Context: an optimization exercise on an open-source flow, tuned for small area and a short achievable clock period. The choices shown serve that exercise and are no tape-out recipe.
RTL that was checked went through simulation tests only; none was proved equivalent to the original.
The series may have gaps, and a smaller design here may also do less where the tests do not look.
For run 3, only the layout was checked, not whether the RTL still works.
Power is estimated from default activity; no workload was simulated.

--- design/flow/design.v ---
module ALU (
	input logic[31:0] SrcA, 
	input logic [31:0] SrcB, 
	input logic [2:0] ALUControl, 
	output logic[31:0] ALUResult
); 
always_comb begin
	ALUResult = 32'b0; 
	if (ALUControl == 3'b010) begin 
		ALUResult = SrcA + SrcB; 
	end
	else if (ALUControl == 3'b110) begin 
		ALUResult = SrcA - SrcB;
	end
end
endmodule
module MUX_ALUSrc(
input logic ALUSrc, 
input logic [31:0] RegB, 
input logic [31:0] Imm,
output logic [31:0] ALUSrc_out
); 
assign ALUSrc_out = ALUSrc ? Imm : RegB; 
endmodule
module MUX_MemtoReg(
input logic MemtoReg, 
input logic [31:0] ALUResult,
input logic [31:0] RD, 
output logic [31:0] MemtoReg_out
); 
assign MemtoReg_out = MemtoReg ? RD : ALUResult; 
endmodule
module MUX_RegDst(
	input logic RegDst,
	input logic [4:0] rt, 
	input logic [4:0] rd,
	output logic [4:0] RegDst_out
); 
	assign RegDst_out = RegDst ? rd : rt; 
endmodule
module data_memory(
input logic clk, rst, 
input logic [31:0] A,  
input logic [31:0] WD,  
input logic WE,  
output logic [31:0] RD, 
output logic [31:0] prode  
); 
logic [31:0] mem [63:0];
assign RD = mem[A[5:0]];
assign prode = mem[A[5:0]]; 
always_ff @(posedge clk or negedge rst)
begin 
	if (!rst) begin 
		for (int i = 0; i < 64; i++) begin 
			mem[i] <= i; 
		end
	end
	else if (WE) begin
		mem[A[5:0]] <= WD; 
	end
end
endmodule
module display(
	input logic [3:0] data_in, 
	output logic [6:0] segments
); 
always_comb
begin 
	case(data_in)
		4'h0: segments = 7'b1000000;  
      4'h1: segments = 7'b1111001;  
      4'h2: segments = 7'b0100100;  
      4'h3: segments = 7'b0110000;  
      4'h4: segments = 7'b0011001;  
      4'h5: segments = 7'b0010010;  
      4'h6: segments = 7'b0000010;  
      4'h7: segments = 7'b1111000;  
      4'h8: segments = 7'b0000000;  
      4'h9: segments = 7'b0010000;  
      default: segments = 7'b1111111; 
    endcase
end
endmodule
module register_file(input logic clk, rst, 
		input logic[4:0] A1, A2, A3,  
		input logic[31:0] WD3,  
		input logic WE3,  
		output logic[31:0] RD1,  
		output logic[31:0] RD2,  
		output logic[31:0] prode  
); 
logic[31:0] rf_regs[31:0];
assign prode = rf_regs[A3];
assign RD1 = rf_regs[A1]; 
assign RD2 = rf_regs[A2];
always_ff @ (posedge clk or negedge rst)
begin 
	if (!rst) begin 
		for (int i = 0; i < 32; i++) begin 
			rf_regs[i] <= i;
		end 
	end
	else begin 
		if (WE3) begin 
			rf_regs[A3] <= WD3;  
		end
	end
end
endmodule
module sign_extend(
input logic [15:0] Imm,
output logic [31:0] SignImm
); 
assign SignImm = {{16{Imm[15]}}, Imm};
endmodule
module top(
    input logic clk, rst,
    input logic[31:0] inst,  
    output logic[31:0] ALUResult,
    output logic[31:0] RD1, RD2,
    output logic[31:0] prode_register_file,
    output logic[31:0] prode_data_memory,
    output logic[6:0] display_led
);
logic[31:0] inst_ex;
assign inst_ex = inst;
logic [31:0] SignImm, ALUSrc_out, MemtoReg_out, MemData;
logic [4:0] WriteReg;
logic MemtoReg, ALUSrc, RegDst, WE, WE3, RType;
logic [2:0] ALUControl;
assign RType = inst_ex[31];
assign MemtoReg = (inst_ex[31:26] == 6'b010101);  
assign WE = (inst_ex[31:26] == 6'b010100);  
assign RegDst = RType;
assign ALUSrc = !RType;
assign WE3 = (inst_ex[31:26] == 6'b010101) || RType;  
assign ALUControl = RType ? inst_ex[29:27] : 3'b010;
register_file r_f(
    .clk(clk),
    .rst(rst),
    .A1(inst_ex[25:21]),  
    .A2(inst_ex[20:16]),  
    .A3(WriteReg),  
    .WD3(MemtoReg_out),
    .WE3(WE3),
    .RD1(RD1),
    .RD2(RD2),
    .prode(prode_register_file)
);
ALU alu_inst(
    .SrcA(RD1),
    .SrcB(ALUSrc_out),
    .ALUControl(ALUControl),
    .ALUResult(ALUResult)
);
data_memory d_mem(
    .clk(clk),
    .rst(rst),
    .A(ALUResult),
    .WD(RD2),
    .WE(WE),
    .RD(MemData),
    .prode(prode_data_memory)
);
MUX_MemtoReg mux_memtoreg(
    .MemtoReg(MemtoReg),
    .ALUResult(ALUResult),
    .RD(MemData),
    .MemtoReg_out(MemtoReg_out)
);
MUX_RegDst mux_regdst(
    .RegDst(RegDst),
    .rt(inst_ex[20:16]),
    .rd(inst_ex[15:11]),
    .RegDst_out(WriteReg)
);
MUX_ALUSrc mux_alusrc(
    .ALUSrc(ALUSrc),
    .RegB(RD2),
    .Imm(SignImm),
    .ALUSrc_out(ALUSrc_out)
);
sign_extend sign_ext(
    .Imm(inst_ex[15:0]),
    .SignImm(SignImm)
);
display t2(
	.data_in(prode_register_file[3:0]),
	.segments(display_led)
);
endmodule
--- design/flow/run.sh ---
#!/bin/bash
# synth_recipe.tcl (not shown) runs the flow's synth.tcl, then flattens the netlist and writes it again
# the make line also repeats each setting of config.mk as NAME=value (left out here)
make -C /OpenROAD-flow-scripts/flow DESIGN_CONFIG=/design/flow/config.mk WORK_HOME=/design/flow/orfs CLKGATE_MAP_FILE= SYNTH_SCRIPT=/design/flow/synth_recipe.tcl finish
--- design/flow/config.mk ---
export PLATFORM = sky130hd
export DESIGN_NAME = top
export DESIGN_NICKNAME = top
export VERILOG_FILES = /design/flow/design.v
export SDC_FILE = /design/flow/constraint.sdc
export NUM_CORES = 8
export LEC_CHECK = 0
export CAP_MARGIN = 40
export CORE_MARGIN = 2
export CORE_UTILIZATION = 30
export SLEW_MARGIN = 40
--- design/flow/constraint.sdc ---
create_clock -name core_clock -period 24.0 [get_ports {clk}]
set_input_delay 4.8000 -clock core_clock [delete_from_list [all_inputs] [get_ports {clk}]]
set_output_delay 4.8000 -clock core_clock [all_outputs]
set_load 0.01 [all_outputs]
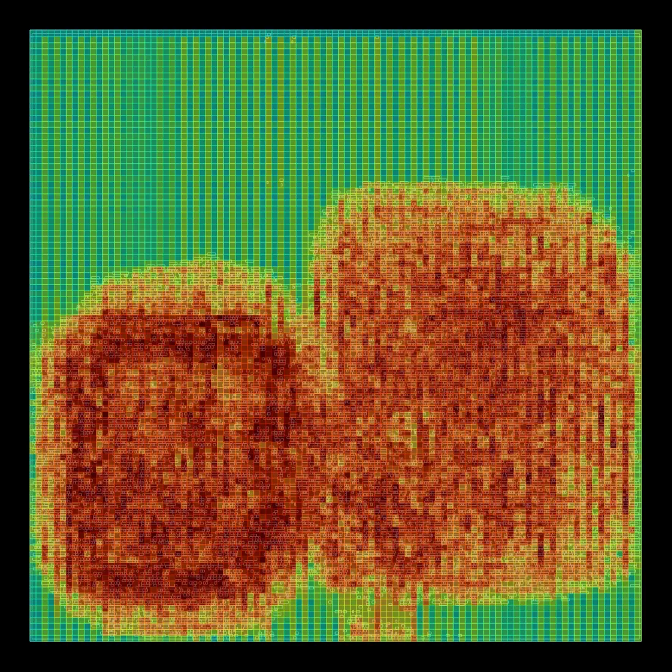
*Routing congestion, run 1*
Total GRT Usage: 0.344
GR Util met3: 0.176
routing usage on met1: 0.408
fin util: 0.351

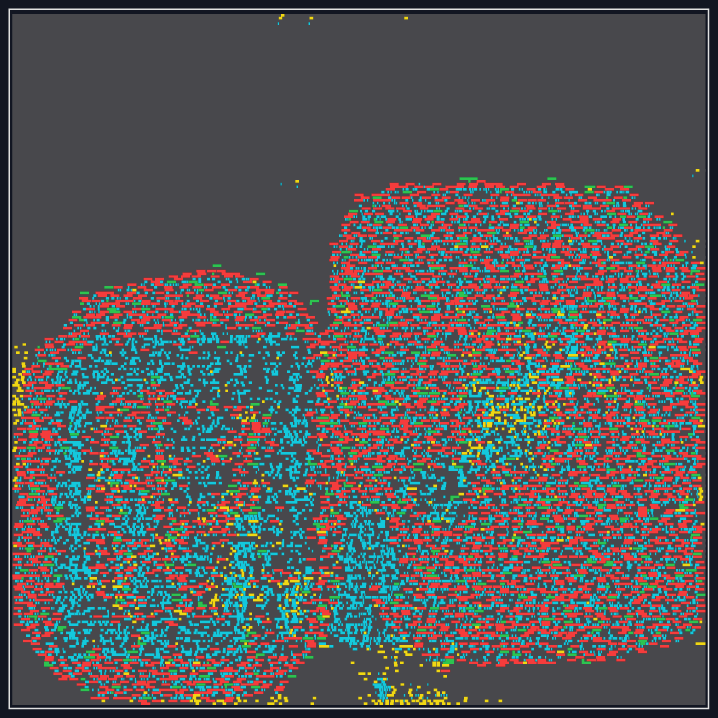
*Cells coloured by class, run 1*
Scale: 1 px per µm. Fill, decap, tap and diode cells in grey.
[yellow] other buffers and delay cells | cells: 793 | share of their area: 4.6%
[cyan] combinational and other logic | cells: 10760 | share of their area: 40%
[green] clock drivers and dummy loads | cells: 582 | share of their area: 6.9%
[red] flops | cells: 3072 | share of their area: 48%
fraction of area in registers: 0.459
FP Rows: 254
core area: 479000 µm²
final instance area: 168000 µm²

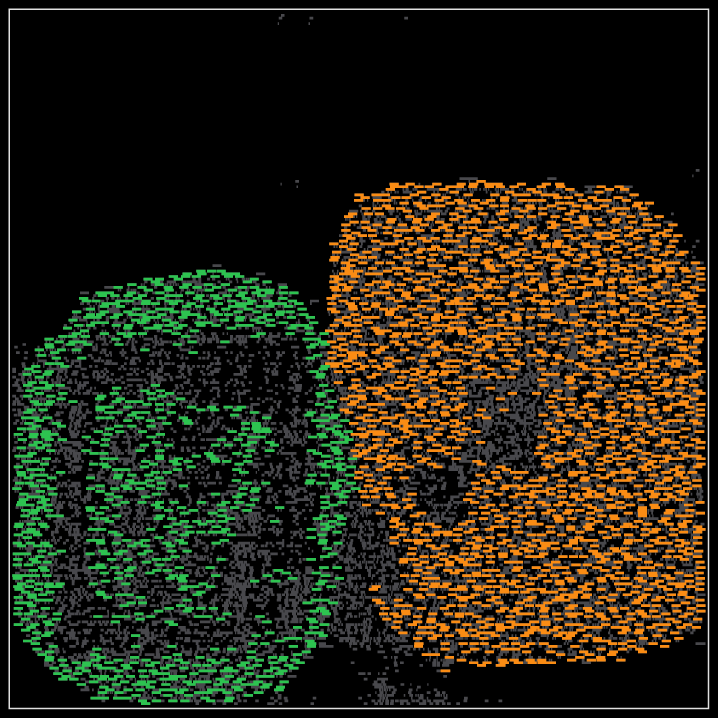
*Sequential cells coloured by instance or generate block, run 1*
Scale: 1 px per µm. Other cells in grey.
[orange] d_mem | sequential cells: 2048
[green] r_f | sequential cells: 1024
DIE AREA: 487000 µm²
final cell count without fillers: 21.7k

## run 1: worst paths after layout
kind / startpoint / to / slack, ps / cells after the start
worst max-delay path: inst[20] / prode_data_memory[23] / 3060 / 26
max in group asynchronous: rst / r_f.rf_regs[28][18] / 16230 / 7
min in group asynchronous: rst / d_mem.mem[23][10] / 3700 / 1
worst min-delay path: d_mem.mem[40][18] / d_mem.mem[40][18] / 480 / 2
worst max register to register: r_f.rf_regs[30][0] / r_f.rf_regs[2][23] / 14130 / 24
worst min register to register: d_mem.mem[40][18] / d_mem.mem[40][18] / 480 / 2
## run 1: where the power goes
| part | switching [W] | total [W] | internal [W] |
|---|---|---|---|
| combinational | 0.00322 | 0.00429 | 0.00107 |
| clock | 0.00233 | 0.00539 | 0.00306 |
| sequential | 0.00101 | 0.00676 | 0.00574 |
## run 1: kinds of logic after synthesis
family | after synthesis | synth area share
compound gates | 5982 | 0.271
xor+xnor | 10 | 0.000607
fa+ha+maj | 69 | 0.00609
buf+inv | 1656 | 0.0454
flops | 3072 | 0.535
mux | 209 | 0.0151
simple gates | 4351 | 0.127
## run 1: registers in the layout, indices dropped and copies added, names as in the netlist
register,cells
r_f.rf_regs,1024
d_mem.mem,2048
==> impl_metrics.ini, run 1 <==
[run_status]
status = finished clean

[synth]
syn_area_per_cell_um2 = 9.40
syn_inst = 15300
synth_edf_count = 0
synth_most_common_cell = nand2_1
synth_top_area_frac = 0.485
synth_cell_types = 108
ys_top_cells_by_count = 3271 x nand2_1, 2894 x o21ai_0, 2800 x dfrtp_1
async_flop_share = 1.00
synth_area_um2 = 144000

[setup_path]
crit_family = simple AND/OR/NAND/NOR gates
crit_buf_inv = 7
critical-path-max-stage-delay_ps = 940
endpoint_kind = primary output
worst_setup_path_start_kind = input port
path_max_fanout = 66
crit_path_top_delay_cell = nor4_1
cpMostUsedCell = buf_4

[final_layout]
most-common-layout-cells = 3170 x nand2_1, 2892 x o21ai_0, 2800 x dfrtp_1, 802 x a22oi_1, 624 x a22o_1
buf_share = 0.0441
seq_cell_count = 3072
largestClassByArea = sequential cells
multi_input_comb_cells = 10600
n_all_inverters = 139
multi_input_area_share = 0.379
nClkBuffers = 466
n_all_buffers = 793
drive_above_1_share = 0.124

[global_route]
grt_pass1_vias = 133000
grt-busiest-layer = met2
grt_max_degree = 154
met2_usage = 0.461
overflow = 0

[timing]
final_max_slew_viol_count = 0
finalCriticalPeriod_ps = 20940
period_share = 0.872
rsz0062_at_grt = no
setup_ws_ps = 3060
tightest_slew_ps = 1110
finClkSkew_ps = 105

[routing]
drtIter0Drc = 28400
top_layer = met5
firstDrtPassIters = 15
routedWlPerCell_um = 40.0
wl_met3_mm = 138
vias = 145000
ant_nets = 0
met2WireLength_mm = 334
viasPerCell = 6.69
wl_mm = 868

[clock_network]
cts_buffer_depth = 4
cts-buffers-inserted = 322
insertion_delay_ps = 1050
cts.clk_slew.worst_paths_ps = 50
cts_sinks = 3072
cts-root-buf = clkbuf_16
post_cts_resized = 0

[pwr]
cellPowerDensity_nw_per_um2 = 97.8
vdd_drop_max_uv = 80.6
leakage_nw = 70.7
power_w = 0.0164

[placed_design]
dp_hpwl_mm = 535
numPortBuffers = 200
placed_area_um2 = 156000

[floorplan]
die_w_um = 698
ios = 201
start_util = 0.301
taps = 6400
die_h_um = 698

[job]
maxCapViolCount = 0

[worst_hold_path]
hp-class = reg2reg
==> run 2, diff against run 1 <==
--- a/design/flow/design.v
+++ b/design/flow/design.v
@@ -4,15 +4,12 @@
 	input logic [2:0] ALUControl, 
 	output logic[31:0] ALUResult
 ); 
-always_comb begin
-	ALUResult = 32'b0; 
-	if (ALUControl == 3'b010) begin 
-		ALUResult = SrcA + SrcB; 
-	end
-	else if (ALUControl == 3'b110) begin 
-		ALUResult = SrcA - SrcB;
-	end
-end
+logic sub, valid;
+logic [31:0] sum;
+assign sub = (ALUControl == 3'b110);
+assign valid = (ALUControl == 3'b010) | sub;
+assign sum = SrcA + (SrcB ^ {32{sub}}) + {31'b0, sub};
+assign ALUResult = sum & {32{valid}};
 endmodule
 module MUX_ALUSrc(
 input logic ALUSrc, 
@@ -39,26 +36,39 @@
 	assign RegDst_out = RegDst ? rd : rt; 
 endmodule
 module data_memory(
-input logic clk, rst, 
-input logic [31:0] A,  
+input logic clk, rst,
+input logic [5:0] A,  
 input logic [31:0] WD,  
 input logic WE,  
-output logic [31:0] RD, 
-output logic [31:0] prode  
-); 
-logic [31:0] mem [63:0];
-assign RD = mem[A[5:0]];
-assign prode = mem[A[5:0]]; 
-always_ff @(posedge clk or negedge rst)
-begin 
-	if (!rst) begin 
-		for (int i = 0; i < 64; i++) begin 
-			mem[i] <= i; 
-		end
-	end
-	else if (WE) begin
-		mem[A[5:0]] <= WD; 
-	end
+output logic [31:0] RD
+);
+logic [2047:0] q;    
+logic [63:0] v;      
+logic [63:0] dec;
+always_comb begin
+	for (int i = 0; i < 64; i++) dec[i] = (A == i);
+end
+genvar g;
+generate
+	for (g = 0; g < 64; g++) begin : word
+		logic we;
+		assign we = WE & dec[g];
+		always_ff @(posedge clk) begin
+			q[32*g +: 32] <= (q[32*g +: 32] & ~{32{we}}) | (WD & {32{we}});
+		end
+		always_ff @(posedge clk or negedge rst) begin
+			if (!rst) v[g] <= 1'b0;
+			else      v[g] <= v[g] | we;
+		end
+	end
+endgenerate
+logic [63:0] s;
+logic n;
+assign s = dec & v;
+assign n = |(dec & ~v);
+always_comb begin
+	RD = {26'b0, A & {6{n}}};
+	for (int i = 0; i < 64; i++) RD = RD | (q[32*i +: 32] & {32{s[i]}});
 end
 endmodule
 module display(
@@ -82,29 +92,54 @@
     endcase
 end
 endmodule
-module register_file(input logic clk, rst, 
+module register_file(input logic clk, rst,
 		input logic[4:0] A1, A2, A3,  
 		input logic[31:0] WD3,  
 		input logic WE3,  
 		output logic[31:0] RD1,  
 		output logic[31:0] RD2,  
 		output logic[31:0] prode  
-); 
-logic[31:0] rf_regs[31:0];
-assign prode = rf_regs[A3];
-assign RD1 = rf_regs[A1]; 
-assign RD2 = rf_regs[A2];
-always_ff @ (posedge clk or negedge rst)
-begin 
-	if (!rst) begin 
-		for (int i = 0; i < 32; i++) begin 
-			rf_regs[i] <= i;
-		end 
-	end
-	else begin 
-		if (WE3) begin 
-			rf_regs[A3] <= WD3;  
-		end
+);
+logic [1023:0] q;    
+logic [31:0] v;      
+logic [31:0] dec1, dec2, dec3;
+always_comb begin
+	for (int i = 0; i < 32; i++) begin
+		dec1[i] = (A1 == i);
+		dec2[i] = (A2 == i);
+		dec3[i] = (A3 == i);
+	end
+end
+genvar g;
+generate
+	for (g = 0; g < 32; g++) begin : word
+		logic we;
+		assign we = WE3 & dec3[g];
+		always_ff @(posedge clk) begin
+			q[32*g +: 32] <= (q[32*g +: 32] & ~{32{we}}) | (WD3 & {32{we}});
+		end
+		always_ff @(posedge clk or negedge rst) begin
+			if (!rst) v[g] <= 1'b0;
+			else      v[g] <= v[g] | we;
+		end
+	end
+endgenerate
+logic [31:0] s1, s2, s3;
+logic n1, n2, n3;
+assign s1 = dec1 & v;
+assign s2 = dec2 & v;
+assign s3 = dec3 & v;
+assign n1 = |(dec1 & ~v);
+assign n2 = |(dec2 & ~v);
+assign n3 = |(dec3 & ~v);
+always_comb begin
+	RD1 = {27'b0, A1 & {5{n1}}};
+	RD2 = {27'b0, A2 & {5{n2}}};
+	prode = {27'b0, A3 & {5{n3}}};
+	for (int i = 0; i < 32; i++) begin
+		RD1 = RD1 | (q[32*i +: 32] & {32{s1[i]}});
+		RD2 = RD2 | (q[32*i +: 32] & {32{s2[i]}});
+		prode = prode | (q[32*i +: 32] & {32{s3[i]}});
 	end
 end
 endmodule
@@ -157,12 +192,12 @@
 data_memory d_mem(
     .clk(clk),
     .rst(rst),
-    .A(ALUResult),
+    .A(ALUResult[5:0]),
     .WD(RD2),
     .WE(WE),
-    .RD(MemData),
-    .prode(prode_data_memory)
-);
+    .RD(MemData)
+);
+assign prode_data_memory = MemData;
 MUX_MemtoReg mux_memtoreg(
     .MemtoReg(MemtoReg),
     .ALUResult(ALUResult),
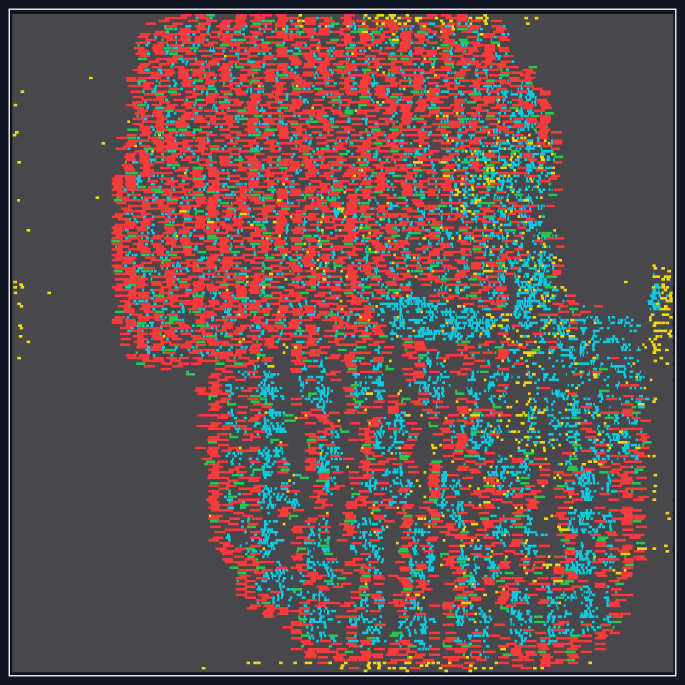
*Cells coloured by class, run 2*
Scale: 1 px per µm. Fill, decap, tap and diode cells in grey.
[yellow] other buffers and delay cells | cells: 732 | share of their area: 4.5%
[red] flops | cells: 3168 | share of their area: 64%
[green] clock drivers and dummy loads | cells: 601 | share of their area: 7.2%
[cyan] combinational and other logic | cells: 4836 | share of their area: 24%
core area: 435000 µm²
final instance area: 155000 µm²
fin util: 0.356
fraction of area in registers: 0.612
FP Rows: 242

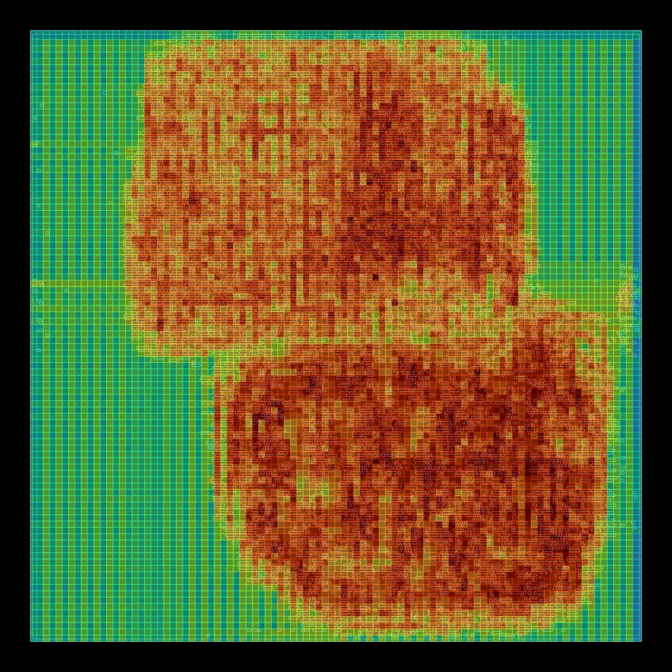
*Routing congestion, run 2*
post-detailed-route wirelength per cell: 50.7 µm
routing usage on met1: 0.420

==> impl_metrics.ini, run 2 <==
[synth]
synthSimpleGateAreaFrac = 0.0818
synth_compound_area_frac = 0.161
synth_most_common_cell = edfxtp_1
syn_inst = 8658
syn_area_per_cell_um2 = 15.1
synth_xor_area_frac = 0.00367
synthAdderAreaFrac = 0.00349
synth_top_area_frac = 0.704
synth_area_um2 = 131000
yosys-mux-area-fraction = 0.00573
async_flop_share = 0.0303
synth_edf_count = 3072

[job]
maxCapViolCount = 0

[setup_path]
cpMostUsedCell = buf_4
endpoint_kind = primary output
r2r_cells = 21
path_max_fanout = 28
critical-path-max-stage-delay_ps = 1010
crit_path_top_delay_cell = or4_2
crit_end = prode_data_memory[7]
startpoint = inst[16]
worst_setup_path_start_kind = input port
reg2reg_from = r_f.v[17]

[pwr]
leakage_nw = 50.0
vdd_drop_max_uv = 60.5
cellPowerDensity_nw_per_um2 = 96.6

[final_layout]
n_all_inverters = 92
nClkBuffers = 386
n_all_buffers = 732
largestClassByArea = sequential cells
drive_above_1_share = 0.160
buf_share = 0.0426
seq_cell_count = 3168
most-common-layout-cells = 3072 x edfxtp_1, 1381 x a22oi_1, 445 x buf_4, 387 x nand4_1, 362 x a22o_1

[clock_network]
cts_buffer_depth = 4
cts.clk_slew.worst_paths_ps = 70
cts-buffers-inserted = 328
cts_sinks = 3168
cts-root-buf = clkbuf_16
post_cts_resized = 0

[timing]
finClkSkew_ps = 113
finalCriticalPeriod_ps = 20590
rsz0062_at_grt = no
tightest_slew_ps = 1080
period_share = 0.858
final_max_slew_viol_count = 0

[global_route]
grtUsageMet3 = 0.159
grt-busiest-layer = met2
grt_max_degree = 67
overflow = 0
met2_usage = 0.444

[routing]
wl_mm = 767
drtIter0Drc = 27500
firstDrtPassIters = 15
ant_nets = 0
top_layer = met5

[floorplan]
die_w_um = 665
taps = 5734
die_h_um = 665
start_util = 0.301

[run_status]
status = finished clean

[worst_hold_path]
worst_hold_startpoint = r_f.v[28]
min_to = r_f.v[28]
hp-class = reg2reg
whs_path_depth = 1

[placed_design]
dp_hpwl_mm = 457
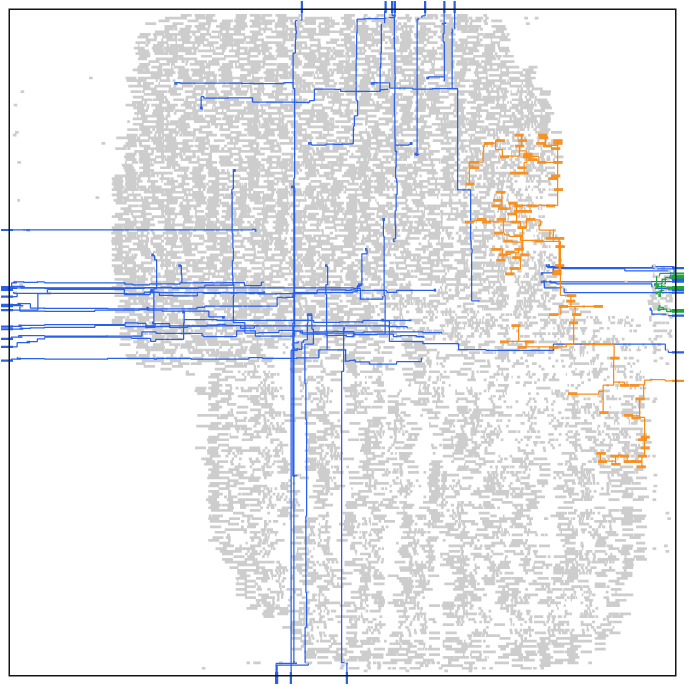
*Wires at chosen ports, followed through buffers, run 2*
Scale: 1 px per µm.
[green] display_led | bits: 7 | direction: output | edge: right | end cells: 7 | buffers: 7 | wire: 139 µm
[blue] prode_data_memory | bits: 32 | direction: output | edge: 13 left, 8 right, 7 top, 4 bottom | end cells: 32 | buffers: 32 | wire: 10200 µm
[orange] rst | bits: 1 | direction: input | edge: right | end cells: 96 | buffers: 2 | wire: 1340 µm
I/O Buffers: 200
boundary pin count: 201

[run 2: cell count changes after synthesis, sizes merged, moves of 579 or more]
cell	delta
o21ai	-2977
clkbuf	-833
nand2	-2944
dfrtp	-2704
a22oi	+579
edfxtp	+3072
[run 2: critical path, delay by kind of cell]
| kind | cells | cell delay (ps) |
|---|---|---|
| AO/OA/AOI/OAI | 8 | 2920 |
| XOR/XNOR | 1 | 80 |
| adder cells (fa/ha/maj) | 1 | 390 |
| buffers and inverters | 6 | 2790 |
| multiplexers | 1 | 290 |
| AND/OR/NAND/NOR | 8 | 4410 |
[run 2: where the power goes]
part / internal [W] / switching (W)
clock: 0.00292 / 0.00230
sequential: 0.00650 / 0.000110
combinational: 0.000734 / 0.00239
[run 2: metrics by stage]
step | instances | area (µm²) | total power, W | utilization
finish | 15100 | 155000 | 0.0149 | 0.356
global route | 15100 | 155000 | 0.0151 | 0.356
detailed placement | 14500 | 144000 | 0.00964 | 0.330
CTS | 15100 | 154000 | 0.0147 | 0.355
floorplan | 8658 | 131000 | 0.00774 | -
global placement | 14400 | 143000 | 0.00958 | 0.328
==> run 3: a larger rewrite; changed files in full <==
removed: design/flow/run.sh
==> design/flow/design.v <==
module ALU (
	input logic[31:0] SrcA, 
	input logic [31:0] RD2, 
	input logic [31:0] Imm, 
	input logic rtype,
	input logic cin,
	input logic valid,
	output logic[31:0] ALUResult
); 
logic [31:0] y;
assign y = rtype ? (RD2 ^ {32{cin}}) : Imm;
assign ALUResult = (SrcA + y + {31'b0, cin}) & {32{valid}};
endmodule
module MUX_ALUSrc(
input logic ALUSrc, 
input logic [31:0] RegB, 
input logic [31:0] Imm,
output logic [31:0] ALUSrc_out
); 
assign ALUSrc_out = ALUSrc ? Imm : RegB; 
endmodule
module MUX_MemtoReg(
input logic MemtoReg, 
input logic [31:0] ALUResult,
input logic [31:0] RD, 
output logic [31:0] MemtoReg_out
); 
assign MemtoReg_out = MemtoReg ? RD : ALUResult; 
endmodule
module MUX_RegDst(
	input logic RegDst,
	input logic [4:0] rt, 
	input logic [4:0] rd,
	output logic [4:0] RegDst_out
); 
	assign RegDst_out = RegDst ? rd : rt; 
endmodule
module data_memory(
input logic clk, rst,
input logic [5:0] x,  
input logic [5:0] r2, imm,  
input logic rtype,
input logic cin,
input logic en,
input logic [31:0] WD,  
input logic WE,  
output logic [31:0] RD
);
logic [2047:0] q;    
logic [63:0] v;      
logic [63:0] wen, s, u;
logic [31:0] wdn;
assign wdn = ~WD;
sum_decoder sdec(.x(x), .r2(r2), .imm(imm), .rtype(rtype), .cin(cin), .en(en),
	.v(v), .we(WE), .s(s), .u(u), .wen(wen));
genvar g;
generate
	for (g = 0; g < 64; g++) begin : word
		store_word sw(.clk(clk), .rst(rst), .wen(wen[g]), .wdn(wdn), .q(q[32*g +: 32]), .v(v[g]));
	end
endgenerate
mem_read rd(.q(q), .s(s), .u(u), .d(RD));
endmodule
module mem_read(
	input logic [2047:0] q,
	input logic [63:0] s, u,
	output logic [31:0] d
);
genvar b, k;
generate
	for (b = 0; b < 32; b++) begin : bit_
		logic [63:0] qb;
		logic [7:0] y;
		logic [3:0] w;
		for (k = 0; k < 64; k++) begin : w_
			assign qb[k] = q[32*k + b];
		end
		for (k = 0; k < 8; k++) begin : grp
			ao8 a(.q(qb[8*k +: 8]), .s(s[8*k +: 8]), .y(y[k]));
		end
		nor2 n0(.a(y[0]), .b(y[1]), .y(w[0]));
		nor2 n1(.a(y[2]), .b(y[3]), .y(w[1]));
		nor2 n2(.a(y[4]), .b(y[5]), .y(w[2]));
		if (b < 6) begin : lo
			logic [31:0] ub;
			logic uo;
			for (k = 0; k < 32; k++) begin : w_
				assign ub[k] = u[((k >> b) << (b + 1)) | (1 << b) | (k & ((1 << b) - 1))];
			end
			or32 o(.a(ub), .y(uo));
			nor3 n3(.a(y[6]), .b(y[7]), .c(uo), .y(w[3]));
		end else begin : hi
			nor2 n3(.a(y[6]), .b(y[7]), .y(w[3]));
		end
		nand4 n4(.a(w[0]), .b(w[1]), .c(w[2]), .d(w[3]), .y(d[b]));
	end
endgenerate
endmodule
module sum_decoder(
	input logic [5:0] x, r2, imm,
	input logic rtype,
	input logic cin,
	input logic en,
	input logic [63:0] v,
	input logic we,
	output logic [63:0] s, u, wen
);
logic [5:0] y, p, g, t;
assign y = rtype ? (r2 ^ {6{cin}}) : imm;
assign p = x ^ y;
assign g = x & y;
assign t = x | y;
logic [1:0] z0;
logic [3:0] z [0:4];
assign z0[0] = ~(p[0] ^ cin);
assign z0[1] = p[0] ^ cin;
genvar j;
generate
	for (j = 0; j < 5; j++) begin : pos
		assign z[j][0] = ~(p[j+1] ^ t[j]);    
		assign z[j][1] = ~(p[j+1] ^ g[j]);    
		assign z[j][2] =  (p[j+1] ^ t[j]);    
		assign z[j][3] =  (p[j+1] ^ g[j]);    
	end
endgenerate
logic [63:0] e;
always_comb begin
	for (int k = 0; k < 64; k++) begin
		e[k] = en & z0[k & 1]
			& z[0][(k >> 0) & 3] & z[1][(k >> 1) & 3] & z[2][(k >> 2) & 3]
			& z[3][(k >> 3) & 3] & z[4][(k >> 4) & 3];
		if (k == 0) e[k] = e[k] | ~en;
	end
end
assign s = e & v;
assign u = e & ~v;
assign wen = ~(e & {64{we}});
endmodule
module display(
	input logic [3:0] data_in, 
	output logic [6:0] segments
); 
always_comb
begin 
	case(data_in)
		4'h0: segments = 7'b1000000;  
      4'h1: segments = 7'b1111001;  
      4'h2: segments = 7'b0100100;  
      4'h3: segments = 7'b0110000;  
      4'h4: segments = 7'b0011001;  
      4'h5: segments = 7'b0010010;  
      4'h6: segments = 7'b0000010;  
      4'h7: segments = 7'b1111000;  
      4'h8: segments = 7'b0000000;  
      4'h9: segments = 7'b0010000;  
      default: segments = 7'b1111111; 
    endcase
end
endmodule
module register_file(input logic clk, rst,
		input logic [31:0] s1, s2, s3,  
		input logic [31:0] u1, u2, u3,  
		input logic [31:0] wen,  
		input logic [31:0] WD,  
		output logic [31:0] v,  
		output logic [31:0] RD1, RD2, RD3
);
logic [1023:0] q;    
logic [31:0] wdn;
assign wdn = ~WD;
genvar g;
generate
	for (g = 0; g < 32; g++) begin : word
		store_word sw(.clk(clk), .rst(rst), .wen(wen[g]), .wdn(wdn), .q(q[32*g +: 32]), .v(v[g]));
	end
endgenerate
rf_read rd1(.q(q), .s(s1), .u(u1), .d(RD1));
rf_read rd2(.q(q), .s(s2), .u(u2), .d(RD2));
rf_read rd3(.q(q), .s(s3), .u(u3), .d(RD3));
endmodule
module store_word(
	input logic clk, rst,
	input logic wen,  
	input logic [31:0] wdn,  
	output logic [31:0] q,
	output logic v
);
logic [31:0] d;
genvar b;
generate
	for (b = 0; b < 32; b++) begin : bit_
		hold_bit hb(.q(q[b]), .wdn(wdn[b]), .wen(wen), .d(d[b]));
	end
endgenerate
always_ff @(posedge clk) q <= d;
always_ff @(posedge clk or negedge rst) begin
	if (!rst) v <= 1'b0;
	else      v <= v | ~wen;
end
endmodule
module hold_bit(input logic q, wdn, wen, output logic d);
assign d = ~((wdn | wen) & ~(q & wen));
endmodule
module rf_read(
	input logic [1023:0] q,
	input logic [31:0] s, u,
	output logic [31:0] d
);
genvar b, k;
generate
	for (b = 0; b < 32; b++) begin : bit_
		logic [31:0] qb;
		logic [3:0] y;
		for (k = 0; k < 32; k++) begin : w
			assign qb[k] = q[32*k + b];
		end
		for (k = 0; k < 4; k++) begin : grp
			ao8 a(.q(qb[8*k +: 8]), .s(s[8*k +: 8]), .y(y[k]));
		end
		logic w0, w1;
		nor2 n0(.a(y[0]), .b(y[1]), .y(w0));
		if (b < 5) begin : lo
			logic [15:0] ub;
			logic uo;
			for (k = 0; k < 16; k++) begin : w
				assign ub[k] = u[((k >> b) << (b + 1)) | (1 << b) | (k & ((1 << b) - 1))];
			end
			or16 o(.a(ub), .y(uo));
			nor3 n1(.a(y[2]), .b(y[3]), .c(uo), .y(w1));
		end else begin : hi
			nor2 n1(.a(y[2]), .b(y[3]), .y(w1));
		end
		nand2 n2(.a(w0), .b(w1), .y(d[b]));
	end
endgenerate
endmodule
module ao8(input logic [7:0] q, s, output logic y);
assign y = |(q & s);
endmodule
module or16(input logic [15:0] a, output logic y);
assign y = |a;
endmodule
module or32(input logic [31:0] a, output logic y);
assign y = |a;
endmodule
module nor2(input logic a, b, output logic y);
assign y = ~(a | b);
endmodule
module nor3(input logic a, b, c, output logic y);
assign y = ~(a | b | c);
endmodule
module nand2(input logic a, b, output logic y);
assign y = ~(a & b);
endmodule
module nand4(input logic a, b, c, d, output logic y);
assign y = ~(a & b & c & d);
endmodule
module read_select #(parameter AW = 5) (
	input logic [AW-1:0] a,
	input logic [(1<<AW)-1:0] v,
	output logic [(1<<AW)-1:0] s, u
);
logic [(1<<AW)-1:0] dec;
always_comb begin
	for (int i = 0; i < (1<<AW); i++) dec[i] = (a == i);
end
assign s = dec & v;
assign u = dec & ~v;
endmodule
module write_select #(parameter AW = 5) (
	input logic [AW-1:0] a,
	input logic en,
	output logic [(1<<AW)-1:0] wen
);
always_comb begin
	for (int i = 0; i < (1<<AW); i++) wen[i] = ~(en & (a == i));
end
endmodule
module sign_extend(
input logic [15:0] Imm,
output logic [31:0] SignImm
); 
assign SignImm = {{16{Imm[15]}}, Imm};
endmodule
module top(
    input logic clk, rst,
    input logic[31:0] inst,  
    output logic[31:0] ALUResult,
    output logic[31:0] RD1, RD2,
    output logic[31:0] prode_register_file,
    output logic[31:0] prode_data_memory,
    output logic[6:0] display_led
);
logic [4:0] rs, rt, rd, WriteReg;
logic [31:0] SignImm, MemData, WD3;
logic RType, MemtoReg, WE, WE3, sub, valid;
assign rs = inst[25:21];
assign rt = inst[20:16];
assign rd = inst[15:11];
assign RType = inst[31];
assign MemtoReg = (inst[31:26] == 6'b010101);  
assign WE = (inst[31:26] == 6'b010100);  
assign WE3 = MemtoReg || RType;  
assign sub = RType && (inst[29:27] == 3'b110);
assign valid = !RType || (inst[29:27] == 3'b010) || (inst[29:27] == 3'b110);
MUX_RegDst mux_regdst(
    .RegDst(RType),
    .rt(rt),
    .rd(rd),
    .RegDst_out(WriteReg)
);
sign_extend sign_ext(
    .Imm(inst[15:0]),
    .SignImm(SignImm)
);
logic [31:0] v, s1, s2, s3, u1, u2, u3, wen3;
read_select #(.AW(5)) rsel1(.a(rs), .v(v), .s(s1), .u(u1));
read_select #(.AW(5)) rsel2(.a(rt), .v(v), .s(s2), .u(u2));
read_select #(.AW(5)) rsel3(.a(WriteReg), .v(v), .s(s3), .u(u3));
write_select #(.AW(5)) wsel(.a(WriteReg), .en(WE3), .wen(wen3));
register_file r_f(
    .clk(clk),
    .rst(rst),
    .s1(s1),
    .s2(s2),
    .s3(s3),
    .u1(u1),
    .u2(u2),
    .u3(u3),
    .wen(wen3),
    .WD(WD3),
    .v(v),
    .RD1(RD1),
    .RD2(RD2),
    .RD3(prode_register_file)
);
ALU alu_inst(
    .SrcA(RD1),
    .RD2(RD2),
    .Imm(SignImm),
    .rtype(RType),
    .cin(sub),
    .valid(valid),
    .ALUResult(ALUResult)
);
data_memory d_mem(
    .clk(clk),
    .rst(rst),
    .x(RD1[5:0]),
    .r2(RD2[5:0]),
    .imm(inst[5:0]),
    .rtype(RType),
    .cin(sub),
    .en(valid),
    .WD(RD2),
    .WE(WE),
    .RD(MemData)
);
assign prode_data_memory = MemData;
assign WD3 = MemtoReg ? MemData : ALUResult;
display t2(
	.data_in(prode_register_file[3:0]),
	.segments(display_led)
);
endmodule
==> design/flow/flow/run.sh <==
#!/bin/bash
# The standard ORFS layout (standard.sh), with more timing effort:
# - repair_timing treats any path with less than SETUP_SLACK_MARGIN ns of
#   slack as violating, so it keeps shortening the input-to-output paths
#   past the 24 ns clock;
# - MATCH_CELL_FOOTPRINT=0 lets it resize cells across footprints;
set -e
bash standard.sh SETUP_SLACK_MARGIN=${MARGIN:-11} MATCH_CELL_FOOTPRINT=0 \
  "BUFFER_PORTS_ARGS=-buffer_cell sky130_fd_sc_hd__buf_4" finish > standard.log 2>&1
==> design/flow/standard.sh <==
#!/bin/bash
# synth_recipe.tcl (not shown) runs the flow's synth.tcl, then flattens the netlist and writes it again
# the make line also repeats each setting of config.mk as NAME=value (left out here)
make -C /OpenROAD-flow-scripts/flow DESIGN_CONFIG=/design/flow/config.mk WORK_HOME=/design/flow/orfs CLKGATE_MAP_FILE= SYNTH_SCRIPT=/design/flow/synth_recipe.tcl "${@:-finish}"
==> design/flow/config.mk <==
export PLATFORM = sky130hd
export DESIGN_NAME = top
export DESIGN_NICKNAME = top
export VERILOG_FILES = /design/flow/design.v
export SDC_FILE = /design/flow/constraint.sdc
export NUM_CORES = 8
export LEC_CHECK = 0
export CAP_MARGIN = 40
export CORE_MARGIN = 2
export CORE_UTILIZATION = 50
export SLEW_MARGIN = 40
export SYNTH_HIERARCHICAL = 1
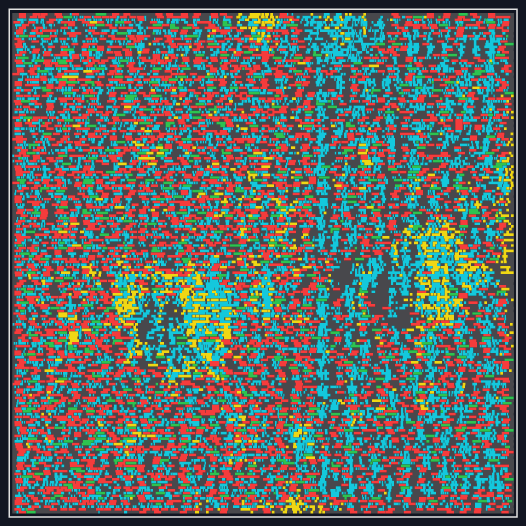
*Cells coloured by class, run 3*
Scale: 1 px per µm. Fill, decap, tap and diode cells in grey.
[red] flops | cells: 3168 | share of their area: 41%
[cyan] combinational and other logic | cells: 11274 | share of their area: 44%
[yellow] other buffers and delay cells | cells: 1059 | share of their area: 7.5%
[green] clock drivers and dummy loads | cells: 612 | share of their area: 7.5%
core area: 251000 µm²
FP Rows: 184
final instance area: 159000 µm²
fraction of area in registers: 0.402
fin util: 0.633

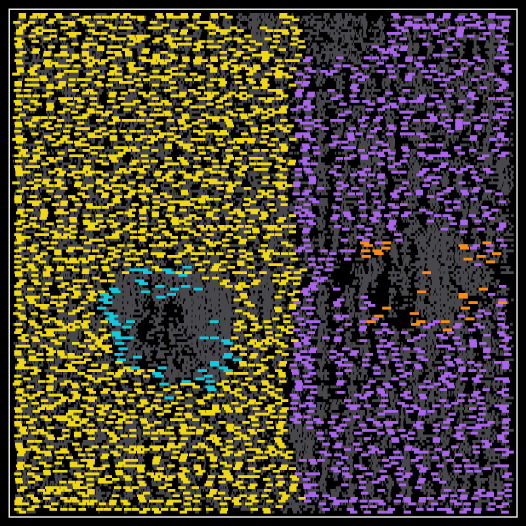
*Sequential cells grouped by signal name, run 3*
Scale: 1 px per µm. Other cells in grey.
[yellow] d_mem.word.sw.q | sequential cells: 2048
[orange] r_f.word.sw.v | sequential cells: 32 | where: middle right
[cyan] d_mem.word.sw.v | sequential cells: 64
[purple] r_f.word.sw.q | sequential cells: 1024
Seq. cell area: 63900 µm²
sequential power: 0.00644 W

==> impl_metrics.ini, run 3 <==
[timing]
finClkSkew_ps = 94.7
rsz0062_at_grt = yes
tightest_slew_ps = 1020
final_max_slew_viol_count = 0
slew_headroom = 0.318
finalCriticalPeriod_ps = 15020
period_share = 0.626

[pwr]
power_w = 0.0150
cellPowerDensity_nw_per_um2 = 94.4
leakage_nw = 55.7
vdd_drop_max_uv = 66.3

[routing]
wl_mm = 652
routedWlPerCell_um = 33.4
top_layer = met5
ant_nets = 0
drc = 0
firstDrtPassIters = 13

[floorplan]
taps = 3348
die_h_um = 506
ios = 201
start_util = 0.502
die_w_um = 506

[setup_path]
crit_path_top_delay_cell = nor3_4
endpoint_kind = primary output
critical-path-max-stage-delay_ps = 550
reg2reg_from = r_f.word[30].sw.v
crit_family = simple AND/OR/NAND/NOR gates
r2r_cells = 24
worst_setup_path_start_kind = input port
cpMostUsedCell = nand4_1
path_max_fanout = 16
crit_buf_inv = 7
cp_num_cells = 24
critical_path_required_ps = 19200
crit_type = in2out

[worst_hold_path]
worst_hold_startpoint = d_mem.word[22].sw.q[21]
min_to = d_mem.word[22].sw.q[21]
hp-class = reg2reg
whs_path_depth = 2

[final_layout]
drive_above_1_share = 0.174
nClkBuffers = 483
buf_share = 0.0732
multi_input_comb_cells = 11200
most-common-layout-cells = 3161 x nand2_1, 3081 x o21ai_1, 3072 x dfxtp_1, 2416 x a22oi_1, 708 x nand4_1
seq_cell_count = 3168
n_all_buffers = 1059
n_all_inverters = 95
largestClassByArea = multi-input gates

[synth]
syn_inst = 14500
syn_area_per_cell_um2 = 8.69
synth_area_um2 = 126000

[run_status]
status = finished clean

[global_route]
overflow = 0
grt_max_degree = 66
met2_usage = 0.692
grt-busiest-layer = met2
gr-usage-met1 = 0.565
grtUsageMet3 = 0.160

[placed_design]
numPortBuffers = 200
dpl.cell_count = 18200
placed_area_um2 = 135000
dp_hpwl_mm = 375

[clock_network]
cts_sinks = 3168
cts.clk_slew.worst_paths_ps = 60
cts-root-buf = clkbuf_16
cts_buffer_depth = 4

[job]
maxCapViolCount = 0
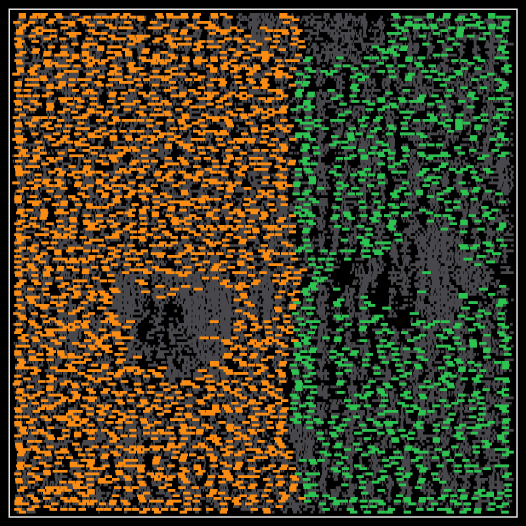
*Sequential cells coloured by instance or generate block, run 3*
Scale: 1 px per µm. Other cells in grey.
[orange] d_mem | sequential cells: 2112
[green] r_f | sequential cells: 1056
final cell count without fillers: 19.5k
DIE AREA: 256000 µm²

[run 3: power by group]
group	total, W	switching [W]	internal, W
clock network	0.00553	0.00225	0.00327
registers	0.00644	0.000663	0.00577
logic	0.00305	0.00210	0.000948
total	0.0150	0.00502	0.00999
[run 3: worst reg2reg max path: cells and delay by family (launching register included)]
kind                       cells  cell delay (ps)
AOI/OAI and AO/OA              3              750
and+or+nand+nor               11             3110
xor gates and xnor gates       2              360
buffers and inverters          6             1330
muxes                          1              280
adders and majority gates      1              430
DFF                            1              900
[run 3: repair_timing]
action	in CTS	in global routing
setup endpoints to repair	103	91
buffers inserted	373	95
gates resized for setup	1199	276
hold endpoints to repair	0	0
cloned	93	20
pin swaps	372	282
[run 3: worst max-delay path by stage]
stage | start | endpoint | slack (ps)
after floorplan | inst[18] | prode_data_memory[0] | 10640
after global placement | inst[16] | prode_data_memory[30] | 7650
after detailed placement | inst[16] | prode_data_memory[17] | 7770
final | inst[18] | prode_data_memory[0] | 8980
after CTS | inst[16] | prode_data_memory[17] | 9450
after global routing | inst[18] | prode_data_memory[0] | 9000
==> run 4, diff against run 3 <==
--- a/design/flow/design.v
+++ b/design/flow/design.v
@@ -7,9 +7,70 @@
 	input logic valid,
 	output logic[31:0] ALUResult
 ); 
-logic [31:0] y;
-assign y = rtype ? (RD2 ^ {32{cin}}) : Imm;
-assign ALUResult = (SrcA + y + {31'b0, cin}) & {32{valid}};
+logic [31:0] y, p, g, cn;
+alu_srcb #(.W(32)) sb(.r2(RD2), .imm(Imm), .rtype(rtype), .sub(cin), .y(y));
+vec_xor #(.W(32)) px(.a(SrcA), .b(y), .y(p));
+vec_and #(.W(32)) ga(.a(SrcA), .b(y), .y(g));
+ks_carry kc(.p(p), .g(g), .cin(cin), .cn(cn));
+alu_sum su(.p(p), .cn(cn), .valid(valid), .s(ALUResult));
+endmodule
+module alu_srcb #(parameter W = 32) (
+	input logic [W-1:0] r2, imm,
+	input logic rtype, sub,
+	output logic [W-1:0] y
+);
+assign y = rtype ? (r2 ^ {W{sub}}) : imm;
+endmodule
+module vec_xor #(parameter W = 32) (input logic [W-1:0] a, b, output logic [W-1:0] y);
+assign y = a ^ b;
+endmodule
+module vec_and #(parameter W = 32) (input logic [W-1:0] a, b, output logic [W-1:0] y);
+assign y = a & b;
+endmodule
+module ks_carry (
+	input logic [31:0] p, g,
+	input logic cin,
+	output logic [31:0] cn
+);
+logic [31:0] G [0:5];
+logic [31:0] P [0:5];
+assign G[0] = {g[31:1], g[0] | (p[0] & cin)};
+assign P[0] = p;
+genvar k, i;
+generate
+	for (k = 0; k < 5; k++) begin : lvl
+		for (i = 0; i < 32; i++) begin : b
+			if (i >= (1 << k)) begin : m
+				if (k % 2 == 0) begin : t
+					prefix_node_t n(.gh(G[k][i]), .ph(P[k][i]), .gl(G[k][i - (1 << k)]), .pl(P[k][i - (1 << k)]),
+						.gn(G[k+1][i]), .pn(P[k+1][i]));
+				end else begin : f
+					prefix_node_f n(.ghn(G[k][i]), .phn(P[k][i]), .gln(G[k][i - (1 << k)]), .pln(P[k][i - (1 << k)]),
+						.g(G[k+1][i]), .p(P[k+1][i]));
+				end
+			end else begin : c
+				assign G[k+1][i] = ~G[k][i];
+				assign P[k+1][i] = ~P[k][i];
+			end
+		end
+	end
+endgenerate
+assign cn = {G[5][30:0], ~cin};
+endmodule
+module prefix_node_t(input logic gh, ph, gl, pl, output logic gn, pn);
+assign gn = ~(gh | (ph & gl));
+assign pn = ~(ph & pl);
+endmodule
+module prefix_node_f(input logic ghn, phn, gln, pln, output logic g, p);
+assign g = ~(ghn & (phn | gln));
+assign p = ~(phn | pln);
+endmodule
+module alu_sum (
+	input logic [31:0] p, cn,
+	input logic valid,
+	output logic [31:0] s
+);
+assign s = ~(p ^ cn) & {32{valid}};
 endmodule
 module MUX_ALUSrc(
 input logic ALUSrc, 
@@ -106,10 +167,10 @@
 	output logic [63:0] s, u, wen
 );
 logic [5:0] y, p, g, t;
-assign y = rtype ? (r2 ^ {6{cin}}) : imm;
-assign p = x ^ y;
-assign g = x & y;
-assign t = x | y;
+alu_srcb #(.W(6)) sb(.r2(r2), .imm(imm), .rtype(rtype), .sub(cin), .y(y));
+vec_xor #(.W(6)) px(.a(x), .b(y), .y(p));
+vec_and #(.W(6)) ga(.a(x), .b(y), .y(g));
+vec_or #(.W(6)) to(.a(x), .b(y), .y(t));
 logic [1:0] z0;
 logic [3:0] z [0:4];
 assign z0[0] = ~(p[0] ^ cin);
@@ -136,6 +197,9 @@
 assign u = e & ~v;
 assign wen = ~(e & {64{we}});
 endmodule
+module vec_or #(parameter W = 32) (input logic [W-1:0] a, b, output logic [W-1:0] y);
+assign y = a | b;
+endmodule
 module display(
 	input logic [3:0] data_in, 
 	output logic [6:0] segments
==> design/flow/flow/run.sh (replaced) <==
#!/bin/bash
# The standard ORFS layout (standard.sh) with these changes:
# - repair_timing treats any path with less than SETUP_SLACK_MARGIN ns of
#   slack as violating, so it keeps shortening the input-to-output paths
#   past the 24 ns clock; MATCH_CELL_FOOTPRINT=0 lets it resize cells across
#   footprints;
# - the port buffers start as buf_2 cells (resizable) instead of delay cells;
set -e
bash standard.sh SETUP_SLACK_MARGIN=9.5 MATCH_CELL_FOOTPRINT=0 \
  "BUFFER_PORTS_ARGS=-buffer_cell sky130_fd_sc_hd__buf_2" \
  "CTS_ARGS=-sink_clustering_enable -repair_clock_nets -dont_use_dummy_load -buf_list sky130_fd_sc_hd__clkbuf_8 -sink_clustering_size 14 -sink_clustering_max_diameter 50" \
  finish > standard.log 2>&1
==> design/flow/config.mk (replaced) <==
export PLATFORM = sky130hd
export DESIGN_NAME = top
export DESIGN_NICKNAME = top
export VERILOG_FILES = /design/flow/design.v
export SDC_FILE = /design/flow/constraint.sdc
export NUM_CORES = 8
export LEC_CHECK = 0
export CAP_MARGIN = 25
export CORE_MARGIN = 2
export CORE_UTILIZATION = 50
export SLEW_MARGIN = 25
export SYNTH_HIERARCHICAL = 1
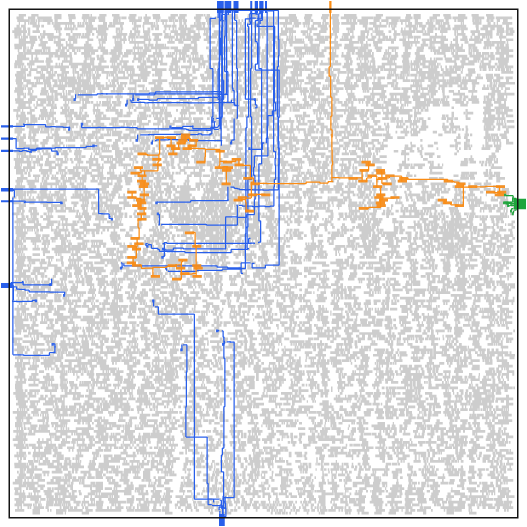
*Wires at chosen ports, followed through buffers, run 4*
Scale: 1 px per µm.
[orange] rst | bits: 1 | direction: input | edge: top | end cells: 96 | buffers: 2 | wire: 1170 µm
[green] display_led | bits: 7 | direction: output | edge: right | end cells: 7 | buffers: 7 | wire: 74.1 µm
[blue] prode_data_memory | bits: 32 | direction: output | edge: 19 top, 9 left, 4 bottom | end cells: 32 | buffers: 49 | wire: 6680 µm

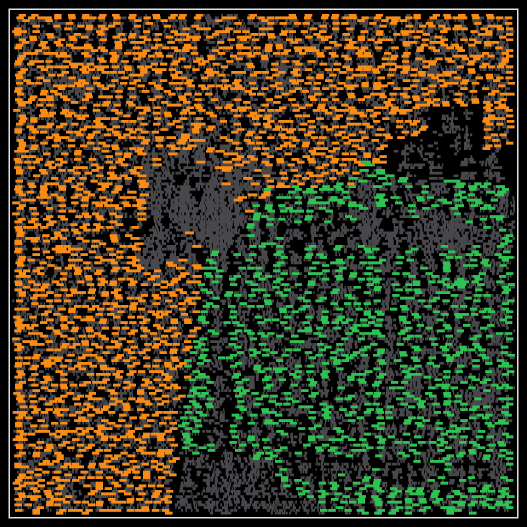
*Sequential cells coloured by instance or generate block, run 4*
Scale: 1 px per µm. Other cells in grey.
[green] r_f | sequential cells: 1056
[orange] d_mem | sequential cells: 2112 | where: widely spread
fin util: 0.584
final cell count without fillers: 19.0k

==> impl_metrics.ini, run 4 <==
[clock_network]
cts_buffer_depth = 4
cts-buffers-inserted = 349
cts-root-buf = clkbuf_8
cts_sinks = 3168
cts_tree = done
cts.clk_slew.worst_paths_ps = 70
insertion_delay_ps = 1070
cts_max_level = 5

[pwr]
comb-power_w = 0.00278
switching_share = 0.365
powerSeq_w = 0.00640
power.switching_w = 0.00449
p_clk_frac = 0.255
cellPowerDensity_nw_per_um2 = 83.8
p_clk_w = 0.00314
maxPowerGroup = sequential cells
p_comb_frac = 0.226
leakage_nw = 50.1
power_w = 0.0123
vdd_drop_max_uv = 56.9
internal_power_w = 0.00782
p_seq_frac = 0.520

[routing]
wl_met1_mm = 228
wl_mm = 621
met2WireLength_mm = 252
firstDrtPassIters = 22
ant_nets = 0
drtIter0Drc = 20300
top_layer = met5
wl_met3_mm = 80.2
viasPerCell = 6.86
vias = 131000
drc = 0

[timing]
slew_headroom = 0.113
setup-violations-final = 0
holdWs_ps = 447
hold_viol = 0
period_share = 0.627
setup_tns_ps = 0
finalCriticalPeriod_ps = 15040
tightest_slew_ps = 1330
clock.fmax_mhz = 66.5
setup_ws_ps = 8960
finClkSkew_ps = 136
final_max_slew_viol_count = 0
rsz0062_at_grt = yes

[global_route]
grt_usage = 0.456
grt_pass1_wl_mm = 856
grt_pass1_vias = 118000
grt_max_degree = 66
antenna_found_initial = 36
overflow = 0

[floorplan]
start_util = 0.503
ios = 201
die_w_um = 507
die_h_um = 507
rows = 184
die-area_um2 = 257000
coreArea_um2 = 252000

[final_layout]
seq_area_um2 = 63900
most-common-layout-cells = 3236 x nand2_1, 3072 x o21ai_1, 3072 x dfxtp_1, 2450 x a22oi_1, 726 x nand4_1
multi_input_area_um2 = 64800
final_common_cell = nand2_1
drive_above_1_share = 0.133
area_growth_pct = 16.1
finalInstanceArea_um2 = 147000
largest_register = d_mem.word.sw.q
top_regs = d_mem.word.sw.q x2048, r_f.word.sw.q x1024, d_mem.word.sw.v x64
largest_reg_flops = 2048
fin_nets = 15700
nFillCells = 22500

[setup_path]
critical-path-max-stage-delay_ps = 570
crit_path_top_delay_cell = nand4_1
path_max_fanout = 24
crit_family = simple AND/OR/NAND/NOR gates
arrival_ps = 10240
worst_setup_path_start_kind = input port
crit_type = in2out
critical_path_required_ps = 19200
cpMostUsedCell = buf_12
endpoint_kind = primary output
crit_buf_inv = 10

[placed_design]
dpl.cell_count = 18300
dp_hpwl_mm = 376
placed_area_um2 = 134000
numPortBuffers = 200
gp_congestion = 1.05
dp_slack_ps = 6730

[synth]
synth_area_um2 = 127000
syn_inst = 14600
ys_warn_count = 17
syn_area_per_cell_um2 = 8.68

[run_status]
status = finished clean

[worst_hold_path]
hp-class = reg2reg

[job]
maxCapViolCount = 0
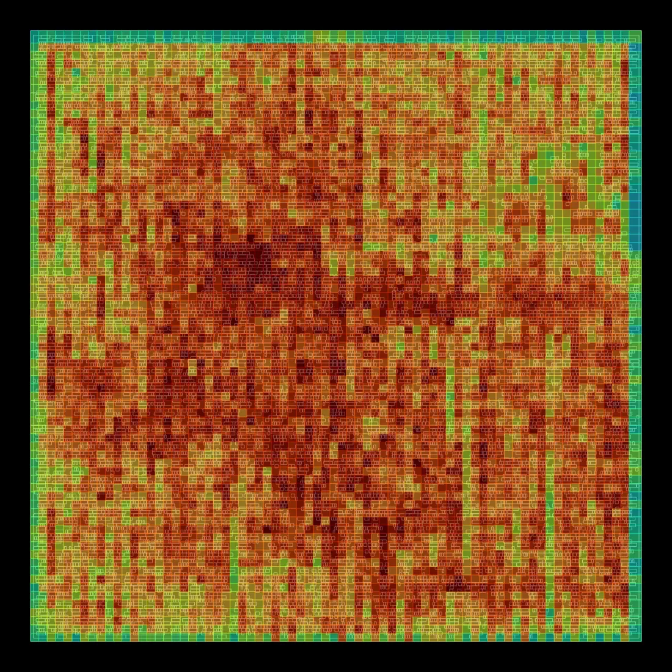
*Routing congestion, run 4*
M2 GR Usage: 0.651
post-detailed-route wirelength per cell: 32.6 µm
global-route layer with the greatest usage: met2
GR Util met3: 0.139
routing usage on met1: 0.568

-- run 4: cell type report --
type / instances / share of cell area
diodes: 20 / 0.000341
flip-flops and latches: 3168 / 0.435
repair buffers: 860 / 0.0598
multi-input cells: 11200 / 0.441
inverters: 102 / 0.00279
well taps: 3348 / 0.0285
clock buffers: 349 / 0.0327
-- run 4: timing repair --
| action | in CTS | in global routing |
|---|---|---|
| pin swaps | 157 | 156 |
| gates cloned | 43 | 22 |
| hold buffers | 0 | 0 |
| resized for setup | 678 | 285 |
| buffers inserted | 156 | 106 |
| setup endpoints to repair | 61 | 52 |
-- run 4: worst paths after layout --
path,slack (ps),startpoint,cells past startpoint,end
setup / recovery,8960,inst[16],26,prode_data_memory[5]
hold / removal,450,d_mem.word[33].sw.q[11],2,d_mem.word[33].sw.q[11]
setup reg to reg,17090,r_f.word[10].sw.v,25,r_f.word[20].sw.q[26]
hold reg to reg,450,d_mem.word[33].sw.q[11],2,d_mem.word[33].sw.q[11]
max in group asynchronous,18820,rst,2,d_mem.word[49].sw.v
min in group asynchronous,3760,rst,1,r_f.word[1].sw.v
==> run 5, diff against run 4 <==
--- a/design/flow/design.v
+++ b/design/flow/design.v
@@ -166,36 +166,93 @@
 	input logic we,
 	output logic [63:0] s, u, wen
 );
-logic [5:0] y, p, g, t;
-alu_srcb #(.W(6)) sb(.r2(r2), .imm(imm), .rtype(rtype), .sub(cin), .y(y));
-vec_xor #(.W(6)) px(.a(x), .b(y), .y(p));
-vec_and #(.W(6)) ga(.a(x), .b(y), .y(g));
-vec_or #(.W(6)) to(.a(x), .b(y), .y(t));
-logic [1:0] z0;
-logic [3:0] z [0:4];
-assign z0[0] = ~(p[0] ^ cin);
-assign z0[1] = p[0] ^ cin;
-genvar j;
+logic [21:0] zi, za, zs, z;
+logic [5:0] p, g, t, pa, ga, ta, ps, gs, ts;
+vec_xor #(.W(6)) pxi(.a(x), .b(imm), .y(p));
+vec_and #(.W(6)) gai(.a(x), .b(imm), .y(g));
+vec_or #(.W(6)) toi(.a(x), .b(imm), .y(t));
+sad_conditions ci(.p(p), .g(g), .t(t), .cin(1'b0), .z(zi));
+vec_xor #(.W(6)) pxa(.a(x), .b(r2), .y(pa));
+vec_and #(.W(6)) gaa(.a(x), .b(r2), .y(ga));
+vec_or #(.W(6)) toa(.a(x), .b(r2), .y(ta));
+sad_conditions ca(.p(pa), .g(ga), .t(ta), .cin(1'b0), .z(za));
+vec_xnor #(.W(6)) pxs(.a(x), .b(r2), .y(ps));
+vec_andn #(.W(6)) gas(.a(x), .b(r2), .y(gs));
+vec_orn #(.W(6)) tos(.a(x), .b(r2), .y(ts));
+sad_conditions cs(.p(ps), .g(gs), .t(ts), .cin(1'b1), .z(zs));
+logic sel_i, sel_a, sel_s;
+assign sel_i = ~rtype;
+assign sel_a = rtype & ~cin;
+assign sel_s = rtype & cin;
+genvar j, k;
 generate
-	for (j = 0; j < 5; j++) begin : pos
-		assign z[j][0] = ~(p[j+1] ^ t[j]);    
-		assign z[j][1] = ~(p[j+1] ^ g[j]);    
-		assign z[j][2] =  (p[j+1] ^ t[j]);    
-		assign z[j][3] =  (p[j+1] ^ g[j]);    
+	for (j = 0; j < 22; j++) begin : zs_
+		select3 m(.a(zi[j]), .b(za[j]), .c(zs[j]), .sa(sel_i), .sb(sel_a), .sc(sel_s), .y(z[j]));
+	end
+endgenerate
+logic [7:0] an;
+logic [15:0] bn;
+logic [63:0] vn;
+logic wen_n;
+assign vn = ~v;
+generate
+	for (k = 0; k < 8; k++) begin : grpa
+		nand4 n(.a(en), .b(z[k & 1]), .c(z[2 + (k & 3)]), .d(z[6 + ((k >> 1) & 3)]), .y(an[k]));
+	end
+	for (k = 0; k < 16; k++) begin : grpb
+		nand3 n(.a(z[10 + (k & 3)]), .b(z[14 + ((k >> 1) & 3)]), .c(z[18 + ((k >> 2) & 3)]), .y(bn[k]));
+	end
+	for (k = 1; k < 64; k++) begin : sel
+		nor3 ns(.a(an[k & 7]), .b(bn[k >> 2]), .c(vn[k]), .y(s[k]));
+		nor3 nu(.a(an[k & 7]), .b(bn[k >> 2]), .c(v[k]), .y(u[k]));
 	end
 endgenerate
+sel_word0 s0(.an(an[0]), .bn(bn[0]), .en(en), .v(v[0]), .s(s[0]), .u(u[0]));
 logic [63:0] e;
 always_comb begin
-	for (int k = 0; k < 64; k++) begin
-		e[k] = en & z0[k & 1]
-			& z[0][(k >> 0) & 3] & z[1][(k >> 1) & 3] & z[2][(k >> 2) & 3]
-			& z[3][(k >> 3) & 3] & z[4][(k >> 4) & 3];
-		if (k == 0) e[k] = e[k] | ~en;
-	end
+	for (int kk = 0; kk < 64; kk++) e[kk] = ~an[kk & 7] & ~bn[kk >> 2];
+	e[0] = e[0] | ~en;
 end
+assign wen = ~(e & {64{we}});
+endmodule
+module sad_conditions(
+	input logic [5:0] p, g, t,
+	input logic cin,
+	output logic [21:0] z
+);
+assign z[0] = ~(p[0] ^ cin);
+assign z[1] = p[0] ^ cin;
+genvar j;
+generate
+	for (j = 0; j < 5; j++) begin : pos
+		assign z[2 + 4*j + 0] = ~(p[j+1] ^ t[j]);
+		assign z[2 + 4*j + 1] = ~(p[j+1] ^ g[j]);
+		assign z[2 + 4*j + 2] =  (p[j+1] ^ t[j]);
+		assign z[2 + 4*j + 3] =  (p[j+1] ^ g[j]);
+	end
+endgenerate
+endmodule
+module select3(input logic a, b, c, sa, sb, sc, output logic y);
+logic an, bn, cn;
+nand2 na(.a(a), .b(sa), .y(an));
+nand2 nb(.a(b), .b(sb), .y(bn));
+nand2 nc(.a(c), .b(sc), .y(cn));
+nand3 no(.a(an), .b(bn), .c(cn), .y(y));
+endmodule
+module sel_word0(input logic an, bn, en, v, output logic s, u);
+logic e;
+assign e = ~en | (~an & ~bn);
 assign s = e & v;
 assign u = e & ~v;
-assign wen = ~(e & {64{we}});
+endmodule
+module vec_xnor #(parameter W = 32) (input logic [W-1:0] a, b, output logic [W-1:0] y);
+assign y = ~(a ^ b);
+endmodule
+module vec_andn #(parameter W = 32) (input logic [W-1:0] a, b, output logic [W-1:0] y);
+assign y = a & ~b;
+endmodule
+module vec_orn #(parameter W = 32) (input logic [W-1:0] a, b, output logic [W-1:0] y);
+assign y = a | ~b;
 endmodule
 module vec_or #(parameter W = 32) (input logic [W-1:0] a, b, output logic [W-1:0] y);
 assign y = a | b;
@@ -223,6 +280,7 @@
 endmodule
 module register_file(input logic clk, rst,
 		input logic [31:0] s1, s2, s3,  
+		input logic [31:0] s1lo, s2lo,  
 		input logic [31:0] u1, u2, u3,  
 		input logic [31:0] wen,  
 		input logic [31:0] WD,  
@@ -238,9 +296,9 @@
 		store_word sw(.clk(clk), .rst(rst), .wen(wen[g]), .wdn(wdn), .q(q[32*g +: 32]), .v(v[g]));
 	end
 endgenerate
-rf_read rd1(.q(q), .s(s1), .u(u1), .d(RD1));
-rf_read rd2(.q(q), .s(s2), .u(u2), .d(RD2));
-rf_read rd3(.q(q), .s(s3), .u(u3), .d(RD3));
+rf_read rd1(.q(q), .s(s1), .slo(s1lo), .u(u1), .d(RD1));
+rf_read rd2(.q(q), .s(s2), .slo(s2lo), .u(u2), .d(RD2));
+rf_read rd3(.q(q), .s(s3), .slo(s3), .u(u3), .d(RD3));
 endmodule
 module store_word(
 	input logic clk, rst,
@@ -267,7 +325,7 @@
 endmodule
 module rf_read(
 	input logic [1023:0] q,
-	input logic [31:0] s, u,
+	input logic [31:0] s, slo, u,
 	output logic [31:0] d
 );
 genvar b, k;
@@ -279,7 +337,7 @@
 			assign qb[k] = q[32*k + b];
 		end
 		for (k = 0; k < 4; k++) begin : grp
-			ao8 a(.q(qb[8*k +: 8]), .s(s[8*k +: 8]), .y(y[k]));
+			ao8 a(.q(qb[8*k +: 8]), .s(b < 6 ? slo[8*k +: 8] : s[8*k +: 8]), .y(y[k]));
 		end
 		logic w0, w1;
 		nor2 n0(.a(y[0]), .b(y[1]), .y(w0));
@@ -316,6 +374,9 @@
 module nand2(input logic a, b, output logic y);
 assign y = ~(a & b);
 endmodule
+module nand3(input logic a, b, c, output logic y);
+assign y = ~(a & b & c);
+endmodule
 module nand4(input logic a, b, c, d, output logic y);
 assign y = ~(a & b & c & d);
 endmodule
@@ -331,6 +392,15 @@
 assign s = dec & v;
 assign u = dec & ~v;
 endmodule
+module read_select_s #(parameter AW = 5) (
+	input logic [AW-1:0] a,
+	input logic [(1<<AW)-1:0] v,
+	output logic [(1<<AW)-1:0] s
+);
+always_comb begin
+	for (int i = 0; i < (1<<AW); i++) s[i] = (a == i) & v[i];
+end
+endmodule
 module write_select #(parameter AW = 5) (
 	input logic [AW-1:0] a,
 	input logic en,
@@ -377,9 +447,11 @@
     .Imm(inst[15:0]),
     .SignImm(SignImm)
 );
-logic [31:0] v, s1, s2, s3, u1, u2, u3, wen3;
+logic [31:0] v, s1, s2, s3, s1lo, s2lo, u1, u2, u3, wen3;
 read_select #(.AW(5)) rsel1(.a(rs), .v(v), .s(s1), .u(u1));
+read_select_s #(.AW(5)) rsel1lo(.a(rs), .v(v), .s(s1lo));
 read_select #(.AW(5)) rsel2(.a(rt), .v(v), .s(s2), .u(u2));
+read_select_s #(.AW(5)) rsel2lo(.a(rt), .v(v), .s(s2lo));
 read_select #(.AW(5)) rsel3(.a(WriteReg), .v(v), .s(s3), .u(u3));
 write_select #(.AW(5)) wsel(.a(WriteReg), .en(WE3), .wen(wen3));
 register_file r_f(
@@ -388,6 +460,8 @@
     .s1(s1),
     .s2(s2),
     .s3(s3),
+    .s1lo(s1lo),
+    .s2lo(s2lo),
     .u1(u1),
     .u2(u2),
     .u3(u3),
--- a/design/flow/config.mk
+++ b/design/flow/config.mk
@@ -7,6 +7,7 @@
 export LEC_CHECK = 0
 export CAP_MARGIN = 25
 export CORE_MARGIN = 2
-export CORE_UTILIZATION = 50
+export CORE_UTILIZATION = 58
+export PLACE_DENSITY = 0.72
 export SLEW_MARGIN = 25
 export SYNTH_HIERARCHICAL = 1
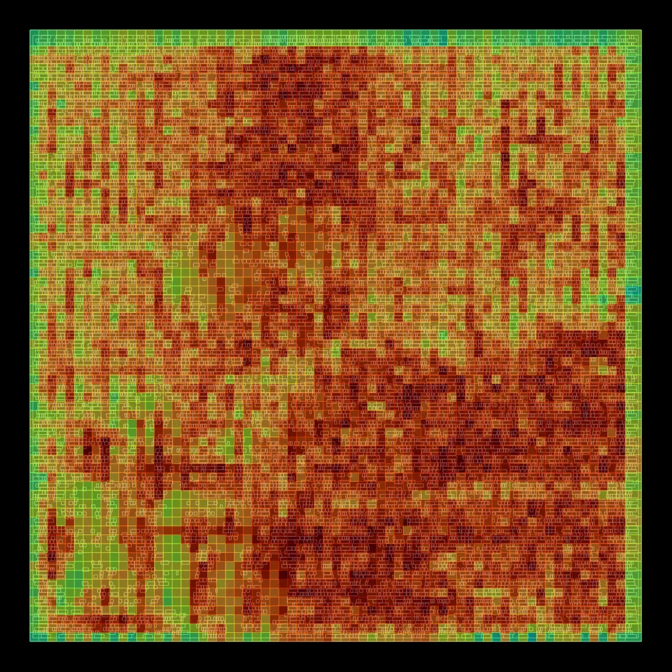
*Routing congestion, run 5*
GR Util met3: 0.234
Total GRT Usage: 0.504
M2 GR Usage: 0.672
post-detailed-route wirelength per cell: 31.7 µm
routing usage on met1: 0.633

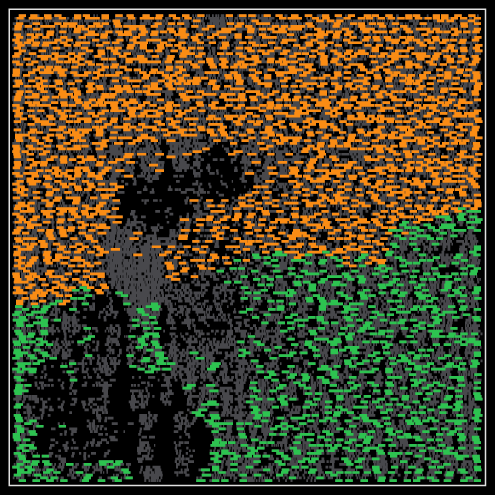
*Sequential cells coloured by instance or generate block, run 5*
Scale: 1 px per µm. Other cells in grey.
[orange] d_mem | sequential cells: 2112
[green] r_f | sequential cells: 1056
fin util: 0.656
final cell count without fillers: 18.7k
DIE AREA: 225000 µm²

==> impl_metrics.ini, run 5 <==
[worst_hold_path]
min_to = d_mem.word[52].sw.q[21]
whs_path_depth = 2
worst_hold_startpoint = d_mem.word[52].sw.q[21]
hp-class = reg2reg

[pwr]
p_clk_frac = 0.249
internal_power_w = 0.00759
maxPowerGroup = sequential cells
comb-power_w = 0.00251
power_w = 0.0119
p_seq_frac = 0.540
leakage_nw = 49.9
switching_share = 0.362
power.switching_w = 0.00430
p_clk_w = 0.00296
p_comb_frac = 0.211
vdd_drop_max_uv = 77.2
cellPowerDensity_nw_per_um2 = 82.4

[synth]
syn_inst = 14800
synth_area_um2 = 129000
syn_area_per_cell_um2 = 8.68
ys_warn_count = 17

[setup_path]
crit_path_cell_trace = buf_12 > and3b_1 > and3_1 > buf_4 > a22oi_1 > nand4_1 > nor2_1 > nand2_4 > xnor2_1 > a21oi_1 > xor2_2 > nand2_1 > nor2_1 > nand2_1 > nor2_1 > a21oi_2 > xnor2_1 > and2_2 > buf_2
rr_endpoint = r_f.word[26].sw.q[28]
crit_type = in2out
crit_path_top_delay_cell = nor2_1
path_max_fanout = 26
r2r_cells = 21
crit_end = ALUResult[30]
arrival_ps = 9920
cpMostUsedCell = nor2_1
cp_num_cells = 19
critical_path_required_ps = 19200
critical-path-max-stage-delay_ps = 520
reg2reg_from = r_f.word[31].sw.v
endpoint_kind = primary output
crit_family = simple AND/OR/NAND/NOR gates
crit_buf_inv = 3
worst_setup_path_start_kind = input port
rrSetupSlack_ps = 16910
startpoint = inst[18]

[floorplan]
coreArea_um2 = 220000
start_util = 0.584
ios = 201
rows = 172
die_w_um = 475
die_h_um = 475

[final_layout]
top_regs = d_mem.word.sw.q x2048, r_f.word.sw.q x1024, d_mem.word.sw.v x64
largest_reg_flops = 2048
most-common-layout-cells = 3264 x nand2_1, 3072 x o21ai_1, 3072 x dfxtp_1, 2542 x a22oi_1, 707 x nand4_1
area_growth_pct = 12.2
finalInstanceArea_um2 = 144000
drive_above_1_share = 0.119
fin_nets = 15800
seq_area_um2 = 63900
nFillCells = 18100
multi_input_area_um2 = 66000
final_common_cell = nand2_1
largest_register = d_mem.word.sw.q

[routing]
drtIter0Drc = 25100
firstDrtPassIters = 15
drc = 0
vias = 134000
wl_mm = 593
viasPerCell = 7.15
ant_nets = 0

[placed_design]
gp_congestion = 1.10
dpl.cell_count = 18200
dp_hpwl_mm = 365
dp_slack_ps = 7580
numPortBuffers = 200
placed_area_um2 = 136000

[timing]
tightest_slew_ps = 1170
period_share = 0.613
holdWs_ps = 446
slew_headroom = 0.222
final_max_slew_viol_count = 0
setup_ws_ps = 9280
finalCriticalPeriod_ps = 14720
finClkSkew_ps = 143
setup-violations-final = 0
clock.fmax_mhz = 67.9
rsz0062_at_grt = yes
hold_viol = 0
setup_tns_ps = 0

[global_route]
grt_max_degree = 66
grt_pass1_wl_mm = 835
grt_pass1_vias = 122000
overflow = 0
antenna_found_initial = 53

[clock_network]
cts-buffers-inserted = 317
insertion_delay_ps = 1130
cts_tree = done
cts_buffer_depth = 4
cts_max_level = 5
cts-root-buf = clkbuf_8
cts.clk_slew.worst_paths_ps = 50
cts_sinks = 3168

[run_status]
status = finished clean

[job]
maxCapViolCount = 0
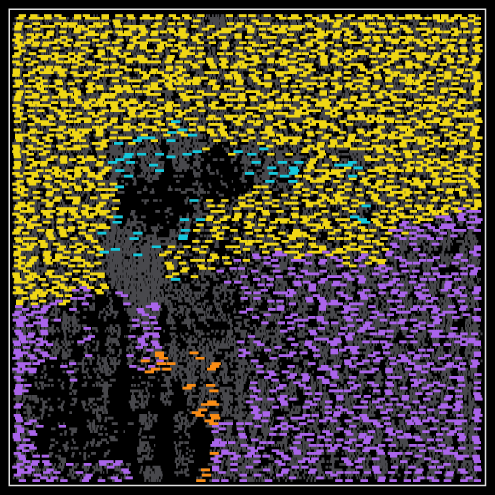
*Sequential cells grouped by signal name, run 5*
Scale: 1 px per µm. Other cells in grey.
[orange] r_f.word.sw.v | sequential cells: 32 | where: bottom centre
[yellow] d_mem.word.sw.q | sequential cells: 2048
[cyan] d_mem.word.sw.v | sequential cells: 64
[purple] r_f.word.sw.q | sequential cells: 1024
fraction of area in registers: 0.443
sequential power: 0.00642 W

==> run 5: worst register-to-register path: stages, from the launching register on <==
cell and delay [ps]:
dfrtp_1 860, nor3_1 280, nor4_1 370, nand4_1 320, nor3_4 340, nand2_4 220, xor2_4 250, xnor2_1 250
nand2_1 120, nand3_1 180, nand4_1 160, buf_12 220, buf_12 150, nor3_4 390, buf_8 320, a22oi_1 170
nand4_1 260, nor2_2 150, nand4_1 270, mux2_2 350, clkinv_1 870, o21ai_1 470
==> run 5: timing repair <==
item	CTS	global route
gates cloned	1	4
pin swaps	65	94
setup buffers	73	79
setup endpoints to repair	62	59
gates resized for setup	296	229
hold buffers	0	0
==> run 5: per-layer routing <==
metal  wire, µm  up-vias  track usage
met1     213000    62100        0.633
li1           -    57600            -
met5        857        -       0.0216
met4      53400       48        0.356
met2     228000    11000        0.672
met3      98400     3112        0.234
==> run 5: layout make-up <==
type,count,area share
multi-input cells,11400,0.458
flip-flops and latches,3168,0.443
clock buffers,317,0.0302
inverters,148,0.00385
diodes,32,0.000555
well taps,2958,0.0257
repair buffers,688,0.0390
==> run 6, diff against run 5 <==
--- a/design/flow/design.v
+++ b/design/flow/design.v
@@ -7,12 +7,12 @@
 	input logic valid,
 	output logic[31:0] ALUResult
 ); 
-logic [31:0] y, p, g, cn;
+logic [31:0] y, pn, gn, c;
 alu_srcb #(.W(32)) sb(.r2(RD2), .imm(Imm), .rtype(rtype), .sub(cin), .y(y));
-vec_xor #(.W(32)) px(.a(SrcA), .b(y), .y(p));
-vec_and #(.W(32)) ga(.a(SrcA), .b(y), .y(g));
-ks_carry kc(.p(p), .g(g), .cin(cin), .cn(cn));
-alu_sum su(.p(p), .cn(cn), .valid(valid), .s(ALUResult));
+vec_xnor #(.W(32)) px(.a(SrcA), .b(y), .y(pn));
+vec_nand #(.W(32)) ga(.a(SrcA), .b(y), .y(gn));
+ks_carry kc(.pn(pn), .gn(gn), .cin(cin), .c(c));
+alu_sum su(.pn(pn), .c(c), .valid(valid), .s(ALUResult));
 endmodule
 module alu_srcb #(parameter W = 32) (
 	input logic [W-1:0] r2, imm,
@@ -24,24 +24,27 @@
 module vec_xor #(parameter W = 32) (input logic [W-1:0] a, b, output logic [W-1:0] y);
 assign y = a ^ b;
 endmodule
-module vec_and #(parameter W = 32) (input logic [W-1:0] a, b, output logic [W-1:0] y);
-assign y = a & b;
+module vec_xnor #(parameter W = 32) (input logic [W-1:0] a, b, output logic [W-1:0] y);
+assign y = ~(a ^ b);
+endmodule
+module vec_nand #(parameter W = 32) (input logic [W-1:0] a, b, output logic [W-1:0] y);
+assign y = ~(a & b);
 endmodule
 module ks_carry (
-	input logic [31:0] p, g,
+	input logic [31:0] pn, gn,
 	input logic cin,
-	output logic [31:0] cn
+	output logic [31:0] c
 );
 logic [31:0] G [0:5];
 logic [31:0] P [0:5];
-assign G[0] = {g[31:1], g[0] | (p[0] & cin)};
-assign P[0] = p;
+assign G[0] = {gn[31:1], gn[0] & (pn[0] | ~cin)};
+assign P[0] = pn;
 genvar k, i;
 generate
 	for (k = 0; k < 5; k++) begin : lvl
 		for (i = 0; i < 32; i++) begin : b
 			if (i >= (1 << k)) begin : m
-				if (k % 2 == 0) begin : t
+				if (k % 2 == 1) begin : t
 					prefix_node_t n(.gh(G[k][i]), .ph(P[k][i]), .gl(G[k][i - (1 << k)]), .pl(P[k][i - (1 << k)]),
 						.gn(G[k+1][i]), .pn(P[k+1][i]));
 				end else begin : f
@@ -55,7 +58,7 @@
 		end
 	end
 endgenerate
-assign cn = {G[5][30:0], ~cin};
+assign c = {G[5][30:0], cin};
 endmodule
 module prefix_node_t(input logic gh, ph, gl, pl, output logic gn, pn);
 assign gn = ~(gh | (ph & gl));
@@ -66,11 +69,11 @@
 assign p = ~(phn | pln);
 endmodule
 module alu_sum (
-	input logic [31:0] p, cn,
+	input logic [31:0] pn, c,
 	input logic valid,
 	output logic [31:0] s
 );
-assign s = ~(p ^ cn) & {32{valid}};
+assign s = ~(pn ^ c) & {32{valid}};
 endmodule
 module MUX_ALUSrc(
 input logic ALUSrc, 
@@ -167,19 +170,19 @@
 	output logic [63:0] s, u, wen
 );
 logic [21:0] zi, za, zs, z;
-logic [5:0] p, g, t, pa, ga, ta, ps, gs, ts;
+logic [5:0] p, gn, tn, pa, gan, tan, ps, gsn, tsn;
 vec_xor #(.W(6)) pxi(.a(x), .b(imm), .y(p));
-vec_and #(.W(6)) gai(.a(x), .b(imm), .y(g));
-vec_or #(.W(6)) toi(.a(x), .b(imm), .y(t));
-sad_conditions ci(.p(p), .g(g), .t(t), .cin(1'b0), .z(zi));
+vec_nand #(.W(6)) gai(.a(x), .b(imm), .y(gn));
+vec_nor #(.W(6)) toi(.a(x), .b(imm), .y(tn));
+sad_conditions ci(.p(p), .gn(gn), .tn(tn), .cin(1'b0), .z(zi));
 vec_xor #(.W(6)) pxa(.a(x), .b(r2), .y(pa));
-vec_and #(.W(6)) gaa(.a(x), .b(r2), .y(ga));
-vec_or #(.W(6)) toa(.a(x), .b(r2), .y(ta));
-sad_conditions ca(.p(pa), .g(ga), .t(ta), .cin(1'b0), .z(za));
+vec_nand #(.W(6)) gaa(.a(x), .b(r2), .y(gan));
+vec_nor #(.W(6)) toa(.a(x), .b(r2), .y(tan));
+sad_conditions ca(.p(pa), .gn(gan), .tn(tan), .cin(1'b0), .z(za));
 vec_xnor #(.W(6)) pxs(.a(x), .b(r2), .y(ps));
-vec_andn #(.W(6)) gas(.a(x), .b(r2), .y(gs));
-vec_orn #(.W(6)) tos(.a(x), .b(r2), .y(ts));
-sad_conditions cs(.p(ps), .g(gs), .t(ts), .cin(1'b1), .z(zs));
+vec_nandb #(.W(6)) gas(.a(x), .b(r2), .y(gsn));
+vec_norb #(.W(6)) tos(.a(x), .b(r2), .y(tsn));
+sad_conditions cs(.p(ps), .gn(gsn), .tn(tsn), .cin(1'b1), .z(zs));
 logic sel_i, sel_a, sel_s;
 assign sel_i = ~rtype;
 assign sel_a = rtype & ~cin;
@@ -216,7 +219,7 @@
 assign wen = ~(e & {64{we}});
 endmodule
 module sad_conditions(
-	input logic [5:0] p, g, t,
+	input logic [5:0] p, gn, tn,
 	input logic cin,
 	output logic [21:0] z
 );
@@ -225,10 +228,10 @@
 genvar j;
 generate
 	for (j = 0; j < 5; j++) begin : pos
-		assign z[2 + 4*j + 0] = ~(p[j+1] ^ t[j]);
-		assign z[2 + 4*j + 1] = ~(p[j+1] ^ g[j]);
-		assign z[2 + 4*j + 2] =  (p[j+1] ^ t[j]);
-		assign z[2 + 4*j + 3] =  (p[j+1] ^ g[j]);
+		assign z[2 + 4*j + 0] =  (p[j+1] ^ tn[j]);
+		assign z[2 + 4*j + 1] =  (p[j+1] ^ gn[j]);
+		assign z[2 + 4*j + 2] = ~(p[j+1] ^ tn[j]);
+		assign z[2 + 4*j + 3] = ~(p[j+1] ^ gn[j]);
 	end
 endgenerate
 endmodule
@@ -245,17 +248,14 @@
 assign s = e & v;
 assign u = e & ~v;
 endmodule
-module vec_xnor #(parameter W = 32) (input logic [W-1:0] a, b, output logic [W-1:0] y);
-assign y = ~(a ^ b);
-endmodule
-module vec_andn #(parameter W = 32) (input logic [W-1:0] a, b, output logic [W-1:0] y);
-assign y = a & ~b;
+module vec_nandb #(parameter W = 32) (input logic [W-1:0] a, b, output logic [W-1:0] y);
+assign y = ~(a & ~b);
 endmodule
-module vec_orn #(parameter W = 32) (input logic [W-1:0] a, b, output logic [W-1:0] y);
-assign y = a | ~b;
+module vec_norb #(parameter W = 32) (input logic [W-1:0] a, b, output logic [W-1:0] y);
+assign y = ~(a | ~b);
 endmodule
-module vec_or #(parameter W = 32) (input logic [W-1:0] a, b, output logic [W-1:0] y);
-assign y = a | b;
+module vec_nor #(parameter W = 32) (input logic [W-1:0] a, b, output logic [W-1:0] y);
+assign y = ~(a | b);
 endmodule
 module display(
 	input logic [3:0] data_in, 
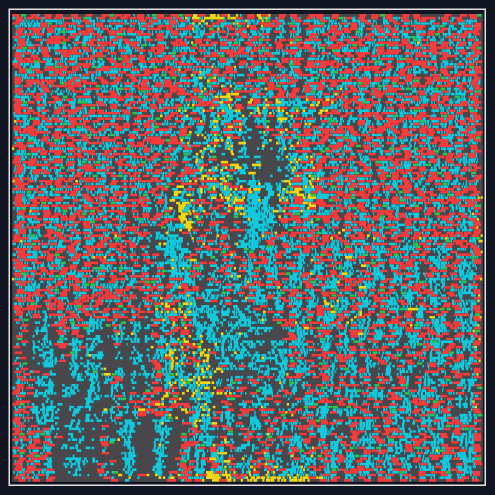
*Cells coloured by class, run 6*
Scale: 1 px per µm. Fill, decap, tap and diode cells in grey.
[green] clock drivers | cells: 322 | share of their area: 3.2%
[red] flops | cells: 3168 | share of their area: 46%
[cyan] combinational and other logic | cells: 11556 | share of their area: 47%
[yellow] other buffers and delay cells | cells: 641 | share of their area: 3.6%
fin util: 0.651
fraction of area in registers: 0.446
final instance area: 143000 µm²

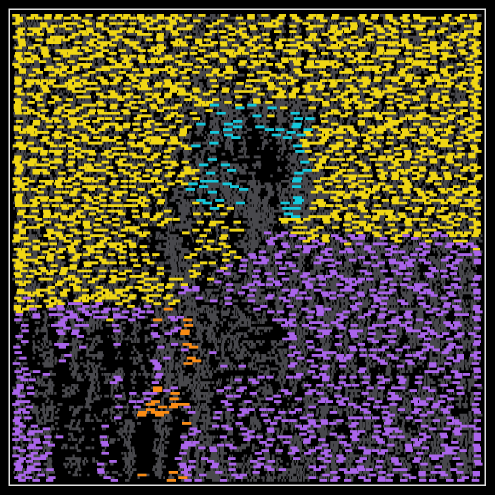
*Sequential cells grouped by signal name, run 6*
Scale: 1 px per µm. Other cells in grey.
[purple] r_f.word.sw.q | sequential cells: 1024
[orange] r_f.word.sw.v | sequential cells: 32
[yellow] d_mem.word.sw.q | sequential cells: 2048
[cyan] d_mem.word.sw.v | sequential cells: 64
sequential power: 0.00643 W

==> impl_metrics.ini, run 6 <==
[synth]
synth_area_um2 = 128000
syn_area_per_cell_um2 = 8.68
syn_inst = 14800
ys_warn_count = 17

[global_route]
grt_pass1_vias = 123000
antenna_found_initial = 42
grt_pass1_wl_mm = 838
grt_max_degree = 66
grt_usage = 0.506
grt-busiest-layer = met2
overflow = 0

[run_status]
status = finished clean

[timing]
holdWs_ps = 449
final_max_slew_viol_count = 0
clock.fmax_mhz = 67.9
tightest_slew_ps = 1200
slew_headroom = 0.198
setup-violations-final = 0
rsz0062_at_grt = yes
setup_tns_ps = 0
finalCriticalPeriod_ps = 14730
finClkSkew_ps = 108
hold_viol = 0
period_share = 0.614

[routing]
ant_nets = 0
routedWlPerCell_um = 31.9
firstDrtPassIters = 22
wl_mm = 595
drc = 0
vias = 133000
drtIter0Drc = 24300
viasPerCell = 7.15

[placed_design]
placed_area_um2 = 136000
dpl.cell_count = 18200
dp_hpwl_mm = 366
numPortBuffers = 200
gp_congestion = 1.06

[final_layout]
most-common-layout-cells = 3305 x nand2_1, 3074 x o21ai_1, 3072 x dfxtp_1, 2553 x a22oi_1, 707 x nand4_1
area_growth_pct = 11.5
top_regs = d_mem.word.sw.q x2048, r_f.word.sw.q x1024, d_mem.word.sw.v x64
drive_above_1_share = 0.115
largest_reg_flops = 2048
fin_nets = 15700
fin_cells = 18700
final_common_cell = nand2_1
largest_register = d_mem.word.sw.q

[floorplan]
rows = 172
ios = 201
start_util = 0.584
coreArea_um2 = 220000
die_w_um = 475
die-area_um2 = 225000
die_h_um = 475

[worst_hold_path]
worst_hold_startpoint = d_mem.word[22].sw.q[30]
whs_path_depth = 2
min_to = d_mem.word[22].sw.q[30]
hp-class = reg2reg

[setup_path]
rrSetupSlack_ps = 16950
crit_path_cell_trace = buf_12 > and3b_1 > and3_2 > buf_4 > a22oi_1 > nand4_1 > nor2_1 > nand2_1 > xnor2_1 > a21oi_1 > xnor2_1 > nor2_1 > nand2_1 > nor2_1 > a21oi_2 > o21ai_2 > xnor2_1 > and2_2 > buf_2
reg2reg_from = r_f.word[2].sw.v
worst_setup_path_start_kind = input port
crit_end = ALUResult[31]
endpoint_kind = primary output
crit_buf_inv = 3
critical_path_required_ps = 19200
startpoint = inst[18]
cp_num_cells = 19
crit_family = simple AND/OR/NAND/NOR gates
path_max_fanout = 26
crit_type = in2out
rr_endpoint = r_f.word[19].sw.q[31]
arrival_ps = 9930
critical-path-max-stage-delay_ps = 590
r2r_cells = 20
crit_path_top_delay_cell = xnor2_1

[clock_network]
cts.clk_slew.worst_paths_ps = 60
cts_tree = done
cts_max_level = 5
cts_sinks = 3168
cts_buffer_depth = 4
cts-buffers-inserted = 322
insertion_delay_ps = 1120
cts-root-buf = clkbuf_8

[pwr]
leakage_nw = 49.4
cellPowerDensity_nw_per_um2 = 82.9
vdd_drop_max_uv = 79.1

[job]
maxCapViolCount = 0
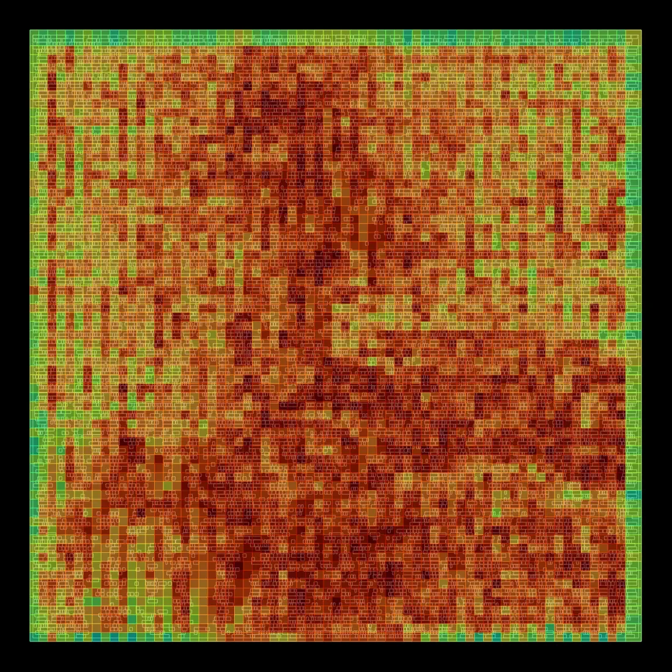
*Routing congestion, run 6*
routing usage on met1: 0.632
M2 GR Usage: 0.685
GR Util met3: 0.219

==> run 6: area by class of cell <==
cell class | count | area (µm²)
multi-input cells | 11400 | 65500
flip-flops and latches | 3168 | 63900
inverters | 149 | 559
repair buffers | 641 | 5020
fillers | 18500 | 76700
diodes | 25 | 62.6
clock buffers | 322 | 4430
well taps | 2958 | 3700
==> run 6: power breakdown <==
group | switching [W] | leakage, nW | internal [W]
combinational | 0.00185 | 20.9 | 0.000624
clock | 0.00178 | 2.32 | 0.00120
sequential | 0.000678 | 26.2 | 0.00575
total | 0.00430 | 49.4 | 0.00757
==> run 6: timing repair <==
item,CTS,global route
hold buffers,0,0
pin swaps,40,54
gates resized for setup,268,149
setup endpoints to repair,59,59
cloned,2,7
setup buffers,40,62
==> run 6: through the flow <==
stage               setup WS (ps)  total power, W
floorplan                    9700         0.00740
global placement             7550         0.00852
detailed placement           7530         0.00861
CTS                          9500          0.0115
global route                 9470          0.0121
finish                       9270          0.0119
==> run 6: per-layer routing <==
| metal | wire length (µm) | vias up |
|---|---|---|
| met5 | 480 | - |
| met4 | 55600 | 37 |
| met3 | 97100 | 3099 |
| met2 | 230000 | 11000 |
| met1 | 212000 | 61700 |
| li1 | - | 57600 |

what the ideal ports hide:
Ports are ideal in the flow. The routed layouts listed here were re-timed in OpenROAD. Step 1 (the two cells are an assumption about what drives the block):
set clk [get_ports {clk}]
set_driving_cell -lib_cell sky130_fd_sc_hd__clkbuf_16 $clk
set_driving_cell -lib_cell sky130_fd_sc_hd__buf_2 [delete_from_list [all_inputs] $clk]
Step 2 adds t to the input delays and takes it off the output delays; t is the mean of the earliest and latest rising clock arrival at the registers after step 1. Input paths then give back, and output paths get back, about the clock's delay inside the block. Slacks: ideal / step 1 / step 2; pairs: ideal / step 1.
| run | t (ns) | setup WS [ns] | latest minus earliest clock arrival (ns) | cell pins on the clock port's net |
|---|---|---|---|---|
| run 1 | 1.121 | 3.062 / 2.983 / 2.983 | 0.105 / 0.106 | 1 |
| run 2 | 1.086 | 3.410 / 3.373 / 3.373 | 0.120 / 0.120 | 1 |
| run 3 | 1.006 | 8.984 / 8.729 / 8.729 | 0.095 / 0.095 | 1 |
| run 4 | 1.104 | 8.962 / 8.659 / 8.659 | 0.135 / 0.135 | 1 |
| run 5 | 1.168 | 9.282 / 9.186 / 9.186 | 0.143 / 0.143 | 1 |
| run 6 | 1.155 | 9.269 / 9.121 / 9.121 | 0.150 / 0.149 | 1 |
After both steps every run listed still meets setup and hold. For run 4, which loses most, drivers alone change the setup slack by -0.303 ns; drivers and shift together by -0.303 ns.
